What follows belongs to an exercise in optimizing a design on an open flow for small area and a short achievable clock period; a production flow would make more cautious choices.
Where RTL was checked, it was by simulation tests only, not by an equivalence proof against the original.
Some runs may be left out. An edit can pass the tests and still lose a function that they never use.
Function not checked in runs 1 to 5 and 8: the RTL went through the layout flow alone.

--- flow/design.v: outline only ---
// module costas: 9476 lines
module costas #
    (
        parameter integer C_S00_AXIS_TDATA_WIDTH    = 32,
        parameter integer C_M00_AXIS_TDATA_WIDTH    = 32
    )
    (
        input  wire                          s00_axis_aclk,
        input  wire                          s00_axis_aresetn,
        input  wire                          s00_axis_tlast,
        input  wire                          s00_axis_tvalid,
        input  wire [C_S00_AXIS_TDATA_WIDTH-1 : 0] s00_axis_tdata,
        input  wire [(C_S00_AXIS_TDATA_WIDTH/8)-1: 0] s00_axis_tstrb,
        output reg                           s00_axis_tready,
        input  wire                          m00_axis_aclk,
        input  wire                          m00_axis_aresetn,
        input  wire                          m00_axis_tready,
        output reg                           m00_axis_tvalid,
        output reg                           m00_axis_tlast,
        output reg [C_M00_AXIS_TDATA_WIDTH-1 : 0] m00_axis_tdata,
        output reg [(C_M00_AXIS_TDATA_WIDTH/8)-1: 0] m00_axis_tstrb
    );
  // ...
==> flow/flow/run.sh <==
#!/bin/bash
# Own layout flow: the standard ORFS flow (standard.sh) with these changes in
# how the layout is made (the clock, its period and the I/O constraints stay
# the standard flow's constraint.sdc):
#  - synthesis is synth_recipe.tcl with Yosys's generic "abc -fast" skipped
#    (synth -noabc), so extract_fa sees the design's own adder structure; the
#    rest of the script (fsm/share skipped, flatten, renames) is unchanged;
#  - port buffers are plain buffers (buf_4) rather than delay cells, so the
#    combinational m00_axis_tready -> s00_axis_tready path stays short;
#  - ABC maps for a 6 ns delay target, and timing repair aims for the period
#    the design can reach (setup margin) rather than only the 14.5 ns clock.
# Every tool's output is in orfs/logs/ (one log per step); make's own output is
# in flow_make.log.
set -euo pipefail
sed '1s/-noshare/-noshare -noabc/' synth_recipe.tcl > flow_synth.tcl
sed "s#SYNTH_SCRIPT=[^ ]*synth_recipe.tcl#SYNTH_SCRIPT=$PWD/flow_synth.tcl#" standard.sh > flow_standard.sh
grep -q "SYNTH_SCRIPT=$PWD/flow_synth.tcl" flow_standard.sh
export BUFFER_PORTS_ARGS="-buffer_cell sky130_fd_sc_hd__buf_4"
export ABC_CLOCK_PERIOD_IN_PS=${ABC_CLOCK_PERIOD_IN_PS:-6000}
export SETUP_SLACK_MARGIN=${SETUP_SLACK_MARGIN:-8.45}
# clock tree: larger sink clusters, clkbuf_8 buffers, no dummy loads
export CTS_ARGS="-sink_clustering_enable -repair_clock_nets -dont_use_dummy_load -sink_clustering_size 30 -buf_list sky130_fd_sc_hd__clkbuf_8"

bash flow_standard.sh > flow_make.log 2>&1
==> flow/standard.sh <==
#!/bin/bash
# synth_recipe.tcl (not shown) runs the flow's synth.tcl, then flattens the netlist and writes it again
# the make line also repeats each setting of config.mk as NAME=value (left out here)
make -C /OpenROAD-flow-scripts/flow DESIGN_CONFIG=/design/flow/config.mk WORK_HOME=/design/flow/orfs CLKGATE_MAP_FILE= SYNTH_SCRIPT=/design/flow/synth_recipe.tcl "${@:-finish}"
==> flow/config.mk <==
export PLATFORM = sky130hd
export DESIGN_NAME = costas
export DESIGN_NICKNAME = costas
export VERILOG_FILES = /design/flow/design.v
export SDC_FILE = /design/flow/constraint.sdc
export NUM_CORES = 4
export LEC_CHECK = 0
export CAP_MARGIN = 20
export CORE_MARGIN = 2
export CORE_UTILIZATION = 55
export SLEW_MARGIN = 20
==> flow/constraint.sdc <==
create_clock -name core_clock -period 14.5 [get_ports {s00_axis_aclk}]
set_input_delay 2.9000 -clock core_clock [delete_from_list [all_inputs] [get_ports {s00_axis_aclk}]]
set_output_delay 2.9000 -clock core_clock [all_outputs]
set_load 0.01 [all_outputs]
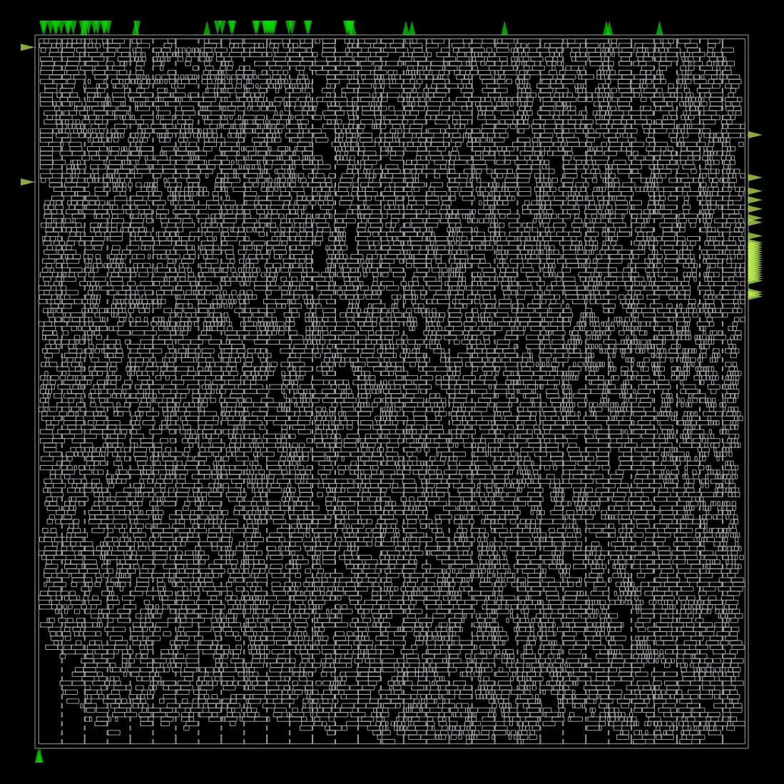
run_1/final_placement.png
Util after Layout: 0.5871
filler cell count in the final layout: 15733
standard-cell row count: 157
tap cells: 2385

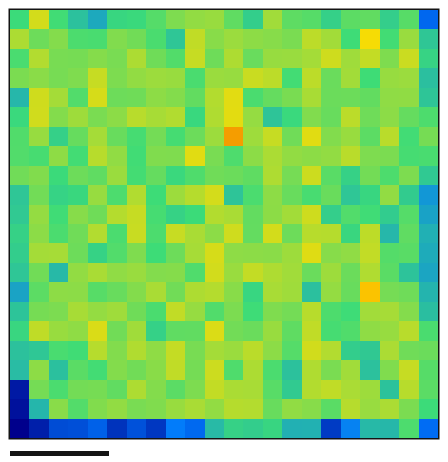
run_1/density.png
Bar = 100 um. 22 x 22 tiles, from dark blue (low) to red (high), 0 to 100% covered.
tiles over 75% full: 0.40%
fullest tile: 82%
nearly empty tiles: 0.20%
mean over tiles: 56%

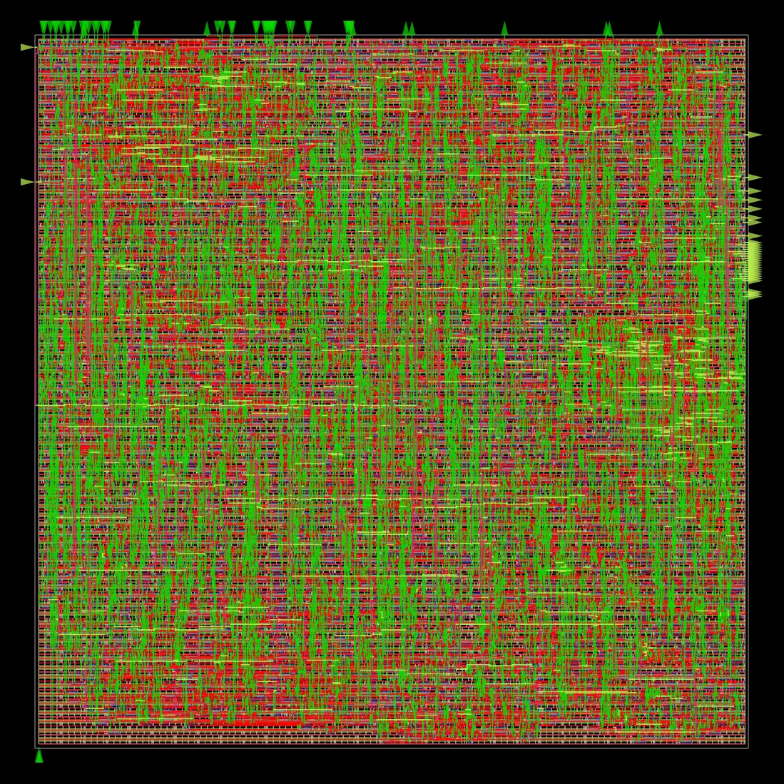
run_1/final_routing.png
routed length per instance: 19.02 um
Tot GR Track Use: 0.2522
total routed wirelength: 234500 um

==> reports/qor.yml, run 1 <==
outcome:
  outcome: "no timing/DRC/antenna violations"
route:
  routed-via-count: 68642
  drt-vias-per-instance: 5.567
  ant_nets: 0
  drt_pre_antenna_iters: 6
  drc_violations_left: 0
  first_iter_violations: 2977
min_path:
  hold_path_depth: 0
  hold_class: "flip-flop to flip-flop"
global_route:
  grt_util_met1: 0.3021
  first_global_vias: 70718
  antenna_found_initial: 3
  grt_util_met3: 0.03003
  top_usage_layer: "met2"
  grt_max_degree: 81
  grt_first_pass_wirelength_um: 376500
  grt_remaining_overflow: 0
  grt_use_met2: 0.4616
yosys:
  netlist_instances: 9913
  syn_avg_cell_area_um2: 10.17
  synth_top_cell_by_area: "dfxtp_1"
  synth_mux_area_frac: 0.007770
  synth-edff-count: 0
  register_bit_total_from_synthesis: 1385
  synth_common_cells: "dfxtp_1, ha_1, xor2_1"
  syn_nets: 11940
  synth_compound_area_frac: 0.1153
  synth_top_family_by_area: "adder cells"
  yosys-top-cells-area: "dfxtp_1, fa_1, ha_1"
  synth.cell_area_um2: 100800
  netlist-cell-type-count: 102
  synth_simple_gate_area_share: 0.09879
  synth_fa_ha_area_frac: 0.3139
  postSynth.asyncResetShare: 0
  synth-xor-area-share: 0.1582
  seq_area_frac_synth: 0.2750
  synth_warnings: 4
  yosys.cell_count.top_type: "dfxtp_1"
  synth.top_cell.area_share: 0.2750
  synth_top_flop_cell: "dfxtp_1"
setup_path:
  slowest_delay_ns: 0.13
  required_ns: 11.60
  cp_top_family: "buffers and inverters"
  r2r_setup_slack_ns: 8.76
  critical_path_class: "input pin to primary output"
  crit_fanout: 2
  cp_num_buf_inv: 2
  critical_path.most_common_cell: "buf_4"
  start_kind: "input pin"
  timing.reg2reg.worst_path_depth: 20
  worstSetupPathDepth: 2
  end_kind: "primary output"
  crit_chain: "buf_4 -> buf_4"
  worstPathArrival_ns: 3.14
  cpMaxStageDelayCell: "buf_4"
clock_tree:
  clkLatencyLatePin_ns: 0.98
  cts_htree_levels: 4
  cts_buffers: 239
  tritoncts_num_sinks: 1385
  reg_clk_slew_reported_paths_ns: 0.06
  clock_tree_from_tritoncts: "done"
  clk_path_buf_depth: 3
  ctsHoldBuffers: 0
  cts.root.buffer_cell: "clkbuf_8"
layout:
  design.final.nets: 11972
  postLayoutCellArea_um2: 107300
  area_growth_syn_to_layout_pct: 6.393
  share_of_cells_above_drive_strength_1: 0.05371
  largest_reg_flops: 68
sta:
  fmax_mhz: 165.5
  final.setup_skew_ns: 0.1064
  slew_headroom: 0.2653
  timing.final.hold_violations: 0
  final-setup-viol-count: 0
  worst_pin_slew_ns: 1.101
  period_needed_ns: 6.042
  final.period_utilization: 0.4167
  slew_violations: 0
  timing.setup.tns_ns: 0
  grt_setup_unrepaired: "no"
place:
  dpl_cell_area_um2: 103500
  dp.final_hpwl_um: 187600
  buffer_ports.inserted: 79
  gp_congestion: 0.8852
floorplan:
  core_area_um2: 182700
  fp.dieArea_um2: 186700
  effective_utilization_at_floorplan: 0.5518
  die-width_um: 432.1
  ioPinCount: 82
  fp.dieH_um: 432.1
job:
  maxCapViolations: 0
-- run 1: layer usage --
metal / vias up / share of wire
li1: 33684 / -
met5: - / 0
met1: 33367 / 0.41
met2: 1180 / 0.52
met4: 0 / 0.037
met3: 411 / 0.031
-- run 1: what timing repair did --
action,4_1_cts,5_1_grt
endpoints found under the setup margin,48,52
buffers inserted,1,5
hold endpoints to repair,0,0
pin swaps,0,2
gates resized for setup,22,41
cloned,1,3
-- run 1: placed cells by master, fill, tap and decap left out, types with 94 or more instances in the layout --
master and instances:
nor3_1 183, nor2_1 439, fa_1 877, a21o_1 326
xnor2_1 896, inv_1 466, o21ai_0 275, nand3_1 173
a21oi_1 498, nor2b_1 117, xor2_1 924, nand2_1 575
buf_4 134, dfxtp_1 1366, and3_1 94, ha_1 1104
clkbuf_8 239
-- run 1: logic make-up after synthesis --
family / count (synthesis)
compound gates: 1753
xor+xnor: 1821
fa+ha+maj: 2005
buf+inv: 825
flops: 1385
mux: 77
simple gates: 2047
-- run 1: cell type report --
type                            count  area (um^2)
Fill cell                       15733        75430
Multi-Input combinational cell   7703        70130
Sequential cell                  1385        27780
Clock buffer                      239         3289
Tap cell                         2385         2984
Inverter                          467         1754
Timing Repair Buffer              149         1316
Antenna cell                        3        7.507
-- run 1: per-stage QoR --
step                hold WS (ns)  utilization  setup slack (ns)  std cells
floorplan                 0.3096            -             8.421       9913
global placement          0.3095       0.5667             7.630      12079
detailed placement        0.3121       0.5667             7.567      12079
CTS                       0.2896       0.5854             8.455      12320
global route              0.3024       0.5871             8.452      12331
finish                    0.2999       0.5871             8.458      12331
run_1/clock_map.png
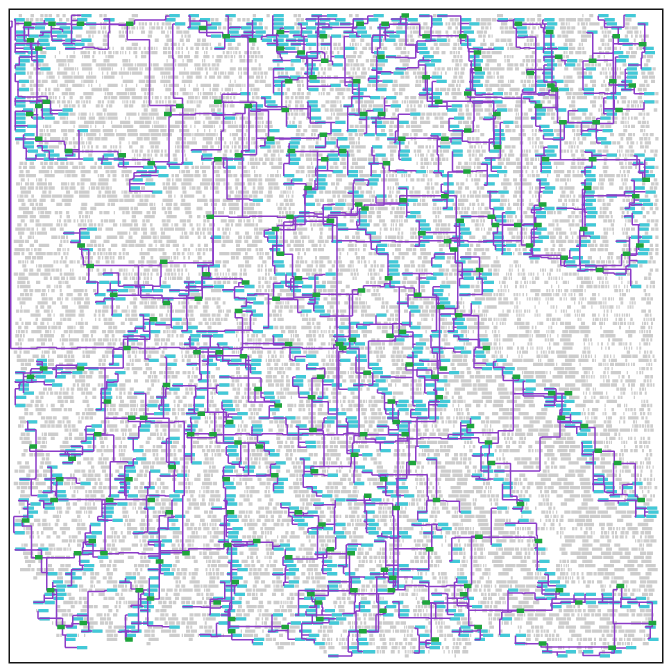

==> run 1 -> run 2 <==
--- a/flow/config.mk
+++ b/flow/config.mk
@@ -7,2 +7,3 @@
 export LEC_CHECK = 0
+export ABC_AREA = 1
 export CAP_MARGIN = 20
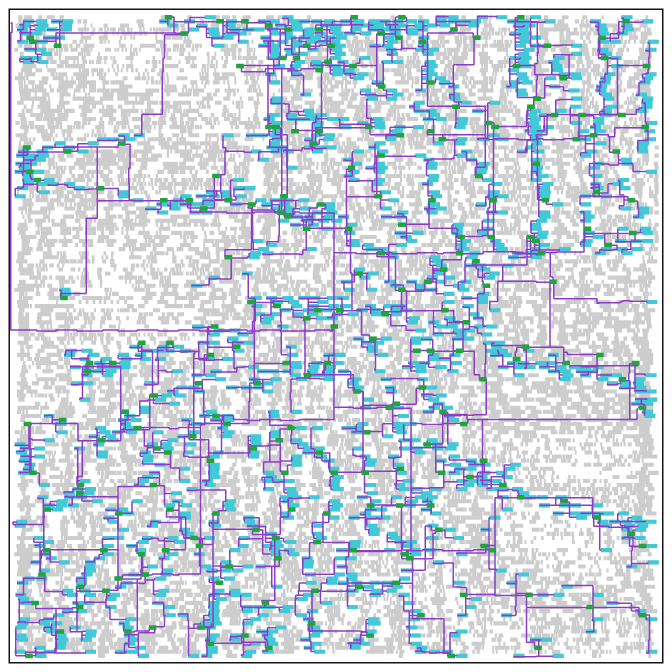
run_2/clock_map.png
[cyan] flip-flops | count: 1385
[green] cells driving clock nets | count: 234
[purple] clock wires | length: 19000 um
flops lie: widely spread
routed clock nets: 235

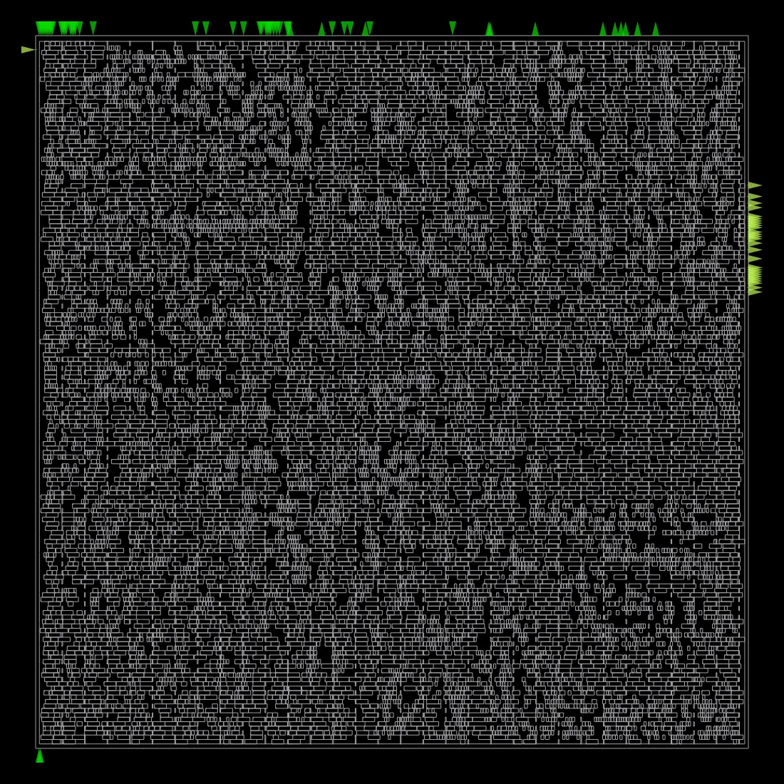
run_2/final_placement.png
filler cell count in the final layout: 16763
sequential cell count: 1385

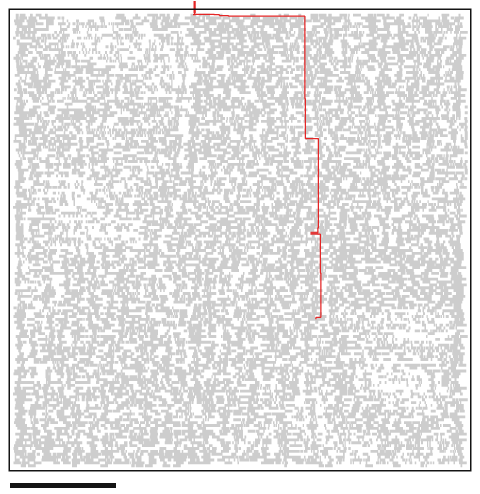
run_2/port_nets.png
Bar = 100 um.
| colour | port | direction | edge | end cells | buffers | wire |
|---|---|---|---|---|---|---|
| red | `m00_axis_tvalid` | output | north | 1 | 1 | 418 um |

==> reports/qor.yml, run 2 <==
yosys:
  synth_common_cells: "nand2_1, dfxtp_1, xor2_1"
  syn_nets: 13468  # +13%
  yosys-top-cells-area: "dfxtp_1, fa_1, ha_1"
  netlist-cell-type-count: 68  # -33%
  postSynth.asyncResetShare: 0  # unchanged
  yosys.cell_count.top_type: "nand2_1"
  register_bit_total_from_synthesis: 1385  # unchanged
  syn_avg_cell_area_um2: 8.972  # -12%
  synth_top_cell_by_area: "dfxtp_1"
  synth_warnings: 4  # unchanged
  synth_top_flop_cell: "dfxtp_1"
sta:
  slew_violations: 0  # unchanged
  final.setup_skew_ns: 0.1049  # -0.001444 ns
  period_needed_ns: 6.044  # +0.001870 ns
  final.period_utilization: 0.4168  # about the same
  final-setup-viol-count: 0  # unchanged
  fmax_mhz: 165.5  # about the same
  slew_headroom: 0.2965  # +0.03124
  worst_pin_slew_ns: 1.054  # -0.04712 ns
route:
  routed-via-count: 75024  # +9.3%
  drc_violations_left: 0  # unchanged
  ant_nets: 0  # unchanged
  drt-vias-per-instance: 5.336  # -4.1%
  drt-total-wl_um: 257400  # +9.8%
  first_iter_violations: 4344  # +46%
clock_tree:
  post_cts_setup_buffers: 0  # -1
  cts.root.buffer_cell: "clkbuf_8"
  cts_htree_levels: 4  # unchanged
  clock_tree_from_tritoncts: "done"
  ctsHoldBuffers: 0  # unchanged
  clkLatencyLatePin_ns: 0.98  # about the same
  clk_path_buf_depth: 3  # unchanged
setup_path:
  critical_path.most_common_cell: "buf_4"
  end_kind: "primary output"
  crit_chain: "buf_4 -> buf_4"
  r2r_setup_slack_ns: 8.97  # +0.21 ns
  critical_path_class: "input pin to primary output"
  worstSetupPathDepth: 2  # unchanged
  start_kind: "input pin"
  worstPathArrival_ns: 3.14  # about the same
  cp_top_family: "buffers and inverters"
  cp_num_buf_inv: 2  # unchanged
  timing.reg2reg.worst_path_depth: 15  # -25%
global_route:
  first_global_vias: 76388  # +8.0%
  grt_max_degree: 64  # -21%
  grt_usage: 0.2723  # +0.02004
  grt_remaining_overflow: 0  # unchanged
floorplan:
  core_area_um2: 185400  # +1.5%
  fp.dieH_um: 436  # +0.90%
  fp.dieArea_um2: 190100  # +1.8%
  die-width_um: 436  # +0.90%
layout:
  sequential_cell_area_um2: 27770  # about the same
  postLayoutCellArea_um2: 109000  # +1.6%
  share_of_cells_above_drive_strength_1: 0.05165  # -0.002061
  design.final.nets: 13608  # +14%
place:
  buffer_ports.inserted: 79  # unchanged
  dpl_cell_area_um2: 105700  # +2.1%
  gp_congestion: 0.9171  # +3.6%
job:
  maxCapViolations: 0  # unchanged
outcome:
  outcome: "no timing/DRC/antenna violations"
min_path:
  hold_class: "flip-flop to flip-flop"
==> run 2: changes by cell type after synthesis, moves of 113 or more <==
cell      change
nand2_1    +1715
inv_1       +628
xnor2_1     -423
nand3_1     +305
a21o_1      -260
xor2_1      +260
clkbuf_1    -187
nor2b_1     -117
nor3_1      -113
==> run 2: logic make-up after synthesis <==
logic type / share of synthesized area
compound gates: 0.07753
flops: 0.2701
xor+xnor: 0.1429
buf+inv: 0.05087
fa+ha+maj: 0.3062
simple gates: 0.1524
==> run 2: routing by layer <==
layer / part of all wire / up-vias / wire, um / GRT usage
met1: 0.43 / 35919 / 109900 / 0.3410
li1: - / 37216 / - / -
met2: 0.50 / 1474 / 128900 / 0.4826
met5: 0 / - / 0 / 0
met3: 0.040 / 415 / 10290 / 0.03567
met4: 0.033 / 0 / 8403 / 0.08935
==> run 2: cell type report <==
type | instances | area share
multi-input cells | 8707 | 0.6397
repair buffers | 120 | 0.008268
flip-flops and latches | 1385 | 0.2548
well taps | 2480 | 0.02848
clock buffers | 234 | 0.02956
diodes | 2 | 0.00004593
inverters | 1133 | 0.03909
==> run 2: through the flow <==
step	hold slack, ns	utilization	cells	worst slack, ns
6_report	0.2835	0.5876	14061	8.456
5_1_grt	0.2964	0.5876	14060	8.450
4_1_cts	0.2885	0.5875	14058	8.455
3_5_place_dp	0.3121	0.5701	13824	8.455
3_3_place_gp	0.3096	0.5701	13824	8.456
2_1_floorplan	0.3096	-	11441	8.581
run_2/met1.png
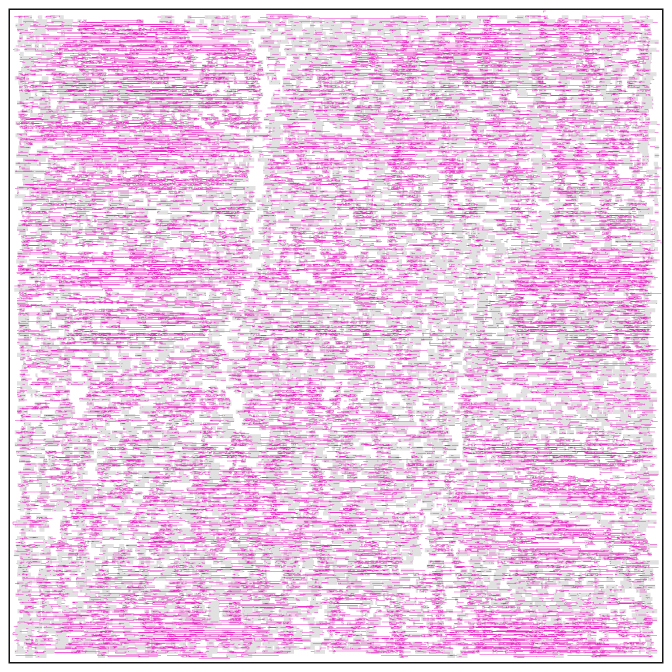

==> run 2 -> run 3 <==
--- a/flow/flow/run.sh
+++ b/flow/flow/run.sh
@@ -7,3 +7,3 @@
 #    rest of the script (fsm/share skipped, flatten, renames) is unchanged;
-#  - port buffers are plain buffers (buf_4) rather than delay cells, so the
+#  - port buffers are clkbuf_2 cells rather than delay cells, so the
 #    combinational m00_axis_tready -> s00_axis_tready path stays short;
@@ -17,3 +17,3 @@
 grep -q "SYNTH_SCRIPT=$PWD/flow_synth.tcl" flow_standard.sh
-export BUFFER_PORTS_ARGS="-buffer_cell sky130_fd_sc_hd__buf_4"
+export BUFFER_PORTS_ARGS="-buffer_cell sky130_fd_sc_hd__clkbuf_2"
 export ABC_CLOCK_PERIOD_IN_PS=${ABC_CLOCK_PERIOD_IN_PS:-6000}
@@ -21,3 +21,3 @@
 # clock tree: larger sink clusters, clkbuf_8 buffers, no dummy loads
-export CTS_ARGS="-sink_clustering_enable -repair_clock_nets -dont_use_dummy_load -sink_clustering_size 30 -buf_list sky130_fd_sc_hd__clkbuf_8"
+export CTS_ARGS="-sink_clustering_enable -repair_clock_nets -dont_use_dummy_load -sink_clustering_size 20 -sink_clustering_max_diameter 80 -buf_list sky130_fd_sc_hd__clkbuf_8"
 
--- a/flow/config.mk
+++ b/flow/config.mk
@@ -7,3 +7,2 @@
 export LEC_CHECK = 0
-export ABC_AREA = 1
 export CAP_MARGIN = 20
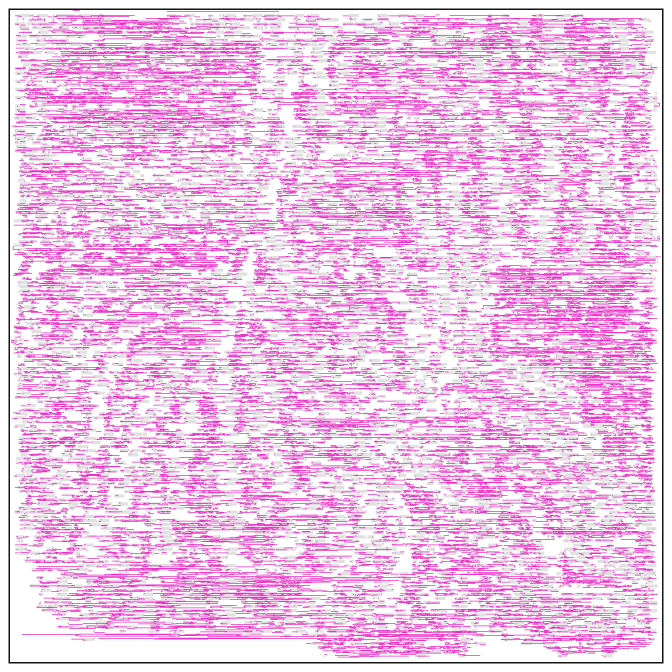
run_3/met1.png
longest straight run: 162 um
main direction: horizontal
global routing met1 resource utilization: 0.3026
detailed-route via count: 67378
total routed wirelength: 230700 um

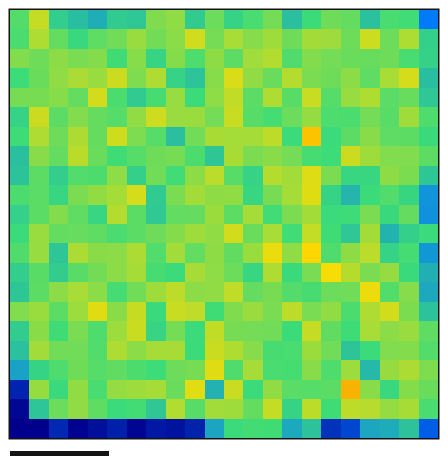
run_3/density.png
Bar = 100 um. 22 x 22 tiles, from dark blue (low) to red (high), 0 to 100% covered.
area inside the core boundary: 182700 um^2
effective utilization at floorplan: 0.5518
Util after Layout: 0.5754

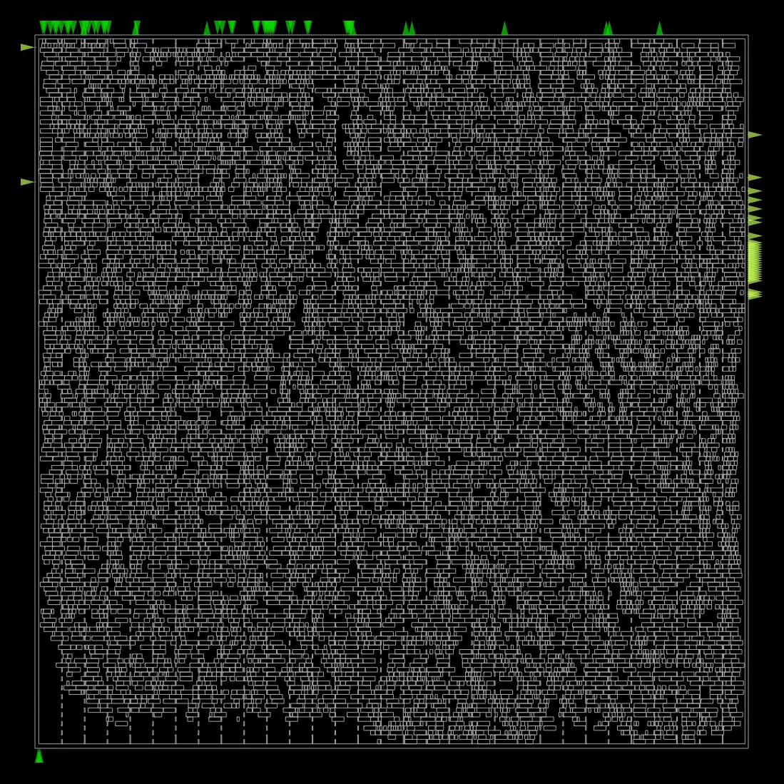
run_3/final_placement.png
Finished Layout Cells: 12192
filler cell count in the final layout: 15954
fraction of area in registers: 0.2643

==> reports/qor.yml, run 3 <==
place:
  dpl_cell_area_um2: 103400  # -2.2%
  pre_cts_slack_ns: 7.448  # -1.007 ns
  gp_congestion: 0.8687  # -5.3%
  buffer_ports.inserted: 79  # unchanged
  dp.final_hpwl_um: 187600
clock_tree:
  clk_path_buf_depth: 3  # unchanged
  cts_htree_levels: 3  # -1
  ctsHoldBuffers: 0  # unchanged
  reg_clk_slew_reported_paths_ns: 0.12
  cts_buffers: 102
  clkLatencyLatePin_ns: 0.85  # -0.13 ns
  tritoncts_num_sinks: 1385
  cts.root.buffer_cell: "clkbuf_8"
  clock_tree_from_tritoncts: "done"
layout:
  largest_reg_flops: 68
  postLayoutCellArea_um2: 105100  # -3.5%
  area_growth_syn_to_layout_pct: 4.273
  highest_count_cells_in_the_layout_ignoring_fill_and_taps: "dfxtp_1, ha_1, xor2_1"
  mostFrequentLayoutCell: "dfxtp_1"
  share_of_cells_above_drive_strength_1: 0.04018  # -0.01147
  design.final.nets: 11835  # -13%
setup_path:
  cpMaxStageDelayCell: "clkbuf_2"
  start_kind: "input pin"
  critical_path.most_common_cell: "clkbuf_2"
  cp_num_buf_inv: 2  # unchanged
  r2r_setup_slack_ns: 8.65  # -0.32 ns
  cp_top_family: "buffers and inverters"
  worstSetupPathDepth: 2  # unchanged
  crit_chain: "clkbuf_2 -> clkbuf_2"
  timing.reg2reg.worst_path_depth: 20  # +5
  slowest_delay_ns: 0.12
  crit_fanout: 2
  critical_path_class: "input pin to primary output"
  required_ns: 11.60
  end_kind: "primary output"
  worstPathArrival_ns: 3.10  # -0.04 ns
route:
  ant_nets: 0  # unchanged
  drt_pre_antenna_iters: 8
  first_iter_violations: 2884  # -34%
  drt-vias-per-instance: 5.526  # +3.6%
  drc_violations_left: 0  # unchanged
  detail_route.wl_per_cell_um: 18.92
global_route:
  grt_remaining_overflow: 0  # unchanged
  grt_use_met2: 0.4601  # -0.02250
  grt_first_pass_wirelength_um: 371600
  grt_util_met3: 0.02205  # -0.01362
  grt_max_degree: 91  # +42%
  first_global_vias: 69151  # -9.5%
  antenna_found_initial: 1
  top_usage_layer: "met2"
  grt_usage: 0.2481  # -0.02420
floorplan:
  ioPinCount: 82
  fp-row-count: 157
  die-width_um: 432.1  # -0.89%
  fp.dieArea_um2: 186700  # -1.8%
  fp.dieH_um: 432.1  # -0.89%
sta:
  timing.final.hold_violations: 0
  final-setup-viol-count: 0  # unchanged
  slew_violations: 0  # unchanged
  slew_headroom: 0.2775  # -0.01907
  final_critical_path_setup_slack_ns: 8.500  # +0.04392 ns
  timing.setup.tns_ns: 0
  final.period_utilization: 0.4138  # -0.003029
  final.setup_skew_ns: 0.09152  # -0.01341 ns
  worst_pin_slew_ns: 1.082  # +0.02857 ns
  period_needed_ns: 6.000  # -0.04392 ns
  fmax_mhz: 166.7  # +0.73%
  grt_setup_unrepaired: "yes"
yosys:
  synth.top_cell.area_share: 0.2750
  seq_area_frac_synth: 0.2750
  netlist-cell-type-count: 102  # +50%
  synth_common_cells: "dfxtp_1, ha_1, xor2_1"
  syn_nets: 11940  # -11%
  yosys.cell_count.top_type: "dfxtp_1"
  netlist_instances: 9913
  synth_warnings: 4  # unchanged
  syn_avg_cell_area_um2: 10.17  # +13%
  synth.cell_area_um2: 100800
  register_bit_total_from_synthesis: 1385  # unchanged
  postSynth.asyncResetShare: 0  # unchanged
  synth_top_cell_by_area: "dfxtp_1"
  synth_top_flop_cell: "dfxtp_1"
  yosys-top-cells-area: "dfxtp_1, fa_1, ha_1"
  synth-edff-count: 0
min_path:
  hold_class: "flip-flop to flip-flop"
  hold_path_depth: 0
job:
  maxCapViolations: 0  # unchanged
outcome:
  outcome: "no timing/DRC/antenna violations"
==> run 3: changes by cell type after synthesis, moves of 93 or more <==
cell and change:
o22ai_1 -93, nand2_1 -1715, clkbuf_1 +187, nor3_1 +113, xnor2_1 +423, xor2_1 -260
inv_1 -628, nand3_1 -305, a21o_1 +260, nor2b_1 +117
==> run 3: cell families after synthesis <==
kind of cell,Yosys count,share of synthesized area
adders and majority gates,2005,0.3139
and+or+nand+nor,2047,0.09880
AOI/OAI and AO/OA,1753,0.1153
muxes,77,0.007770
DFF,1385,0.2750
buffers and inverters,825,0.03102
xor gates and xnor gates,1821,0.1582
==> run 3: what timing repair did <==
item | in CTS | in global routing
pin swaps | 0 | 1
endpoints found under the hold margin | 0 | 0
buffers inserted | 0 | 4
cloned | 0 | 2
resized for setup | 22 | 38
setup endpoints to repair | 38 | 51
==> run 3: cell type report <==
class | instances | area [um^2] | area share
multi-input combinational | 7703 | 70100 | 0.6669
tap | 2385 | 2984 | 0.02839
antenna | 1 | 2.502 | 0.00002381
inverter | 467 | 1753 | 0.01668
clock buffer | 102 | 1404 | 0.01335
timing repair buffer | 149 | 1091 | 0.01038
sequential | 1385 | 27780 | 0.2643
==> run 3: through the flow <==
step / hold slack [ns] / std cells
6_report: 0.2970 / 12192
5_1_grt: 0.3334 / 12192
4_1_cts: 0.2981 / 12183
3_5_place_dp: 0.3121 / 12081
3_3_place_gp: 0.3096 / 12081
2_1_floorplan: 0.3096 / 9913
==> run 3: metal layers <==
layer | vias up | share of wire
met5 | - | 0
met4 | 0 | 0.033
met2 | 857 | 0.52
met3 | 309 | 0.023
li1 | 33375 | -
met1 | 32837 | 0.42
run_3/final_routing.png
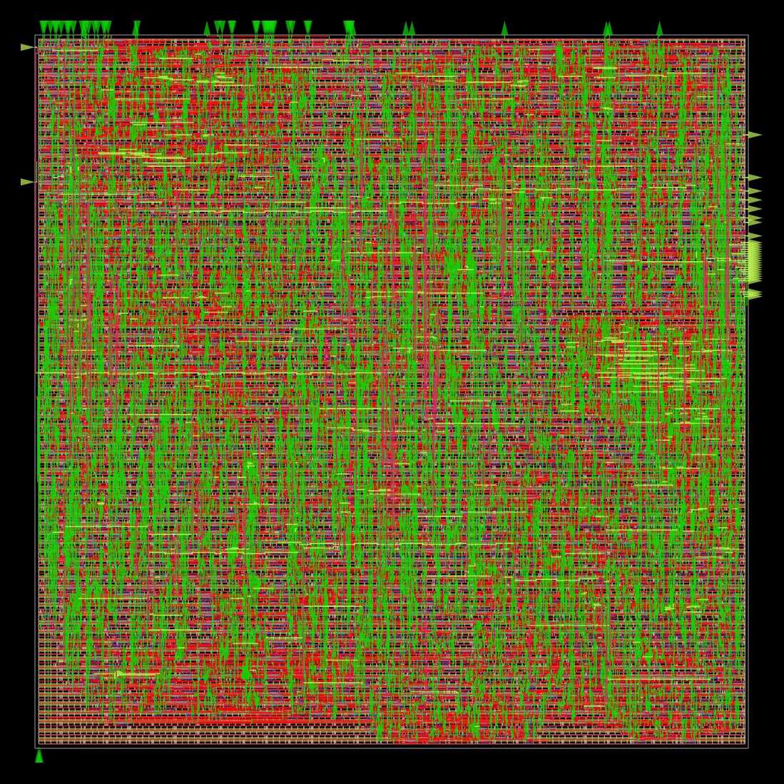

==> run 3 -> run 4 <==
--- a/flow/flow/run.sh
+++ b/flow/flow/run.sh
@@ -21,3 +21,3 @@
 # clock tree: larger sink clusters, clkbuf_8 buffers, no dummy loads
-export CTS_ARGS="-sink_clustering_enable -repair_clock_nets -dont_use_dummy_load -sink_clustering_size 20 -sink_clustering_max_diameter 80 -buf_list sky130_fd_sc_hd__clkbuf_8"
+export CTS_ARGS="-sink_clustering_enable -repair_clock_nets -dont_use_dummy_load -sink_clustering_size 30 -sink_clustering_max_diameter 80 -buf_list sky130_fd_sc_hd__clkbuf_16"
 
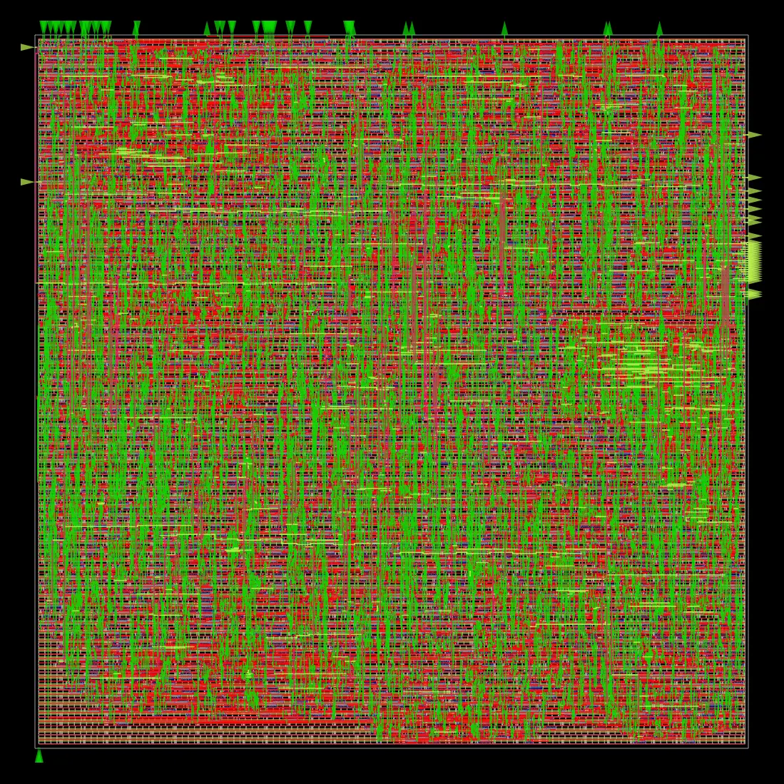
run_4/final_routing.png
total routed wirelength: 231200 um
sum of met3 wire segment lengths after detailed routing: 5619 um
Tot GR Track Use: 0.2484

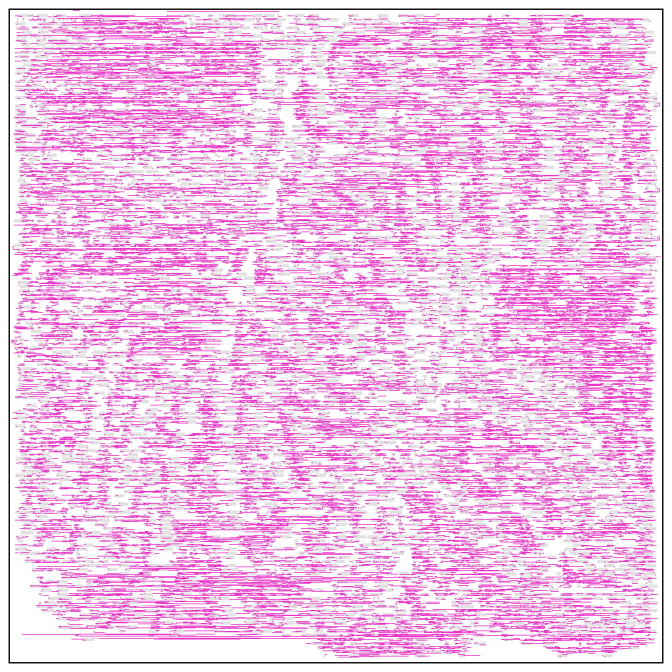
run_4/met1.png
detailed-route via count: 67521
global routing met1 resource utilization: 0.3025

==> reports/qor.yml, run 4 <==
outcome:
  outcome: "no timing/DRC/antenna violations"
sta:
  timing.final.hold_violations: 0  # unchanged
  final.setup_skew_ns: 0.08356  # -0.007965 ns
  timing.setup.tns_ns: 0  # unchanged
  period_needed_ns: 6.000  # unchanged
  worst_pin_slew_ns: 1.058  # -0.02388 ns
  slew_headroom: 0.2869  # +0.009447
  final-setup-viol-count: 0  # unchanged
  fmax_mhz: 166.7  # unchanged
  final.period_utilization: 0.4138  # unchanged
clock_tree:
  clk_path_buf_depth: 3  # unchanged
  clkLatencyLatePin_ns: 0.76  # -0.09 ns
  ctsHoldBuffers: 0  # unchanged
  cts_htree_levels: 3  # unchanged
  clock_tree_from_tritoncts: "done"
  cts.root.buffer_cell: "clkbuf_16"
  cts_buffers: 98  # -3.9%
route:
  drc_violations_left: 0  # unchanged
  drt-vias-per-instance: 5.538  # +0.20%
  detail_route.wl_per_cell_um: 18.96  # +0.23%
  ant_nets: 0  # unchanged
  first_iter_violations: 2898  # +0.49%
min_path:
  hold_class: "flip-flop to flip-flop"
  hold_path_depth: 0  # unchanged
layout:
  final_cells: 12193  # +0.0082%
  area_growth_syn_to_layout_pct: 5.410
  antenna_cells_inserted: 0  # -1
  multiInputGateArea_um2: 70130  # about the same
  postLayoutCoreUtil: 0.5817  # +0.006273
  share_of_cells_above_drive_strength_1: 0.04068  # +0.0005016
  design.final.nets: 11837  # +0.017%
  sequential_cell_area_um2: 27780  # unchanged
  highest_count_cells_in_the_layout_ignoring_fill_and_taps: "dfxtp_1, ha_1, xor2_1"
  mostFrequentLayoutCell: "dfxtp_1"
floorplan:
  fp.dieH_um: 432.1  # unchanged
  fp-row-count: 157  # unchanged
  effective_utilization_at_floorplan: 0.5518  # unchanged
  ioPinCount: 82  # unchanged
  die-width_um: 432.1  # unchanged
  fp.dieArea_um2: 186700  # unchanged
place:
  gp_congestion: 0.8687  # unchanged
  dp.final_hpwl_um: 187600  # unchanged
  buffer_ports.inserted: 79  # unchanged
global_route:
  grt_first_pass_wirelength_um: 372100  # +0.14%
  antenna_found_initial: 0  # -1
  first_global_vias: 69192  # +0.059%
  grt_max_degree: 91  # unchanged
yosys:
  register_bit_total_from_synthesis: 1385  # unchanged
  postSynth.asyncResetShare: 0  # unchanged
  synth_common_cells: "dfxtp_1, ha_1, xor2_1"
  synth_warnings: 4  # unchanged
  synth.cell_area_um2: 100800  # unchanged
  synth_top_cell_by_area: "dfxtp_1"
  synth-edff-count: 0  # unchanged
  syn_nets: 11940  # unchanged
  seq_area_frac_synth: 0.2750  # unchanged
  netlist-cell-type-count: 102  # unchanged
  synth.top_cell.area_share: 0.2750  # unchanged
  yosys-top-cells-area: "dfxtp_1, fa_1, ha_1"
setup_path:
  cpMaxStageDelayCell: "clkbuf_2"
  critical_path.most_common_cell: "clkbuf_2"
  slowest_delay_ns: 0.12  # about the same
  end_kind: "primary output"
  timing.reg2reg.worst_path_depth: 16  # -20%
  worstPathArrival_ns: 3.10  # about the same
  cp_top_family: "buffers and inverters"
  start_kind: "input pin"
  crit_chain: "clkbuf_2 -> clkbuf_2"
  critical_path_class: "input pin to primary output"
  required_ns: 11.60  # about the same
  worstSetupPathDepth: 2  # unchanged
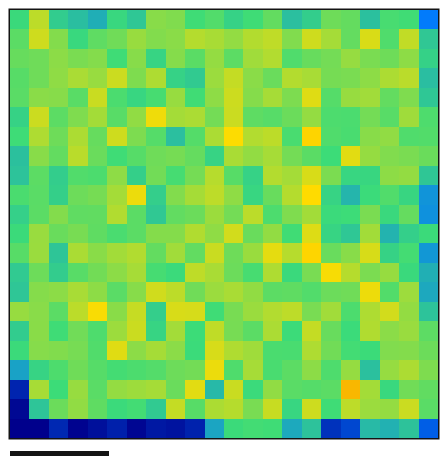
run_4/density.png
Bar = 100 um. 22 x 22 tiles, from dark blue (low) to red (high), 0 to 100% covered.
fullest tile: 79%
emptiest ninth of the die: south-west
mean over tiles: 55%
tiles over 75% full: 0.80%
nearly empty tiles: 1.0%

## run 4: cell counts after synthesis
No cell type changed its count.
## run 4: through the flow
stage | setup WS [ns] | cell area [um^2] | hold WS (ns)
2_1_floorplan | 8.421 | 100800 | 0.3096
3_3_place_gp | 7.568 | 103400 | 0.3096
3_5_place_dp | 7.448 | 103400 | 0.3121
4_1_cts | 8.453 | 105900 | 0.2719
5_1_grt | 8.320 | 106300 | 0.2902
6_report | 8.500 | 106300 | 0.2699
## run 4: final cells by class
cell class                 count  share of cell area
timing repair buffer         155             0.01097
sequential                  1385              0.2614
multi-input combinational   7703              0.6600
clock buffer                  98             0.02308
inverter                     467             0.01650
tap                         2385             0.02808
## run 4: per-layer routing
| metal | routed length, um | GRT usage | vias to the layer above |
|---|---|---|---|
| li1 | - | - | 33404 |
| met1 | 96850 | 0.3025 | 32914 |
| met2 | 121100 | 0.4614 | 892 |
| met3 | 5619 | 0.02146 | 311 |
| met4 | 7661 | 0.07606 | 0 |
| met5 | 0 | 0 | - |
## run 4: cells by family (layout without fill, tap and decap cells)
family	after synthesis	count (layout)	share of synthesized area
AO/OA/AOI/OAI	1753	1753	0.1153
XOR/XNOR	1821	1821	0.1582
adder cells (fa/ha/maj)	2005	2005	0.3139
buffers and inverters	825	720	0.03102
flip-flops	1385	1385	0.2750
multiplexers	77	77	0.007770
AND/OR/NAND/NOR	2047	2047	0.09880
## run 4: repair_timing
action	CTS	global route
setup endpoints to repair	39	51
pin swaps	0	4
gates cloned	1	3
setup buffers	0	8
resized for setup	22	38
run_4/port_nets.png
Bar = 100 um.
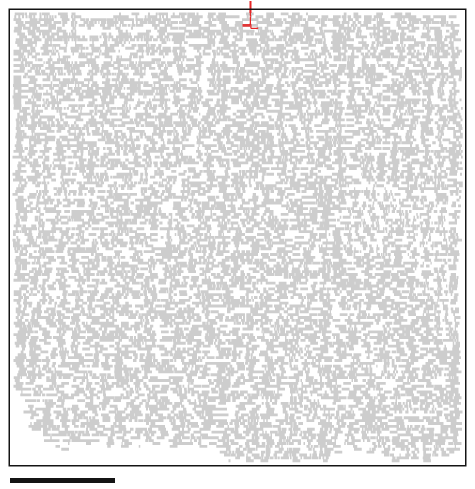

--- run 5: outline of the changes from run 4 ---
flow/design.v: 9477 -> 10278 lines; modules unchanged: 0
  costas: edited, 9476 -> 10277 lines
==> flow/flow/run.sh (replaced) <==
#!/bin/bash
# Own layout flow: the standard ORFS flow (standard.sh), unchanged synthesis
# script, with these differences in how the layout is made:
#  - port buffers are plain buffers (buf_2) instead of the default choice, so the
#    combinational m00_axis_tready -> s00_axis_tready path is not slowed by delay cells;
#  - ABC maps for a 6 ns delay target, and timing repair aims for the clock
#    period the design can reach (setup margin), not just for the 14.5 ns constraint.
# The clock, its period and the I/O constraints are the standard flow's (constraint.sdc).
# Each tool's output is in orfs/logs/; make's own output is in flow_make.log.
set -euo pipefail
export BUFFER_PORTS_ARGS="-buffer_cell sky130_fd_sc_hd__buf_2"
export ABC_CLOCK_PERIOD_IN_PS=${ABC_CLOCK_PERIOD_IN_PS:-6000}
export SETUP_SLACK_MARGIN=${SETUP_SLACK_MARGIN:-8.4}
bash standard.sh > flow_make.log 2>&1
--- a/flow/config.mk
+++ b/flow/config.mk
@@ -8,4 +8,4 @@
 export CAP_MARGIN = 20
 export CORE_MARGIN = 2
-export CORE_UTILIZATION = 55
+export CORE_UTILIZATION = 50
 export SLEW_MARGIN = 20
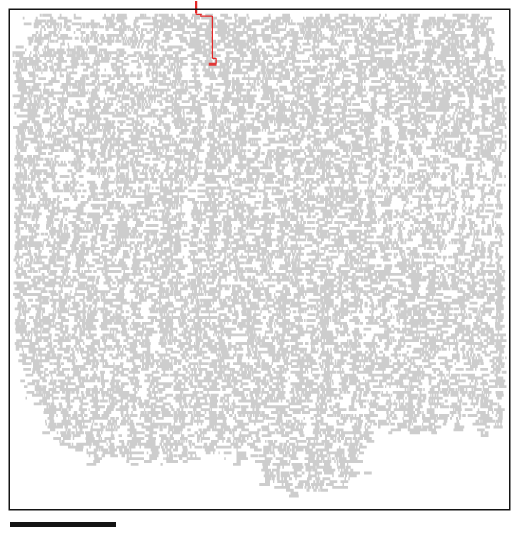
run_5/port_nets.png
Bar = 100 um.
| colour | port | direction | edge | end cells | buffers | wire |
|---|---|---|---|---|---|---|
| red | `m00_axis_tvalid` | output | north | 1 | 1 | 68.9 um |
Top-Level Pins: 82
IO Port Bufs: 79

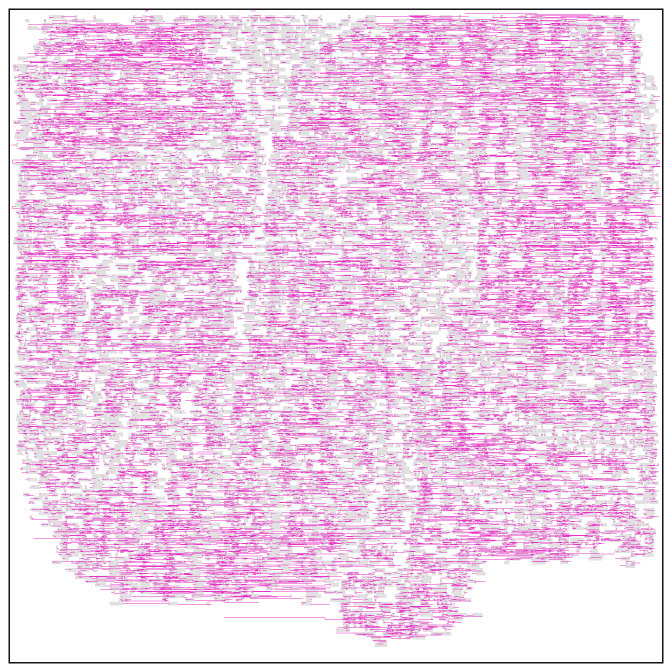
run_5/met1.png
wire length on this layer: 107 mm
main direction: horizontal
share of all routed wire: 43%
longest straight run: 184 um
detailed-route via count: 75623
total routed wirelength: 249200 um
global routing met1 resource utilization: 0.2771

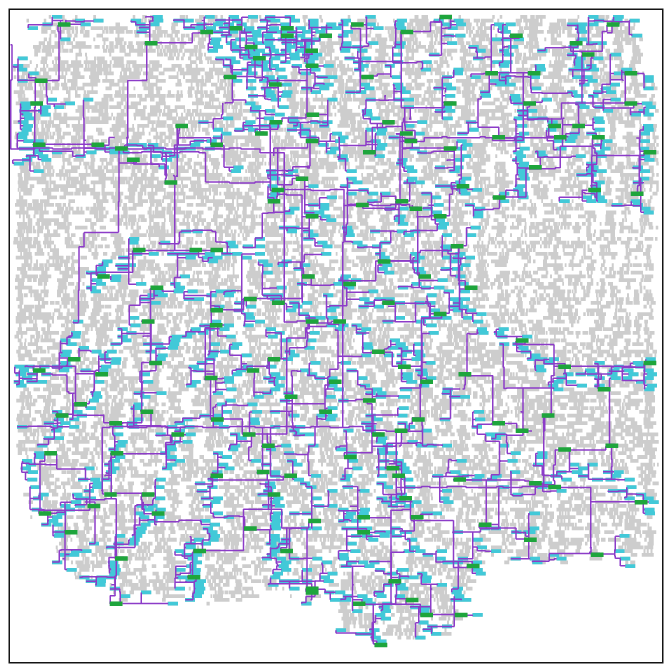
run_5/clock_map.png
clock latency of the later-clocked register in the worst-skew pair: 0.82 ns
Layout Skew: 0.02658 ns

==> reports/qor.yml, run 5 <==
route:
  detail_route.wl_per_cell_um: 17.09  # -9.9%
  ant_nets: 0  # unchanged
  drt-vias-per-instance: 5.187  # -6.3%
  drc_violations_left: 0  # unchanged
  first_iter_violations: 3257  # +12%
  drt_pre_antenna_iters: 5
global_route:
  first_global_vias: 78809  # +14%
  grt_usage: 0.2260  # -0.02241
  antenna_found_initial: 2  # +2
  grt_first_pass_wirelength_um: 408000  # +9.6%
  grt_max_degree: 89  # -2.2%
  grt_remaining_overflow: 0
yosys:
  register_bit_total_from_synthesis: 1385  # unchanged
  synth.top_cell.area_share: 0.2538  # -0.02128
  syn_avg_cell_area_um2: 9.440
  postSynth.asyncResetShare: 0  # unchanged
  synth_common_cells: "inv_1, dfxtp_1, ha_1"
  synth-xor-area-share: 0.1345  # -0.02370
  yosys.cell_count.top_type: "inv_1"
  synth_top_family_by_area: "adder cells"
  synth_mux_area_frac: 0.004317  # -0.003452
  netlist-cell-type-count: 90  # -12%
  synth.cell_area_um2: 109300  # +8.4%
  seq_area_frac_synth: 0.2538  # -0.02128
  synth_simple_gate_area_share: 0.07872  # -0.02008
  syn_nets: 13875  # +16%
  netlist_instances: 11574
  synth_top_cell_by_area: "dfxtp_1"
  synth_compound_area_frac: 0.1169  # +0.001580
  synth_top_flop_cell: "dfxtp_1"
  synth_fa_ha_area_frac: 0.3291  # +0.01525
  synth_warnings: 4  # unchanged
  synth-edff-count: 0  # unchanged
  yosys-top-cells-area: "dfxtp_1, fa_1, ha_1"
sta:
  worst_pin_slew_ns: 1.025  # -0.03331 ns
  fmax_mhz: 164.2  # -1.5%
  final-setup-viol-count: 0  # unchanged
  slew_violations: 0
  final.period_utilization: 0.4201  # +0.006342
  worst_case_hold_slack_ns: 0.3133  # +0.04341 ns
  grt_setup_unrepaired: "yes"
  timing.setup.tns_ns: 0  # unchanged
  timing.final.hold_violations: 0  # unchanged
  slew_headroom: 0.3143  # +0.02735
  period_needed_ns: 6.092  # +0.09196 ns
  final_critical_path_setup_slack_ns: 8.408  # -0.09196 ns
setup_path:
  end_kind: "flip-flop"
  slowest_delay_ns: 0.54  # +0.42 ns
  start_kind: "flip-flop"
  critical_path_class: "flip-flop to flip-flop"
  worstPathArrival_ns: 6.74  # +3.64 ns
  r2r_setup_slack_ns: 8.41
  crit_fanout: 5
  timing.reg2reg.worst_path_depth: 25  # +9
  cpMaxStageDelayCell: "fa_2"
  critical_path.most_common_cell: "inv_1"
  required_ns: 15.15  # +3.55 ns
clock_tree:
  clk_path_buf_depth: 3  # unchanged
  tritoncts_num_sinks: 1385
  reg_clk_slew_reported_paths_ns: 0.06
  cts_htree_levels: 4  # +1
  cts.root.buffer_cell: "clkbuf_16"
  ctsHoldBuffers: 0  # unchanged
  clock_tree_from_tritoncts: "done"
  cts_buffers: 161  # +64%
place:
  dp.final_hpwl_um: 202000  # +7.7%
  gp_congestion: 0.8818  # +1.5%
  dpl.cell_count: 14270
  pre_cts_slack_ns: 7.480  # +0.03238 ns
min_path:
  hold_class: "flip-flop to flip-flop"
  hold_path_depth: 0  # unchanged
floorplan:
  effective_utilization_at_floorplan: 0.5031  # -0.04868
  fp-row-count: 171  # +8.9%
  fp.dieArea_um2: 222300  # +19%
  core_area_um2: 217200
  fp.dieH_um: 471.5  # +9.1%
  die-width_um: 471.5  # +9.1%
layout:
  area_growth_syn_to_layout_pct: 8.508
  share_of_cells_above_drive_strength_1: 0.04640  # +0.005719
  design.final.nets: 13896  # +17%
  mostFrequentLayoutCell: "inv_1"
  largest_reg_flops: 68
  highest_count_cells_in_the_layout_ignoring_fill_and_taps: "inv_1, dfxtp_1, ha_1"
  final_cells: 14579  # +20%
outcome:
  outcome: "no timing/DRC/antenna violations"
job:
  maxCapViolations: 0
-- run 5: changes by cell type after synthesis, sizes merged, moves of 80 or more --
cell / change
ha: +186
nand2: -179
a21oi: +146
fa: +88
inv: +1635
a21o: -80
xor2: -407
xnor2: +264
o21ai: +123
-- run 5: cells by family (layout without fill, tap and decap cells) --
family / after synthesis / after routing
simple gates: 1745 / 1745
mux: 47 / 47
xor+xnor: 1678 / 1678
buf+inv: 2404 / 2554
flops: 1385 / 1385
other cells: 0 / 1
fa+ha+maj: 2302 / 2302
compound gates: 2013 / 2013
-- run 5: cell type report --
cell class / count / area [um^2]
fill: 19368 / 98600
multi-input combinational: 7785 / 72690
sequential: 1385 / 27790
inverter: 2105 / 7901
clock buffer: 220 / 4583
tap: 2854 / 3571
timing repair buffer: 157 / 1032
clock inverter: 72 / 980.9
antenna: 1 / 2.502
-- run 5: what timing repair did --
action | in CTS | in global routing
pin swaps | 9 | 11
setup buffers | 7 | 9
hold endpoints to repair | 0 | 0
endpoints found under the setup margin | 10 | 8
gates resized for setup | 40 | 25
-- run 5: critical path: cells and delay by family (launching register included) --
family	cells	cell delay [ns]
simple gates	4	1.06
mux	1	0.18
flops	1	0.35
compound gates	9	1.62
xor+xnor	1	0.15
fa+ha+maj	5	1.89
buf+inv	5	0.65
-- run 5: stage by stage --
step / util / instance area, um^2
6_report: 0.5459 / 118600
5_1_grt: 0.5459 / 118600
4_1_cts: 0.5450 / 118400
3_5_place_dp: 0.5185 / 112600
3_3_place_gp: 0.5185 / 112600
2_1_floorplan: - / 109300
-- run 5: layer usage --
| metal | vias to the layer above | wire [um] | part of all wire | track usage |
|---|---|---|---|---|
| li1 | 37427 | - | - | - |
| met1 | 36672 | 107000 | 0.43 | 0.2771 |
| met2 | 1116 | 127000 | 0.51 | 0.4112 |
| met3 | 408 | 7308 | 0.029 | 0.02544 |
| met4 | 0 | 7960 | 0.032 | 0.07247 |
| met5 | - | 0 | 0 | 0 |
run_5/final_routing.png
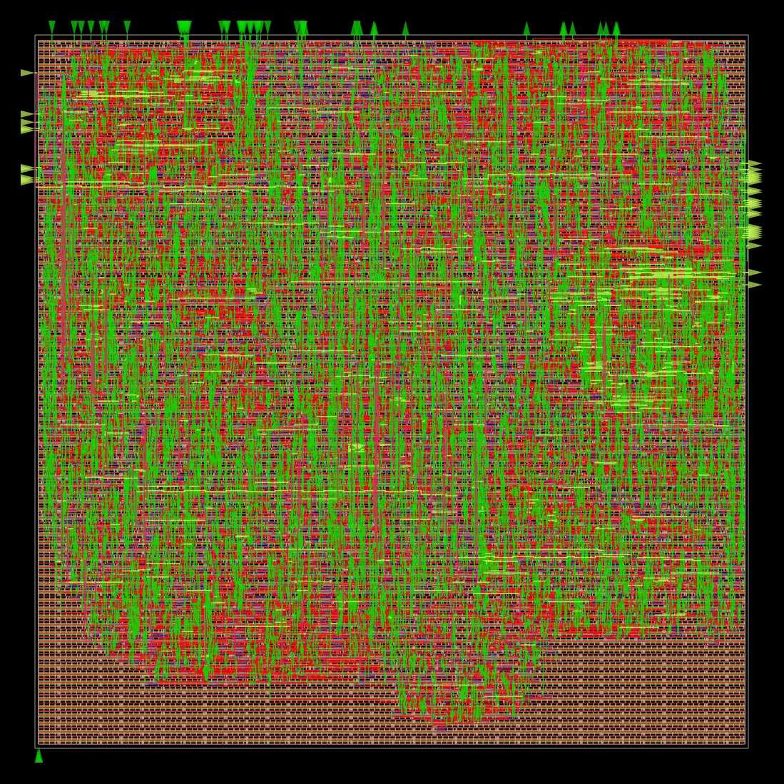

==> run 5 -> run 6 <==
--- a/flow/design.v
+++ b/flow/design.v
@@ -92,2 +92,3 @@
     wire [15:0] phase_d;
+    wire p4000_n;                           
     wire [13:0] z3n  = rd2  ? z2  - 14'sd2555 : z2  + 14'sd2555;
@@ -10214,2 +10215,125 @@
     assign phase_d = {_k10071, _k10070, _k10069, _k10068, _k10067, _k10066, _k10065, _k10064, _k10063, _k10062, _k10061, _k10060, _k10059, _k10058, _k10057, _k10056};
+    wire _k10072 = _k9745 ^ e1q[0];
+    wire _k10073 = _k9746 ^ _k9747;
+    wire _k10074 = _k9748 ^ _k9749;
+    wire _k10075 = _k9750 ^ _k9751;
+    wire _k10076 = _k9752 ^ _k9753;
+    wire _k10077 = _k9754 ^ _k9755;
+    wire _k10078 = _k9756 ^ _k9757;
+    wire _k10079 = _k9758 ^ _k9759;
+    wire _k10080 = _k9760 ^ _k9761;
+    wire _k10081 = _k9762 ^ _k9763;
+    wire _k10082 = 1'b0 ^ 1'b0;
+    wire _k10083 = _k9745 & e1q[0];
+    wire _k10084 = _k9746 & _k9747;
+    wire _k10085 = _k9748 & _k9749;
+    wire _k10086 = _k9750 & _k9751;
+    wire _k10087 = _k9752 & _k9753;
+    wire _k10088 = _k9754 & _k9755;
+    wire _k10089 = _k9756 & _k9757;
+    wire _k10090 = _k9758 & _k9759;
+    wire _k10091 = _k9760 & _k9761;
+    wire _k10092 = _k9762 & _k9763;
+    wire _k10093 = 1'b0 & 1'b0;
+    wire _k10094 = _k10084 | (_k10073 & _k10083);
+    wire _k10095 = _k10073 & _k10072;
+    wire _k10096 = _k10085 | (_k10074 & _k10084);
+    wire _k10097 = _k10074 & _k10073;
+    wire _k10098 = _k10086 | (_k10075 & _k10085);
+    wire _k10099 = _k10075 & _k10074;
+    wire _k10100 = _k10087 | (_k10076 & _k10086);
+    wire _k10101 = _k10076 & _k10075;
+    wire _k10102 = _k10088 | (_k10077 & _k10087);
+    wire _k10103 = _k10077 & _k10076;
+    wire _k10104 = _k10089 | (_k10078 & _k10088);
+    wire _k10105 = _k10078 & _k10077;
+    wire _k10106 = _k10090 | (_k10079 & _k10089);
+    wire _k10107 = _k10079 & _k10078;
+    wire _k10108 = _k10091 | (_k10080 & _k10090);
+    wire _k10109 = _k10080 & _k10079;
+    wire _k10110 = _k10092 | (_k10081 & _k10091);
+    wire _k10111 = _k10081 & _k10080;
+    wire _k10112 = _k10093 | (_k10082 & _k10092);
+    wire _k10113 = _k10082 & _k10081;
+    wire _k10114 = _k10096 | (_k10097 & _k10083);
+    wire _k10115 = _k10097 & _k10072;
+    wire _k10116 = _k10098 | (_k10099 & _k10094);
+    wire _k10117 = _k10099 & _k10095;
+    wire _k10118 = _k10100 | (_k10101 & _k10096);
+    wire _k10119 = _k10101 & _k10097;
+    wire _k10120 = _k10102 | (_k10103 & _k10098);
+    wire _k10121 = _k10103 & _k10099;
+    wire _k10122 = _k10104 | (_k10105 & _k10100);
+    wire _k10123 = _k10105 & _k10101;
+    wire _k10124 = _k10106 | (_k10107 & _k10102);
+    wire _k10125 = _k10107 & _k10103;
+    wire _k10126 = _k10108 | (_k10109 & _k10104);
+    wire _k10127 = _k10109 & _k10105;
+    wire _k10128 = _k10110 | (_k10111 & _k10106);
+    wire _k10129 = _k10111 & _k10107;
+    wire _k10130 = _k10112 | (_k10113 & _k10108);
+    wire _k10131 = _k10113 & _k10109;
+    wire _k10132 = _k10118 | (_k10119 & _k10083);
+    wire _k10133 = _k10119 & _k10072;
+    wire _k10134 = _k10120 | (_k10121 & _k10094);
+    wire _k10135 = _k10121 & _k10095;
+    wire _k10136 = _k10122 | (_k10123 & _k10114);
+    wire _k10137 = _k10123 & _k10115;
+    wire _k10138 = _k10124 | (_k10125 & _k10116);
+    wire _k10139 = _k10125 & _k10117;
+    wire _k10140 = _k10126 | (_k10127 & _k10118);
+    wire _k10141 = _k10127 & _k10119;
+    wire _k10142 = _k10128 | (_k10129 & _k10120);
+    wire _k10143 = _k10129 & _k10121;
+    wire _k10144 = _k10130 | (_k10131 & _k10122);
+    wire _k10145 = _k10131 & _k10123;
+    wire _k10146 = _k10140 | (_k10141 & _k10083);
+    wire _k10147 = _k10141 & _k10072;
+    wire _k10148 = _k10142 | (_k10143 & _k10094);
+    wire _k10149 = _k10143 & _k10095;
+    wire _k10150 = _k10144 | (_k10145 & _k10114);
+    wire _k10151 = _k10145 & _k10115;
+    wire _k10152 = _k10073 ^ _k10083;
+    wire _k10153 = _k10074 ^ _k10094;
+    wire _k10154 = _k10075 ^ _k10114;
+    wire _k10155 = _k10076 ^ _k10116;
+    wire _k10156 = _k10077 ^ _k10132;
+    wire _k10157 = _k10078 ^ _k10134;
+    wire _k10158 = _k10079 ^ _k10136;
+    wire _k10159 = _k10080 ^ _k10138;
+    wire _k10160 = _k10081 ^ _k10146;
+    wire _k10161 = _k10082 ^ _k10148;
+    wire _k10162 = _k9764 ^ _k9765;
+    wire _k10163 = _k9766 ^ _k9767;
+    wire _k10164 = _k9768 ^ _k9769;
+    wire _k10165 = _k9770 ^ _k9771;
+    wire _k10166 = _k9772 ^ _k9773;
+    wire _k10167 = _k9774 ^ _k9775;
+    wire _k10168 = _k9776 ^ _k9777;
+    wire _k10169 = _k9778 ^ _k9779;
+    wire _k10170 = _k9780 ^ _k9781;
+    wire _k10171 = _k9782 ^ _k9783;
+    wire _k10172 = _k9784 ^ _k9785;
+    wire _k10173 = _k9786 ^ _k9787;
+    wire _k10174 = _k9788 ^ _k9789;
+    wire _k10175 = _k9790 ^ _k9791;
+    wire _k10176 = _k9792 ^ _k9793 ^ 1'b1;
+    wire _k10177 = _k9794 ^ _k9795;
+    wire _k10178 = ~(_k10161 ^ _k10162);
+    wire _k10179 = ~(((_k9764 & _k9765) | (_k9764 & _k10162) | (_k9765 & _k10162)) ^ _k10163);
+    wire _k10180 = ~(((_k9766 & _k9767) | (_k9766 & _k10163) | (_k9767 & _k10163)) ^ _k10164);
+    wire _k10181 = ~(((_k9768 & _k9769) | (_k9768 & _k10164) | (_k9769 & _k10164)) ^ _k10165);
+    wire _k10182 = ~(((_k9770 & _k9771) | (_k9770 & _k10165) | (_k9771 & _k10165)) ^ _k10166);
+    wire _k10183 = ~(((_k9772 & _k9773) | (_k9772 & _k10166) | (_k9773 & _k10166)) ^ _k10167);
+    wire _k10184 = ~(((_k9774 & _k9775) | (_k9774 & _k10167) | (_k9775 & _k10167)) ^ _k10168);
+    wire _k10185 = ~(((_k9776 & _k9777) | (_k9776 & _k10168) | (_k9777 & _k10168)) ^ _k10169);
+    wire _k10186 = ~(((_k9778 & _k9779) | (_k9778 & _k10169) | (_k9779 & _k10169)) ^ _k10170);
+    wire _k10187 = ~(((_k9780 & _k9781) | (_k9780 & _k10170) | (_k9781 & _k10170)) ^ _k10171);
+    wire _k10188 = ~(((_k9782 & _k9783) | (_k9782 & _k10171) | (_k9783 & _k10171)) ^ _k10172);
+    wire _k10189 = ~(((_k9784 & _k9785) | (_k9784 & _k10172) | (_k9785 & _k10172)) ^ _k10173);
+    wire _k10190 = ~(((_k9786 & _k9787) | (_k9786 & _k10173) | (_k9787 & _k10173)) ^ _k10174);
+    wire _k10191 = ~(((_k9788 & _k9789) | (_k9788 & _k10174) | (_k9789 & _k10174)) ^ _k10175);
+    wire _k10192 = ~(((_k9790 & _k9791) | (_k9790 & _k10175) | (_k9791 & _k10175)) ^ _k10176);
+    wire _k10193 = ~(((_k9792 & _k9793) | (_k9792 & _k10176) | (_k9793 & _k10176)) ^ _k10177);
+    assign p4000_n = _k10178 & _k10179 & _k10180 & _k10181 & _k10182 & _k10183 & _k10184 & _k10185 & _k10186 & _k10187 & _k10188 & _k10189 & _k10190 & _k10191 & _k10192 & _k10193;
     always_ff @(posedge clk) begin
@@ -10244,3 +10368,2 @@
     end
-    wire p4000_n = (phase_d == 16'h4000);
     wire fold_n = (phase_d[15] ^ phase_d[14]) & ~p4000_n;
==> flow/flow/run.sh (replaced) <==
#!/bin/bash
# Own layout flow: the standard ORFS flow (standard.sh) with these changes in
# how the layout is made (the clock, its period and the I/O constraints stay
# the standard flow's constraint.sdc):
#  - synthesis is synth_recipe.tcl with Yosys's generic "abc -fast" skipped
#    (synth -noabc), so extract_fa sees the design's own adder structure; the
#    rest of the script (fsm/share skipped, flatten, renames) is unchanged;
#  - port buffers are plain buffers (buf_2) rather than delay cells, so the
#    combinational m00_axis_tready -> s00_axis_tready path stays short;
#  - ABC maps for a 6 ns delay target, and timing repair aims for the period
#    the design can reach (setup margin) rather than only the 14.5 ns clock.
# Every tool's output is in orfs/logs/ (one log per step); make's own output is
# in flow_make.log.
set -euo pipefail
sed '1s/-noshare/-noshare -noabc/' synth_recipe.tcl > flow_synth.tcl
sed "s#SYNTH_SCRIPT=[^ ]*synth_recipe.tcl#SYNTH_SCRIPT=$PWD/flow_synth.tcl#" standard.sh > flow_standard.sh
grep -q "SYNTH_SCRIPT=$PWD/flow_synth.tcl" flow_standard.sh
export BUFFER_PORTS_ARGS="-buffer_cell sky130_fd_sc_hd__buf_2"
export ABC_CLOCK_PERIOD_IN_PS=${ABC_CLOCK_PERIOD_IN_PS:-6000}
export SETUP_SLACK_MARGIN=${SETUP_SLACK_MARGIN:-8.45}

bash flow_standard.sh > flow_make.log 2>&1
--- a/flow/config.mk
+++ b/flow/config.mk
@@ -9,3 +9,3 @@
 export CORE_MARGIN = 2
-export CORE_UTILIZATION = 50
+export CORE_UTILIZATION = 55
 export SLEW_MARGIN = 20
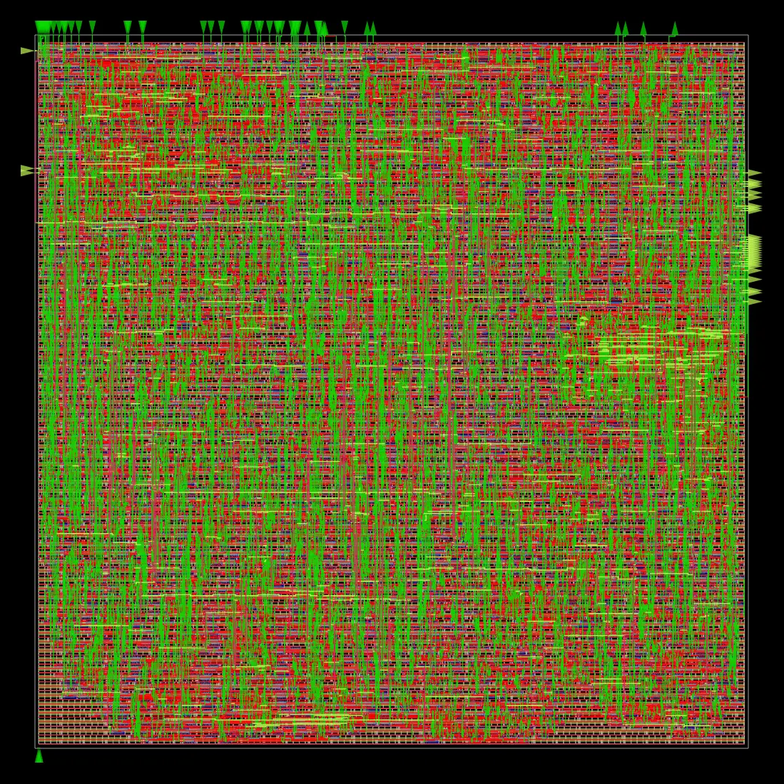
run_6/final_routing.png
routed length per instance: 19.12 um
detailed-routed wire length on met2: 121700 um

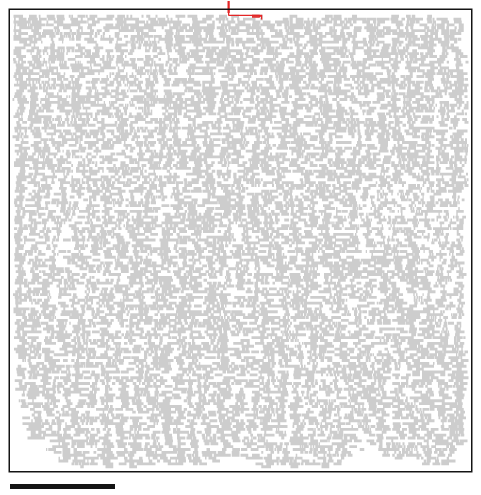
run_6/port_nets.png
Bar = 100 um.

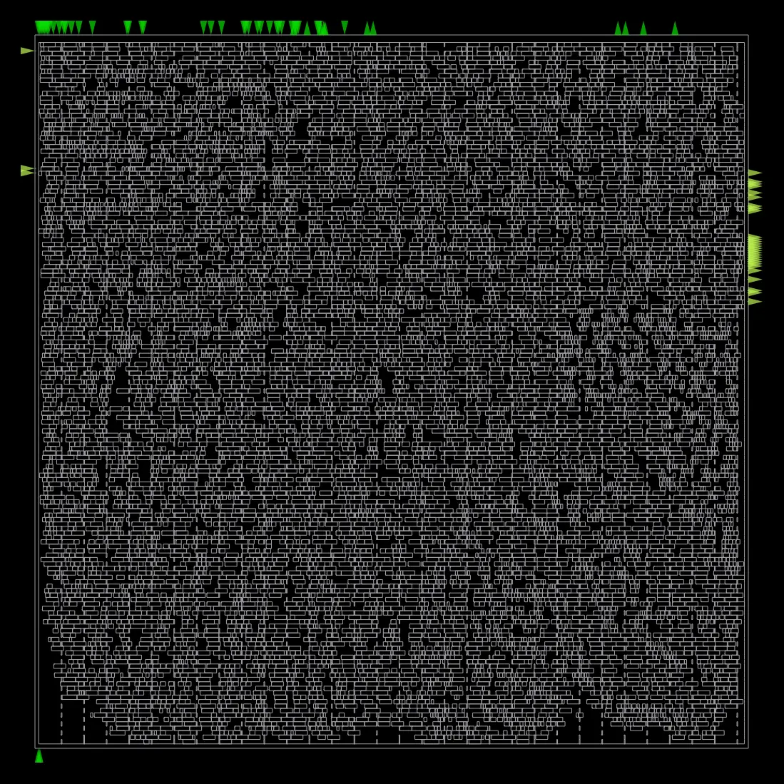
run_6/final_placement.png
Util after Layout: 0.6027
area inside the core boundary: 185800 um^2

==> reports/qor.yml, run 6 <==
clock_tree:
  reg_clk_slew_reported_paths_ns: 0.06  # about the same
  tritoncts_num_sinks: 1385  # unchanged
  clk_path_buf_depth: 3  # unchanged
  clkLatencyLatePin_ns: 0.82  # about the same
  cts_htree_levels: 4  # unchanged
  cts_buffers: 159  # -1.2%
yosys:
  netlist_instances: 9677  # -16%
  synth_top_flop_cell: "dfxtp_1"
  postSynth.asyncResetShare: 0  # unchanged
  yosys-top-cells-area: "dfxtp_1, fa_1, ha_1"
  syn_nets: 12049  # -13%
  synth_mux_area_frac: 0.002547  # -0.001770
  synth_top_cell_by_area: "dfxtp_1"
  yosys.cell_count.top_type: "dfxtp_1"
  synth_warnings: 4  # unchanged
  synth_top_family_by_area: "adder cells"
  synth_compound_area_frac: 0.1292  # +0.01229
  synth.cell_area_um2: 103200  # -5.6%
  synth-edff-count: 0  # unchanged
  seq_area_frac_synth: 0.2688  # +0.01503
  synth_common_cells: "dfxtp_1, ha_1, fa_1"
  synth_fa_ha_area_frac: 0.3577  # +0.02855
  netlist-cell-type-count: 85  # -5.6%
  synth.top_cell.area_share: 0.2688  # +0.01503
setup_path:
  crit_fanout: 2  # -3
  slowest_delay_ns: 0.13  # -0.41 ns
  start_kind: "input pin"
  timing.reg2reg.worst_path_depth: 16  # -36%
  critical_path.most_common_cell: "buf_2"
  cp_top_family: "buffers and inverters"
  cpMaxStageDelayCell: "buf_2"
  worstPathArrival_ns: 3.13  # -3.61 ns
  worstSetupPathDepth: 2  # -92%
  r2r_setup_slack_ns: 8.74  # +0.33 ns
  required_ns: 11.60  # -3.55 ns
  critical_path_class: "input pin to primary output"
  end_kind: "primary output"
outcome:
  outcome: "no timing/DRC/antenna violations"
place:
  dpl_cell_area_um2: 106300  # -5.6%
  dp.final_hpwl_um: 192700  # -4.6%
  buffer_ports.inserted: 79  # unchanged
  gp_congestion: 0.8894  # +0.86%
route:
  drt-vias-per-instance: 5.489  # +5.8%
  ant_nets: 0  # unchanged
  drt-total-wl_um: 235700  # -5.4%
  first_iter_violations: 3034  # -6.8%
  drt_pre_antenna_iters: 6  # +1
global_route:
  grt_max_degree: 81  # -9.0%
  grt_remaining_overflow: 0  # unchanged
  grt_usage: 0.2505  # +0.02447
  first_global_vias: 71850  # -8.8%
  grt_first_pass_wirelength_um: 384400  # -5.8%
  antenna_found_initial: 2  # unchanged
sta:
  slew_violations: 0  # unchanged
  final.period_utilization: 0.4157  # -0.004429
  final.setup_skew_ns: 0.02790  # +0.001325 ns
  slew_headroom: 0.3119  # -0.002314
  worst_pin_slew_ns: 1.031  # +0.005537 ns
  period_needed_ns: 6.027  # -0.06422 ns
  final-setup-viol-count: 0  # unchanged
  grt_setup_unrepaired: "yes"
  fmax_mhz: 165.9  # +1.1%
layout:
  largest_reg_flops: 68  # unchanged
  antenna_cells_inserted: 0  # -1
  fillerInstances: 15579  # -20%
  mostFrequentLayoutCell: "dfxtp_1"
  postLayoutCellArea_um2: 112000  # -5.5%
  design.final.nets: 12086  # -13%
  share_of_cells_above_drive_strength_1: 0.05412  # +0.007722
min_path:
  hold_path_depth: 0  # unchanged
floorplan:
  fp.dieArea_um2: 191000  # -14%
  fp-row-count: 158  # -7.6%
  effective_utilization_at_floorplan: 0.5551  # +0.05196
  die-width_um: 437.1  # -7.3%
  fp.dieH_um: 437.1  # -7.3%
  ioPinCount: 82  # unchanged
job:
  maxCapViolations: 0  # unchanged
## run 6: changes by cell type in the layout (fill, tap and decap cells not counted), moves of 71 or more
cell,change
nand2_1,+115
o21ai_0,-119
a221oi_1,+71
nor2_1,-195
xnor2_1,-438
a21oi_1,-163
a21o_1,+262
inv_1,-1572
xor2_1,+407
## run 6: worst reg2reg max path: stages, from the launching register on
cell	delay [ns]
dfxtp_4	0.69
ha_1	0.41
inv_1	0.07
fa_1	0.44
fa_1	0.57
fa_1	0.46
ha_1	0.32
a211oi_1	0.24
nor2_1	0.11
o41a_1	0.38
o31ai_1	0.41
a31oi_1	0.19
a221oi_1	0.54
o2111ai_1	0.22
a21oi_1	0.26
o21ai_0	0.16
xor2_1	0.16
## run 6: layer usage
layer / wire length [um] / share of wire / GRT usage
met4: 8940 / 0.038 / 0.08977
met5: 0 / 0 / 0
met1: 98250 / 0.42 / 0.3022
met2: 121700 / 0.52 / 0.4573
met3: 6772 / 0.029 / 0.02903
## run 6: timing repair
| action | 4_1_cts | 5_1_grt |
|---|---|---|
| pin swaps | 0 | 0 |
| endpoints found under the hold margin | 0 | 0 |
| setup endpoints to repair | 2 | 10 |
| resized for setup | 2 | 3 |
| buffers inserted | 0 | 1 |
| hold buffers | 0 | 0 |
## run 6: final cells by class
| type | count | area, um^2 | area share |
|---|---|---|---|
| Clock inverter | 79 | 1136 | 0.01014 |
| Inverter | 516 | 1937 | 0.01729 |
| Timing Repair Buffer | 153 | 974.7 | 0.008703 |
| Multi-Input combinational cell | 7499 | 72540 | 0.6477 |
| Clock buffer | 216 | 4539 | 0.04053 |
| Sequential cell | 1385 | 27770 | 0.2480 |
| Tap cell | 2480 | 3103 | 0.02771 |
## run 6: stage by stage
| step | hold WS [ns] | setup slack [ns] |
|---|---|---|
| CTS | 0.3227 | 8.434 |
| global route | 0.3307 | 8.400 |
| finish | 0.3237 | 8.473 |
| global placement | 0.3098 | 8.394 |
| floorplan | 0.3096 | 8.581 |
| detailed placement | 0.3121 | 8.357 |
## run 6: kinds of logic (layout without fill, tap and decap cells)
group	after synthesis	count (layout)
mux	26	26
buf+inv	793	964
compound gates	1957	1957
fa+ha+maj	2349	2349
xor+xnor	1651	1651
flops	1385	1385
simple gates	1516	1516
run_6/clock_map.png
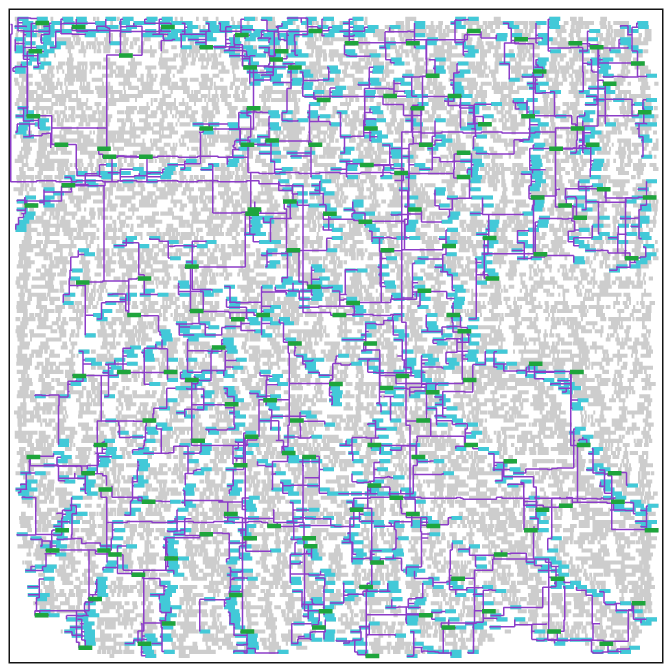

==> run 6 -> run 7 <==
--- a/flow/flow/run.sh
+++ b/flow/flow/run.sh
@@ -20,2 +20,4 @@
 export SETUP_SLACK_MARGIN=${SETUP_SLACK_MARGIN:-8.45}
+# clock tree: larger sink clusters, clkbuf_8 buffers, no dummy loads
+export CTS_ARGS="-sink_clustering_enable -repair_clock_nets -dont_use_dummy_load -sink_clustering_size 30 -buf_list sky130_fd_sc_hd__clkbuf_8"
 
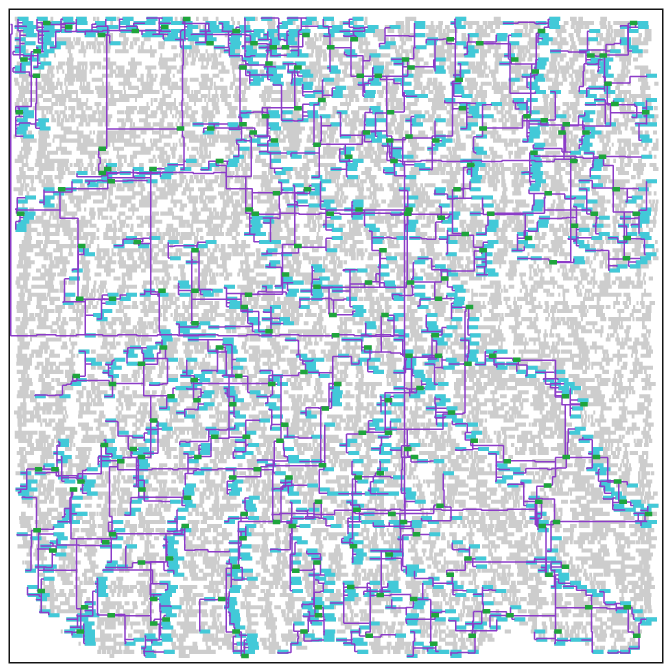
run_7/clock_map.png
Layout Skew: 0.07999 ns
clock latency of the later-clocked register in the worst-skew pair: 0.96 ns

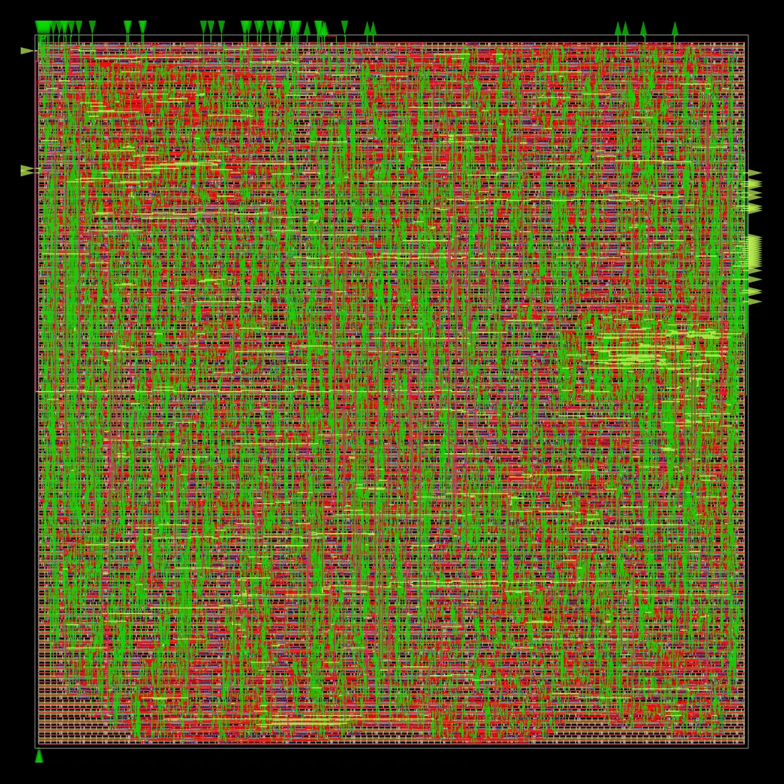
run_7/final_routing.png
total routed wirelength: 234900 um
DRT met1 WL: 97750 um

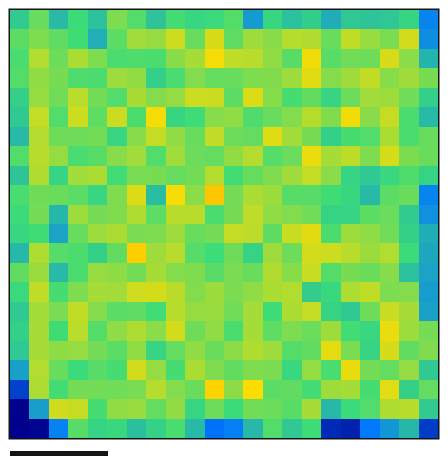
run_7/density.png
Bar = 100 um. 22 x 22 tiles, from dark blue (low) to red (high), 0 to 100% covered.
fullest tile: 77%
nearly empty tiles: 0.60%
mean over tiles: 56%
tiles over 75% full: 0.60%

==> reports/qor.yml, run 7 <==
global_route:
  grt_usage: 0.2497  # -0.0007863
  grt_max_degree: 81  # unchanged
  first_global_vias: 71991  # +0.20%
  grt_first_pass_wirelength_um: 383100  # -0.33%
  grt_remaining_overflow: 0  # unchanged
  antenna_found_initial: 2  # unchanged
clock_tree:
  cts_htree_levels: 4  # unchanged
  clock_tree_from_tritoncts: "done"
  cts_buffers: 232  # +46%
  ctsHoldBuffers: 0  # unchanged
  tritoncts_num_sinks: 1385  # unchanged
  reg_clk_slew_reported_paths_ns: 0.06  # about the same
  clk_path_buf_depth: 3  # unchanged
  cts.root.buffer_cell: "clkbuf_8"
sta:
  final.period_utilization: 0.4157  # about the same
  grt_setup_unrepaired: "yes"
  timing.final.hold_violations: 0
  timing.setup.tns_ns: 0
  slew_headroom: 0.3007  # -0.01128
  period_needed_ns: 6.028  # +0.00005000 ns
  worst_pin_slew_ns: 1.048  # +0.01690 ns
  final_critical_path_setup_slack_ns: 8.472  # -0.00005000 ns
  final-setup-viol-count: 0  # unchanged
  fmax_mhz: 165.9  # about the same
  slew_violations: 0  # unchanged
yosys:
  synth_warnings: 4  # unchanged
  seq_area_frac_synth: 0.2688  # unchanged
  postSynth.asyncResetShare: 0  # unchanged
  synth_top_flop_cell: "dfxtp_1"
  yosys-top-cells-area: "dfxtp_1, fa_1, ha_1"
  netlist-cell-type-count: 85  # unchanged
  synth_top_cell_by_area: "dfxtp_1"
  synth_common_cells: "dfxtp_1, ha_1, fa_1"
  yosys.cell_count.top_type: "dfxtp_1"
  syn_avg_cell_area_um2: 10.66
  synth.cell_area_um2: 103200  # unchanged
  register_bit_total_from_synthesis: 1385
  synth.top_cell.area_share: 0.2688  # unchanged
  syn_nets: 12049  # unchanged
  netlist_instances: 9677  # unchanged
  synth-edff-count: 0  # unchanged
route:
  drt-vias-per-instance: 5.510  # +0.39%
  ant_nets: 0  # unchanged
  detail_route.wl_per_cell_um: 19.15  # +0.15%
  drc_violations_left: 0
  routed-via-count: 67595
  first_iter_violations: 2768  # -8.8%
  drt_pre_antenna_iters: 6  # unchanged
layout:
  largest_reg_flops: 68  # unchanged
  share_of_cells_above_drive_strength_1: 0.05089  # -0.003228
  highest_count_cells_in_the_layout_ignoring_fill_and_taps: "dfxtp_1, ha_1, fa_1"
  area_growth_syn_to_layout_pct: 6.176
  design.final.nets: 12159  # +0.60%
  postLayoutCoreUtil: 0.5894  # -0.01332
  mostFrequentLayoutCell: "dfxtp_1"
floorplan:
  fp-row-count: 158  # unchanged
  ioPinCount: 82  # unchanged
  core_area_um2: 185800  # unchanged
  fp.dieArea_um2: 191000  # unchanged
  fp.dieH_um: 437.1  # unchanged
  die-width_um: 437.1  # unchanged
  effective_utilization_at_floorplan: 0.5551  # unchanged
place:
  dp.final_hpwl_um: 192700  # unchanged
  gp_congestion: 0.8894  # unchanged
  pre_cts_slack_ns: 8.357  # unchanged
  buffer_ports.inserted: 79  # unchanged
job:
  maxCapViolations: 0  # unchanged
setup_path:
  cp_num_buf_inv: 2
  critical_path.most_common_cell: "buf_2"
  r2r_setup_slack_ns: 8.77  # +0.03 ns
  start_kind: "input pin"
  worstPathArrival_ns: 3.13  # about the same
  required_ns: 11.60  # about the same
  critical_path_class: "input pin to primary output"
  worstSetupPathDepth: 2  # unchanged
  crit_chain: "buf_2 -> buf_2"
  slowest_delay_ns: 0.13  # about the same
  end_kind: "primary output"
  cpMaxStageDelayCell: "buf_2"
  cp_top_family: "buffers and inverters"
  timing.reg2reg.worst_path_depth: 16  # unchanged
  crit_fanout: 2  # unchanged
min_path:
  hold_path_depth: 0  # unchanged
  hold_class: "flip-flop to flip-flop"
outcome:
  outcome: "no timing/DRC/antenna violations"
## run 7: cell counts after synthesis
Identical to the previous run, type by type.
## run 7: final cells by class
cell class | count | area [um^2]
Antenna cell | 3 | 7.507
Clock buffer | 232 | 3193
Fill cell | 15902 | 76310
Inverter | 516 | 1937
Multi-Input combinational cell | 7499 | 72540
Sequential cell | 1385 | 27770
Tap cell | 2480 | 3103
Timing Repair Buffer | 153 | 974.7
## run 7: repair_timing
| item | 4_1_cts | 5_1_grt |
|---|---|---|
| buffers inserted | 0 | 1 |
| endpoints found under the setup margin | 2 | 10 |
| resized for setup | 2 | 3 |
## run 7: stage by stage
step	hold slack (ns)	cells	instance area, um^2
finish	0.3060	12268	109500
global route	0.3180	12268	109500
detailed placement	0.3121	12032	106300
global placement	0.3098	12032	106300
floorplan	0.3096	9677	103200
CTS	0.3122	12264	109500
## run 7: routing by layer
layer	up-vias	routed length (um)	track usage
met2	1061	121000	0.4538
met3	456	7103	0.03101
li1	33218	-	-
met4	0	9033	0.09455
met5	-	0	0
met1	32860	97750	0.2997
## run 7: kinds of logic after synthesis
| family | after synthesis | share of synthesized area |
|---|---|---|
| simple gates | 1516 | 0.07269 |
| xor+xnor | 1651 | 0.1402 |
| buf+inv | 793 | 0.02895 |
| fa+ha+maj | 2349 | 0.3577 |
| compound gates | 1957 | 0.1292 |
| flops | 1385 | 0.2688 |
| mux | 26 | 0.002547 |
run_7/port_nets.png
Bar = 100 um.
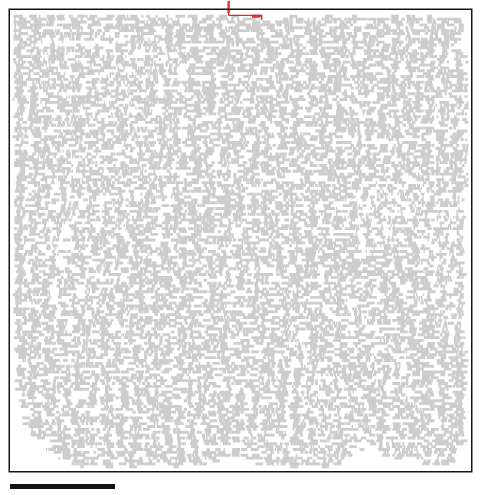

--- run 8: outline of the changes from run 7 ---
flow/design.v: 10401 -> 8085 lines; modules unchanged: 0
  costas: edited, 10400 -> 8084 lines
--- a/flow/flow/run.sh
+++ b/flow/flow/run.sh
@@ -6,5 +6,5 @@
 #    (synth -noabc), so extract_fa sees the design's own adder structure; the
 #    rest of the script (fsm/share skipped, flatten, renames) is unchanged;
-#  - port buffers are plain buffers (buf_2) rather than delay cells, so the
+#  - port buffers are clkbuf_2 cells rather than delay cells, so the
 #    combinational m00_axis_tready -> s00_axis_tready path stays short;
 #  - ABC maps for a 6 ns delay target, and timing repair aims for the period
@@ -16,9 +16,9 @@
 sed "s#SYNTH_SCRIPT=[^ ]*synth_recipe.tcl#SYNTH_SCRIPT=$PWD/flow_synth.tcl#" standard.sh > flow_standard.sh
 grep -q "SYNTH_SCRIPT=$PWD/flow_synth.tcl" flow_standard.sh
-export BUFFER_PORTS_ARGS="-buffer_cell sky130_fd_sc_hd__buf_2"
+export BUFFER_PORTS_ARGS="-buffer_cell sky130_fd_sc_hd__clkbuf_2"
 export ABC_CLOCK_PERIOD_IN_PS=${ABC_CLOCK_PERIOD_IN_PS:-6000}
 export SETUP_SLACK_MARGIN=${SETUP_SLACK_MARGIN:-8.45}
 # clock tree: larger sink clusters, clkbuf_8 buffers, no dummy loads
-export CTS_ARGS="-sink_clustering_enable -repair_clock_nets -dont_use_dummy_load -sink_clustering_size 30 -buf_list sky130_fd_sc_hd__clkbuf_8"
+export CTS_ARGS="-sink_clustering_enable -repair_clock_nets -dont_use_dummy_load -sink_clustering_size 18 -sink_clustering_max_diameter 70 -buf_list sky130_fd_sc_hd__clkbuf_8"
 
 bash flow_standard.sh > flow_make.log 2>&1
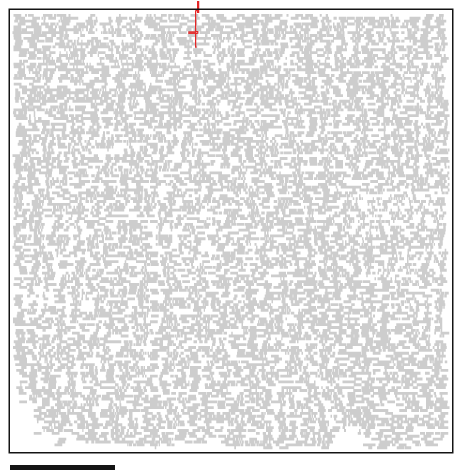
run_8/port_nets.png
Bar = 100 um.
| colour | port | direction | edge | end cells | buffers | wire |
|---|---|---|---|---|---|---|
| red | `m00_axis_tvalid` | output | north | 1 | 1 | 41.2 um |

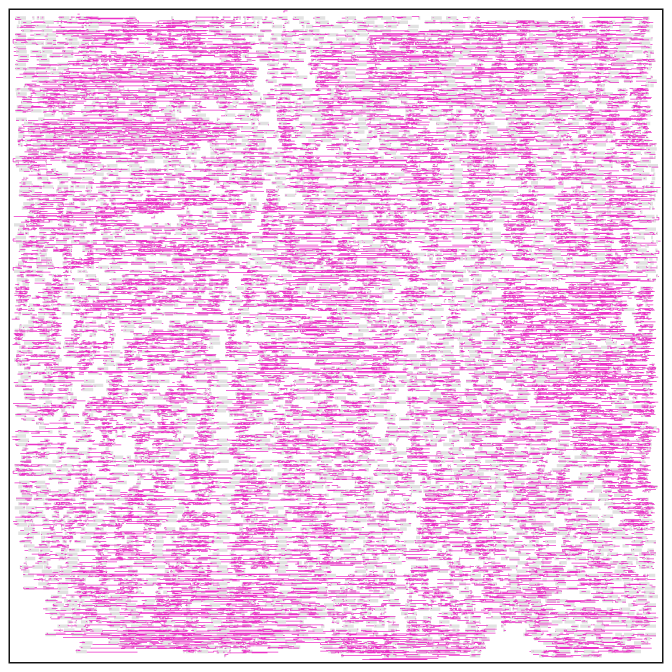
run_8/met1.png
wire length on this layer: 91.7 mm
longest straight run: 225 um
main direction: horizontal
nets with wire on the layer: 10643
share of all routed wire: 42%
detailed-route via count: 65256
global routing met1 resource utilization: 0.2994
total routed wirelength: 217900 um

==> reports/qor.yml, run 8 <==
route:
  first_iter_violations: 3074  # +11%
  drt_pre_antenna_iters: 6  # unchanged
  detail_route.wl_per_cell_um: 18.36  # -4.1%
  drt-vias-per-instance: 5.498  # -0.21%
  drc_violations_left: 0  # unchanged
  ant_nets: 0  # unchanged
yosys:
  postSynth.asyncResetShare: 0  # unchanged
  register_bit_total_from_synthesis: 1385  # unchanged
  synth_top_family_by_area: "adder cells"
  synth-edff-count: 0  # unchanged
  synth_top_flop_cell: "dfxtp_1"
  synth.cell_area_um2: 95150  # -7.8%
  yosys-top-cells-area: "dfxtp_1, ha_1, fa_1"
  synth_mux_area_frac: 0.01498  # +0.01243
  syn_nets: 11371  # -5.6%
  syn_avg_cell_area_um2: 9.868  # -7.4%
  yosys.cell_count.top_type: "dfxtp_1"
  seq_area_frac_synth: 0.2914  # +0.02260
  synth_compound_area_frac: 0.1171  # -0.01203
  synth_top_cell_by_area: "dfxtp_1"
  netlist_instances: 9643  # -0.35%
  synth_fa_ha_area_frac: 0.2740  # -0.08365
  synth_warnings: 4  # unchanged
  netlist-cell-type-count: 105  # +24%
  synth_common_cells: "dfxtp_1, ha_1, xnor2_1"
  synth-xor-area-share: 0.1581  # +0.01790
  synth_simple_gate_area_share: 0.1106  # +0.03793
  synth.top_cell.area_share: 0.2914  # +0.02260
setup_path:
  start_kind: "input pin"
  critical_path_class: "input pin to primary output"
  cpMaxStageDelayCell: "clkbuf_2"
  r2r_setup_slack_ns: 8.74  # -0.03 ns
  timing.reg2reg.worst_path_depth: 17  # +1
  required_ns: 11.60  # about the same
  crit_chain: "clkbuf_2 -> clkbuf_2"
  slowest_delay_ns: 0.12  # about the same
  cp_num_buf_inv: 2  # unchanged
  crit_fanout: 2  # unchanged
  worstSetupPathDepth: 2  # unchanged
  cp_top_family: "buffers and inverters"
  end_kind: "primary output"
  critical_path.most_common_cell: "clkbuf_2"
  worstPathArrival_ns: 3.10  # -0.03 ns
global_route:
  grt_max_degree: 81  # unchanged
  grt_first_pass_wirelength_um: 352300  # -8.0%
  grt_remaining_overflow: 0  # unchanged
  first_global_vias: 66514  # -7.6%
  grt_usage: 0.2497  # about the same
  antenna_found_initial: 3  # +1
floorplan:
  ioPinCount: 82  # unchanged
  fp-row-count: 152  # -3.8%
  effective_utilization_at_floorplan: 0.5541  # -0.001030
  fp.dieArea_um2: 176400  # -7.7%
  die-width_um: 419.9  # -3.9%
  fp.dieH_um: 419.9  # -3.9%
place:
  buffer_ports.inserted: 79  # unchanged
  pre_cts_slack_ns: 8.408  # +0.05087 ns
  dp.final_hpwl_um: 177300  # -8.0%
  gp_congestion: 0.8873  # -0.24%
clock_tree:
  post_cts_setup_buffers: 0  # unchanged
  clkLatencyLatePin_ns: 0.89  # -0.07 ns
  clk_path_buf_depth: 3  # unchanged
  cts.root.buffer_cell: "clkbuf_8"
  tritoncts_num_sinks: 1385  # unchanged
  ctsHoldBuffers: 0  # unchanged
  cts_htree_levels: 3  # -1
  cts_buffers: 110  # -53%
  reg_clk_slew_reported_paths_ns: 0.10  # +0.04 ns
  clock_tree_from_tritoncts: "done"
job:
  maxCapViolations: 0  # unchanged
sta:
  slew_headroom: 0.2700  # -0.03064
  grt_setup_unrepaired: "no"
  timing.final.hold_violations: 0  # unchanged
  final_critical_path_setup_slack_ns: 8.498  # +0.02561 ns
  final.setup_skew_ns: 0.08611  # +0.006122 ns
  fmax_mhz: 166.6  # +0.43%
  period_needed_ns: 6.002  # -0.02561 ns
  timing.setup.tns_ns: 0  # unchanged
  slew_violations: 0  # unchanged
  final-setup-viol-count: 0  # unchanged
  worst_pin_slew_ns: 1.094  # +0.04622 ns
  final.period_utilization: 0.4139  # -0.001766
min_path:
  hold_path_depth: 0  # unchanged
  hold_class: "flip-flop to flip-flop"
layout:
  mostFrequentLayoutCell: "dfxtp_1"
  area_growth_syn_to_layout_pct: 4.320
  highest_count_cells_in_the_layout_ignoring_fill_and_taps: "dfxtp_1, ha_1, xnor2_1"
  share_of_cells_above_drive_strength_1: 0.04374  # -0.007157
  largest_reg_flops: 68  # unchanged
  design.final.nets: 11287  # -7.2%
outcome:
  outcome: "no timing/DRC/antenna violations"
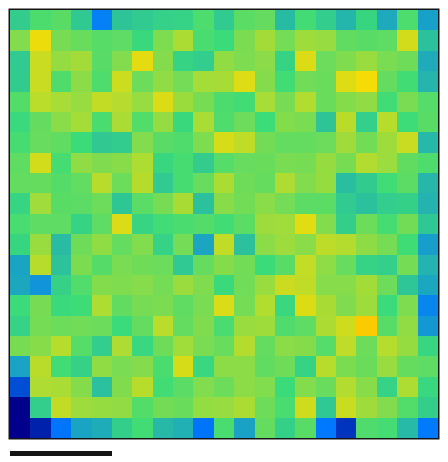
run_8/density.png
Bar = 100 um. 21 x 21 tiles, from dark blue (low) to red (high), 0 to 100% covered.
area inside the core boundary: 171700 um^2
Util after Layout: 0.5780

run 8: cell types whose count changed in the layout (fill, tap and decap cells not counted), moves of 53 or more:
cell      before   now
clkbuf_2       0    79
clkbuf_8     232   114
mux2_2         2    62
xnor2_1      719   962
a21o_1       509   212
nor2_1       283   580
fa_1        1006   638
buf_2         79     0
nor3_1        49   211
xor2_1       924   746
ha_1        1323  1047
o21ai_1        4    57
and3_1        21    87
run 8: per-layer routing:
metal  routed length, um  track usage
met1               91700       0.2994
met4                8143      0.09103
met3                5674      0.02500
met5                   0            0
met2              112300       0.4591
run 8: area by class of cell:
class                           count  area, um^2
Antenna cell                        1       2.502
Multi-Input combinational cell   7407       64310
Sequential cell                  1385       27770
Timing Repair Buffer              126       788.3
Fill cell                       15186       72470
Tap cell                         2310        2890
Clock buffer                      110        1514
Inverter                          529        1986
run 8: logic make-up (layout without fill, tap and decap cells):
| logic type | Yosys count | in the layout |
|---|---|---|
| XOR/XNOR | 1714 | 1714 |
| AO/OA/AOI/OAI | 1694 | 1694 |
| multiplexers | 134 | 134 |
| flip-flops | 1385 | 1385 |
| buffers and inverters | 851 | 765 |
| adder cells (fa/ha/maj) | 1705 | 1705 |
| AND/OR/NAND/NOR | 2160 | 2160 |
| other | 0 | 1 |
run 8: stage by stage:
step / util / cell area [um^2] / hold slack, ns / cells
after global placement: 0.5684 / 97620 / 0.3095 / 11757
after CTS: 0.5773 / 99140 / 0.3268 / 11867
after detailed placement: 0.5684 / 97620 / 0.3121 / 11757
after global routing: 0.5780 / 99260 / 0.3214 / 11868
final: 0.5780 / 99260 / 0.3121 / 11868
after floorplan: - / 95150 / 0.3096 / 9643
run 8: timing repair:
item                                    in CTS  in global routing
resized for setup                            3                 24
gates cloned                                 0                  0
pin swaps                                    0                  0
endpoints found under the setup margin       3                 71
run_8/final_placement.png
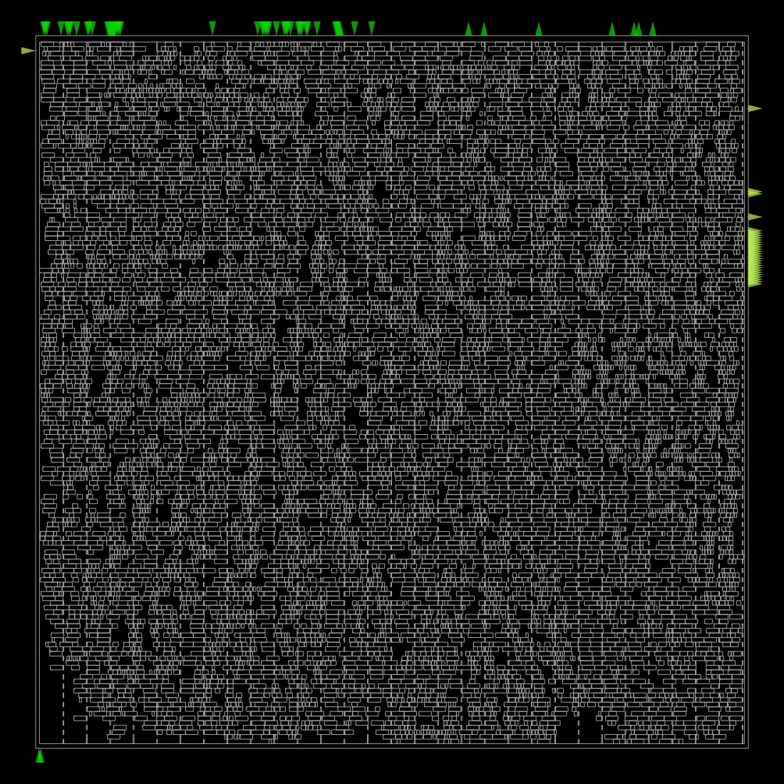

==> run 8 -> run 9 <==
--- a/flow/design.v
+++ b/flow/design.v
@@ -48,4 +48,8 @@
     logic f1, f2;                           
-    logic [31:0] px2, px3, px4, px5, px6, px7, px8, px9, px10, px11, px12, px13, px14, px15;
-    logic [31:0] py2, py3, py4, py5, py6, py7, py8, py9, py10, py11, py12, py13, py14, py15;
+    logic [31:1] px2r;
+    logic [31:2] py2r;
+    wire  [31:0] px2 = {px2r, 1'b0};
+    wire  [31:0] py2 = {py2r, px2r[1], 1'b0};
+    logic [31:0] px3, px4, px5, px6, px7, px8, px9, px10, px11, px12, px13, px14, px15;
+    logic [31:0] py3, py4, py5, py6, py7, py8, py9, py10, py11, py12, py13, py14, py15;
     logic signed [13:0] z2;
@@ -8029,4 +8033,4 @@
         f2 <= ($signed(sxy) > 17'sd53962) || ($signed(sxy) < -17'sd53962);
-        px2 <= {hx[30:0], 1'b0} ^ {wb, 31'b0};
-        py2 <= {hy[30:0], 1'b0} ^ {wa, 31'b0};
+        px2r <= {hx[30:0] ^ {wb, 30'b0}};
+        py2r <= {hy[30:1] ^ {wa, 29'b0}};
         z2  <= z2f;                 rd2  <= $signed(z2f)  > 0;
==> flow/flow/run.sh (replaced) <==
#!/bin/bash
# Own layout flow: the standard ORFS flow (standard.sh) with these changes in
# how the layout is made (the clock, its period and the I/O constraints stay
# the standard flow's constraint.sdc):
#  - synthesis is synth_recipe.tcl with Yosys's generic "abc -fast" skipped
#    (synth -noabc), so extract_fa sees the design's own adder structure; the
#    rest of the script (fsm/share skipped, flatten, renames) is unchanged.
#    The flow also runs the standard synthesis and, should the two keep
#    different registers, lays out the standard synthesis instead;
#  - port buffers are clkbuf_2 cells rather than delay cells, so the
#    combinational m00_axis_tready -> s00_axis_tready path stays short;
#  - ABC maps for a 6 ns delay target, and timing repair aims for the period
#    the design can reach (setup margin) rather than only the 14.5 ns clock;
set -euo pipefail
W=$PWD
sed '1s/-noshare/-noshare -noabc/' synth_recipe.tcl > flow_synth.tcl
sed "s#SYNTH_SCRIPT=[^ ]*synth_recipe.tcl#SYNTH_SCRIPT=$W/flow_synth.tcl#" standard.sh > flow_standard.sh
grep -q "SYNTH_SCRIPT=$W/flow_synth.tcl" flow_standard.sh
sed "s#WORK_HOME=[^ ]*#WORK_HOME=$W/refsyn#" standard.sh > flow_refsyn.sh
grep -q "WORK_HOME=$W/refsyn" flow_refsyn.sh

export BUFFER_PORTS_ARGS="-buffer_cell sky130_fd_sc_hd__clkbuf_2"
export SETUP_SLACK_MARGIN=${SETUP_SLACK_MARGIN:-8.45}
export CTS_ARGS="-sink_clustering_enable -repair_clock_nets -dont_use_dummy_load -sink_clustering_size 18 -sink_clustering_max_diameter 70 -buf_list sky130_fd_sc_hd__clkbuf_8"

(unset BUFFER_PORTS_ARGS SETUP_SLACK_MARGIN CTS_ARGS; bash flow_refsyn.sh synth) > flow_refsyn.log 2>&1
# this flow's synthesis
ABC_CLOCK_PERIOD_IN_PS=6000 bash flow_standard.sh synth > flow_synth.log 2>&1
regs() { grep -oE '\\[^ ]+\$_[A-Z0-9_]+_ ' "$1" | sort -u; }
R=results/sky130hd/costas/base/1_2_yosys.v
if ! cmp -s <(regs refsyn/$R) <(regs orfs/$R); then
  echo "register sets differ: using the standard synthesis" | tee flow_regs.log
  rm -rf orfs
  ABC_CLOCK_PERIOD_IN_PS=6000 bash standard.sh > flow_make.log 2>&1
else
  echo "register sets match ($(regs orfs/$R | wc -l))" | tee flow_regs.log
  ABC_CLOCK_PERIOD_IN_PS=6000 bash flow_standard.sh > flow_make.log 2>&1
fi
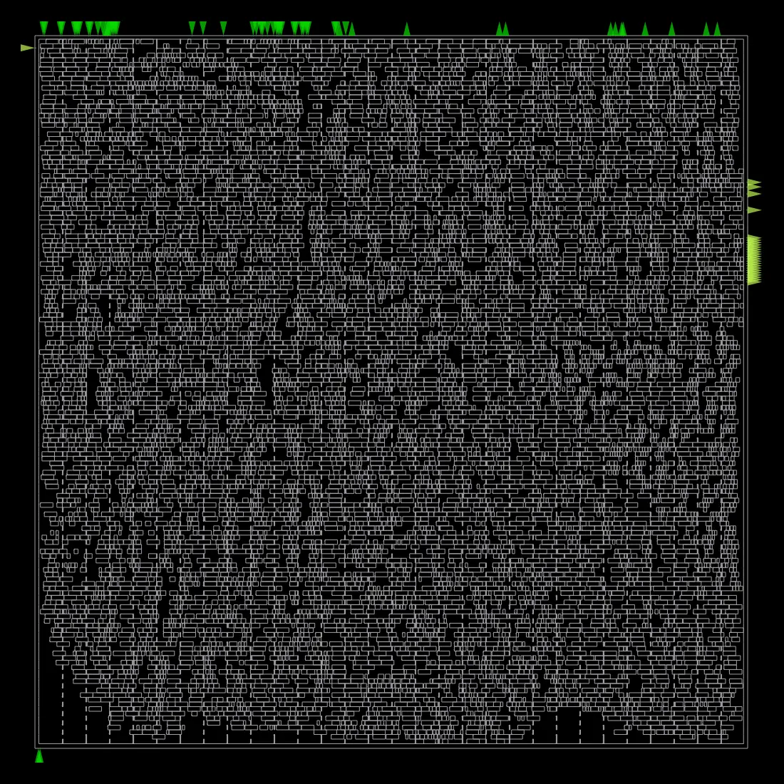
run_9/final_placement.png
filler cell count in the final layout: 15041
Finished Layout Cells: 11685
fraction of area in registers: 0.2814

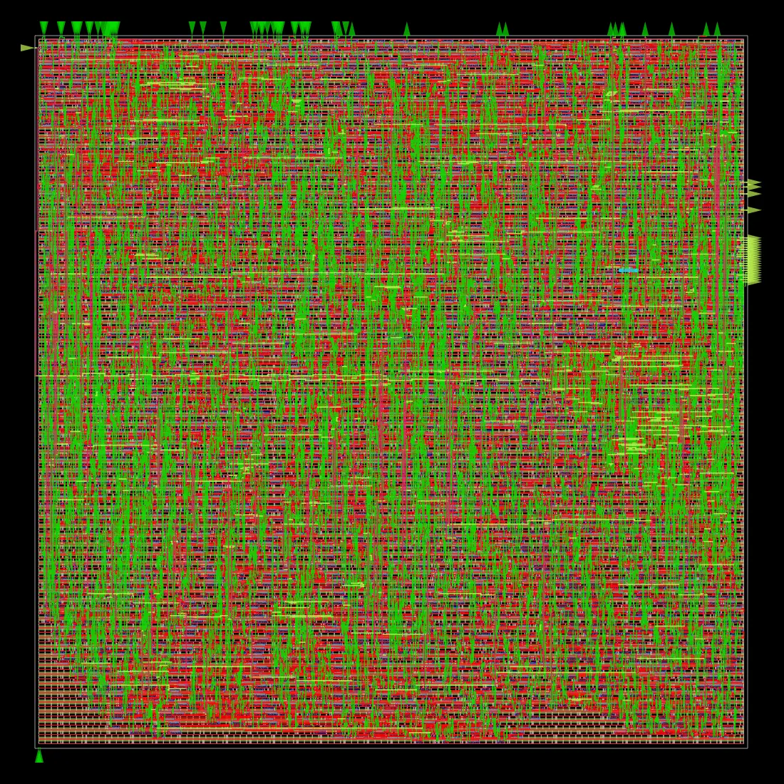
run_9/final_routing.png
highest routing layer actually used: met5
DRT met1 WL: 89670 um

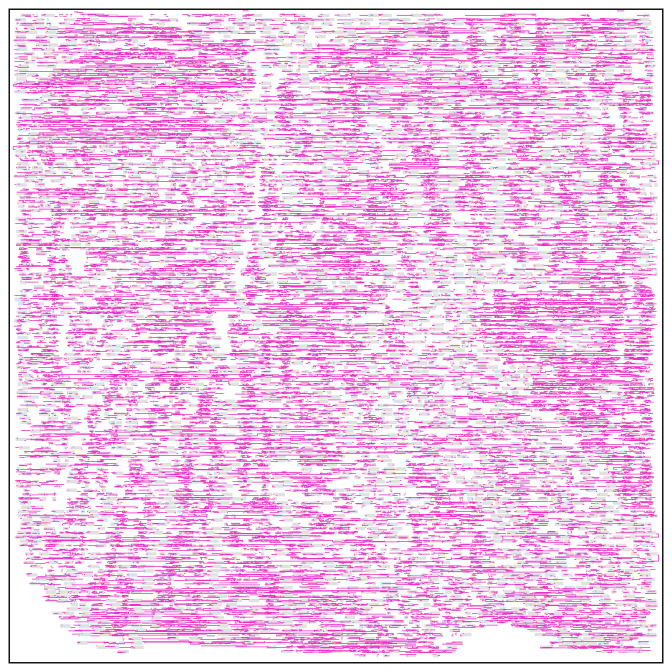
run_9/met1.png
total routed wirelength: 214600 um
detailed-route via count: 64192
global routing met1 resource utilization: 0.2949

==> reports/qor.yml, run 9 <==
sta:
  final-setup-viol-count: 0  # unchanged
  period_needed_ns: 6.002  # +0.0003700 ns
  grt_setup_unrepaired: "no"
  worst_pin_slew_ns: 1.093  # -0.001284 ns
  timing.setup.tns_ns: 0  # unchanged
  worst_case_hold_slack_ns: 0.3054  # -0.006642 ns
  timing.final.hold_violations: 0  # unchanged
  final.setup_skew_ns: 0.09317  # +0.007066 ns
  final.period_utilization: 0.4140  # about the same
  fmax_mhz: 166.6  # about the same
setup_path:
  critical_path.most_common_cell: "clkbuf_2"
  critical_path_class: "input pin to primary output"
  end_kind: "primary output"
  slowest_delay_ns: 0.12  # about the same
  required_ns: 11.60  # about the same
  cpMaxStageDelayCell: "clkbuf_2"
  worstPathArrival_ns: 3.10  # about the same
  crit_fanout: 2  # unchanged
  crit_chain: "clkbuf_2 -> clkbuf_2"
  r2r_setup_slack_ns: 8.70  # -0.04 ns
  timing.reg2reg.worst_path_depth: 16  # -1
  start_kind: "input pin"
  cp_top_family: "buffers and inverters"
yosys:
  synth_warnings: 4  # unchanged
  register_bit_total_from_synthesis: 1384  # -0.072%
  netlist_instances: 9526  # -1.2%
  synth.top_cell.area_share: 0.2936  # +0.002179
  yosys.cell_count.top_type: "dfxtp_1"
  syn_nets: 11249  # -1.1%
  synth_top_cell_by_area: "dfxtp_1"
  synth_common_cells: "dfxtp_1, ha_1, xnor2_1"
  netlist-cell-type-count: 100  # -4.8%
  seq_area_frac_synth: 0.2936  # +0.002179
global_route:
  antenna_found_initial: 4  # +1
  first_global_vias: 65101  # -2.1%
  grt_first_pass_wirelength_um: 346500  # -1.7%
  grt_remaining_overflow: 0  # unchanged
floorplan:
  ioPinCount: 82  # unchanged
  die-width_um: 418.2  # -0.40%
  fp.dieArea_um2: 174900  # -0.81%
  fp.dieH_um: 418.2  # -0.40%
  fp-row-count: 152  # unchanged
  effective_utilization_at_floorplan: 0.5520  # -0.002065
  core_area_um2: 171000  # -0.44%
layout:
  postLayoutCoreUtil: 0.5767  # -0.001292
  area_growth_syn_to_layout_pct: 4.476
  design.final.nets: 11176  # -0.98%
  mostFrequentLayoutCell: "dfxtp_1"
  largest_reg_flops: 68  # unchanged
outcome:
  outcome: "no timing/DRC/antenna violations"
route:
  wl_met2_um: 111500  # -0.78%
  ant_nets: 0  # unchanged
  drt-vias-per-instance: 5.494  # about the same
  detail_route.wl_per_cell_um: 18.37  # about the same
  sum_of_met3_wire_segment_lengths_after_detailed_routing_um: 5755  # +1.4%
  drc_violations_left: 0  # unchanged
  first_iter_violations: 3041  # -1.1%
place:
  dp.final_hpwl_um: 175800  # -0.86%
  dpl_cell_area_um2: 96770  # -0.87%
  buffer_ports.inserted: 79  # unchanged
clock_tree:
  clk_path_buf_depth: 3  # unchanged
  ctsHoldBuffers: 0  # unchanged
  clkLatencyLatePin_ns: 0.91  # +0.02 ns
  cts_buffers: 109  # -0.91%
min_path:
  hold_class: "flip-flop to flip-flop"
job:
  maxCapViolations: 0  # unchanged
run 9: cell count changes after synthesis, moves of 11 or more:
cell,before,now
a211oi_1,45,57
o211a_1,25,6
nor2b_1,156,134
and2_1,85,70
o21ai_1,57,13
mux2i_1,70,96
xnor2_1,963,945
nor3_1,211,176
or4_1,29,15
nand2_1,495,482
a211o_1,27,16
nand4_1,64,36
nor2_1,586,650
run 9: repair_timing:
action	in CTS	in global routing
pin swaps	0	3
buffers inserted	0	7
gates resized for setup	13	52
endpoints found under the setup margin	45	113
run 9: cell families (layout without fill, tap and decap cells):
kind of cell    count (synthesis)  after routing  synth area share
compound gates               1645           1645            0.1151
other cells                     0              1                 0
mux                           167            167           0.01865
fa+ha+maj                    1701           1701            0.2757
buf+inv                       845            770           0.03385
xor+xnor                     1700           1700            0.1579
flops                        1384           1384            0.2936
simple gates                 2084           2084            0.1052
run 9: area by class of cell:
cell class / instances / area [um^2]
well taps: 2233 / 2794
fillers: 15041 / 72370
repair buffers: 136 / 957.2
multi-input cells: 7297 / 63630
flip-flops and latches: 1384 / 27750
diodes: 1 / 2.502
clock buffers: 109 / 1500
inverters: 525 / 1971
run 9: routing by layer:
metal	vias to the layer above	track usage
met5	-	0
met4	2	0.08878
met3	339	0.02210
met1	30894	0.2949
li1	32033	-
met2	924	0.4596
run 9: per-stage QoR:
stage / worst slack (ns) / instances
2_1_floorplan: 8.467 / 9526
3_3_place_gp: 8.198 / 11567
3_5_place_dp: 8.138 / 11567
4_1_cts: 8.420 / 11676
5_1_grt: 8.414 / 11685
6_report: 8.498 / 11685

static timing again, ports no longer ideal:
Ports are ideal in the flow. The routed layouts listed here were re-timed in OpenROAD. Step 1, drivers: a clkbuf_16 drives s00_axis_aclk and a buf_2 each remaining input, both assumed. Step 2 also shifts input and output timing later by t, the mid clock arrival at the registers, as if the neighbouring blocks saw the same clock. a / b / c = ideal ports / drivers / drivers and shift; a / b = the first two.
run	t (ns)	setup WS [ns]	hold slack, ns	worst data-port slew with drivers (ns)	pins driven straight from the clock port
run 1	1.019	8.458 / 8.435 / 8.435	0.300 / 0.300 / 0.300	0.04	1
run 2	1.013	8.456 / 8.434 / 8.434	0.284 / 0.283 / 0.283	0.04	1
run 3	0.895	8.500 / 8.475 / 8.475	0.297 / 0.297 / 0.297	0.04	1
run 4	0.791	8.500 / 8.475 / 8.475	0.270 / 0.270 / 0.270	0.04	1
run 5	0.899	8.408 / 8.408 / 8.408	0.313 / 0.313 / 0.313	0.04	1
run 6	0.885	8.473 / 8.452 / 8.452	0.324 / 0.324 / 0.324	0.05	1
run 7	0.996	8.472 / 8.452 / 8.452	0.306 / 0.306 / 0.306	0.04	1
run 8	0.932	8.498 / 8.473 / 8.473	0.312 / 0.312 / 0.312	0.04	1
run 9	0.941	8.498 / 8.472 / 8.472	0.305 / 0.305 / 0.305	0.04	1
After both steps every run listed still meets setup and hold. For run 9, which loses most, drivers alone change the setup slack by -0.026 ns; drivers and shift together by -0.026 ns.
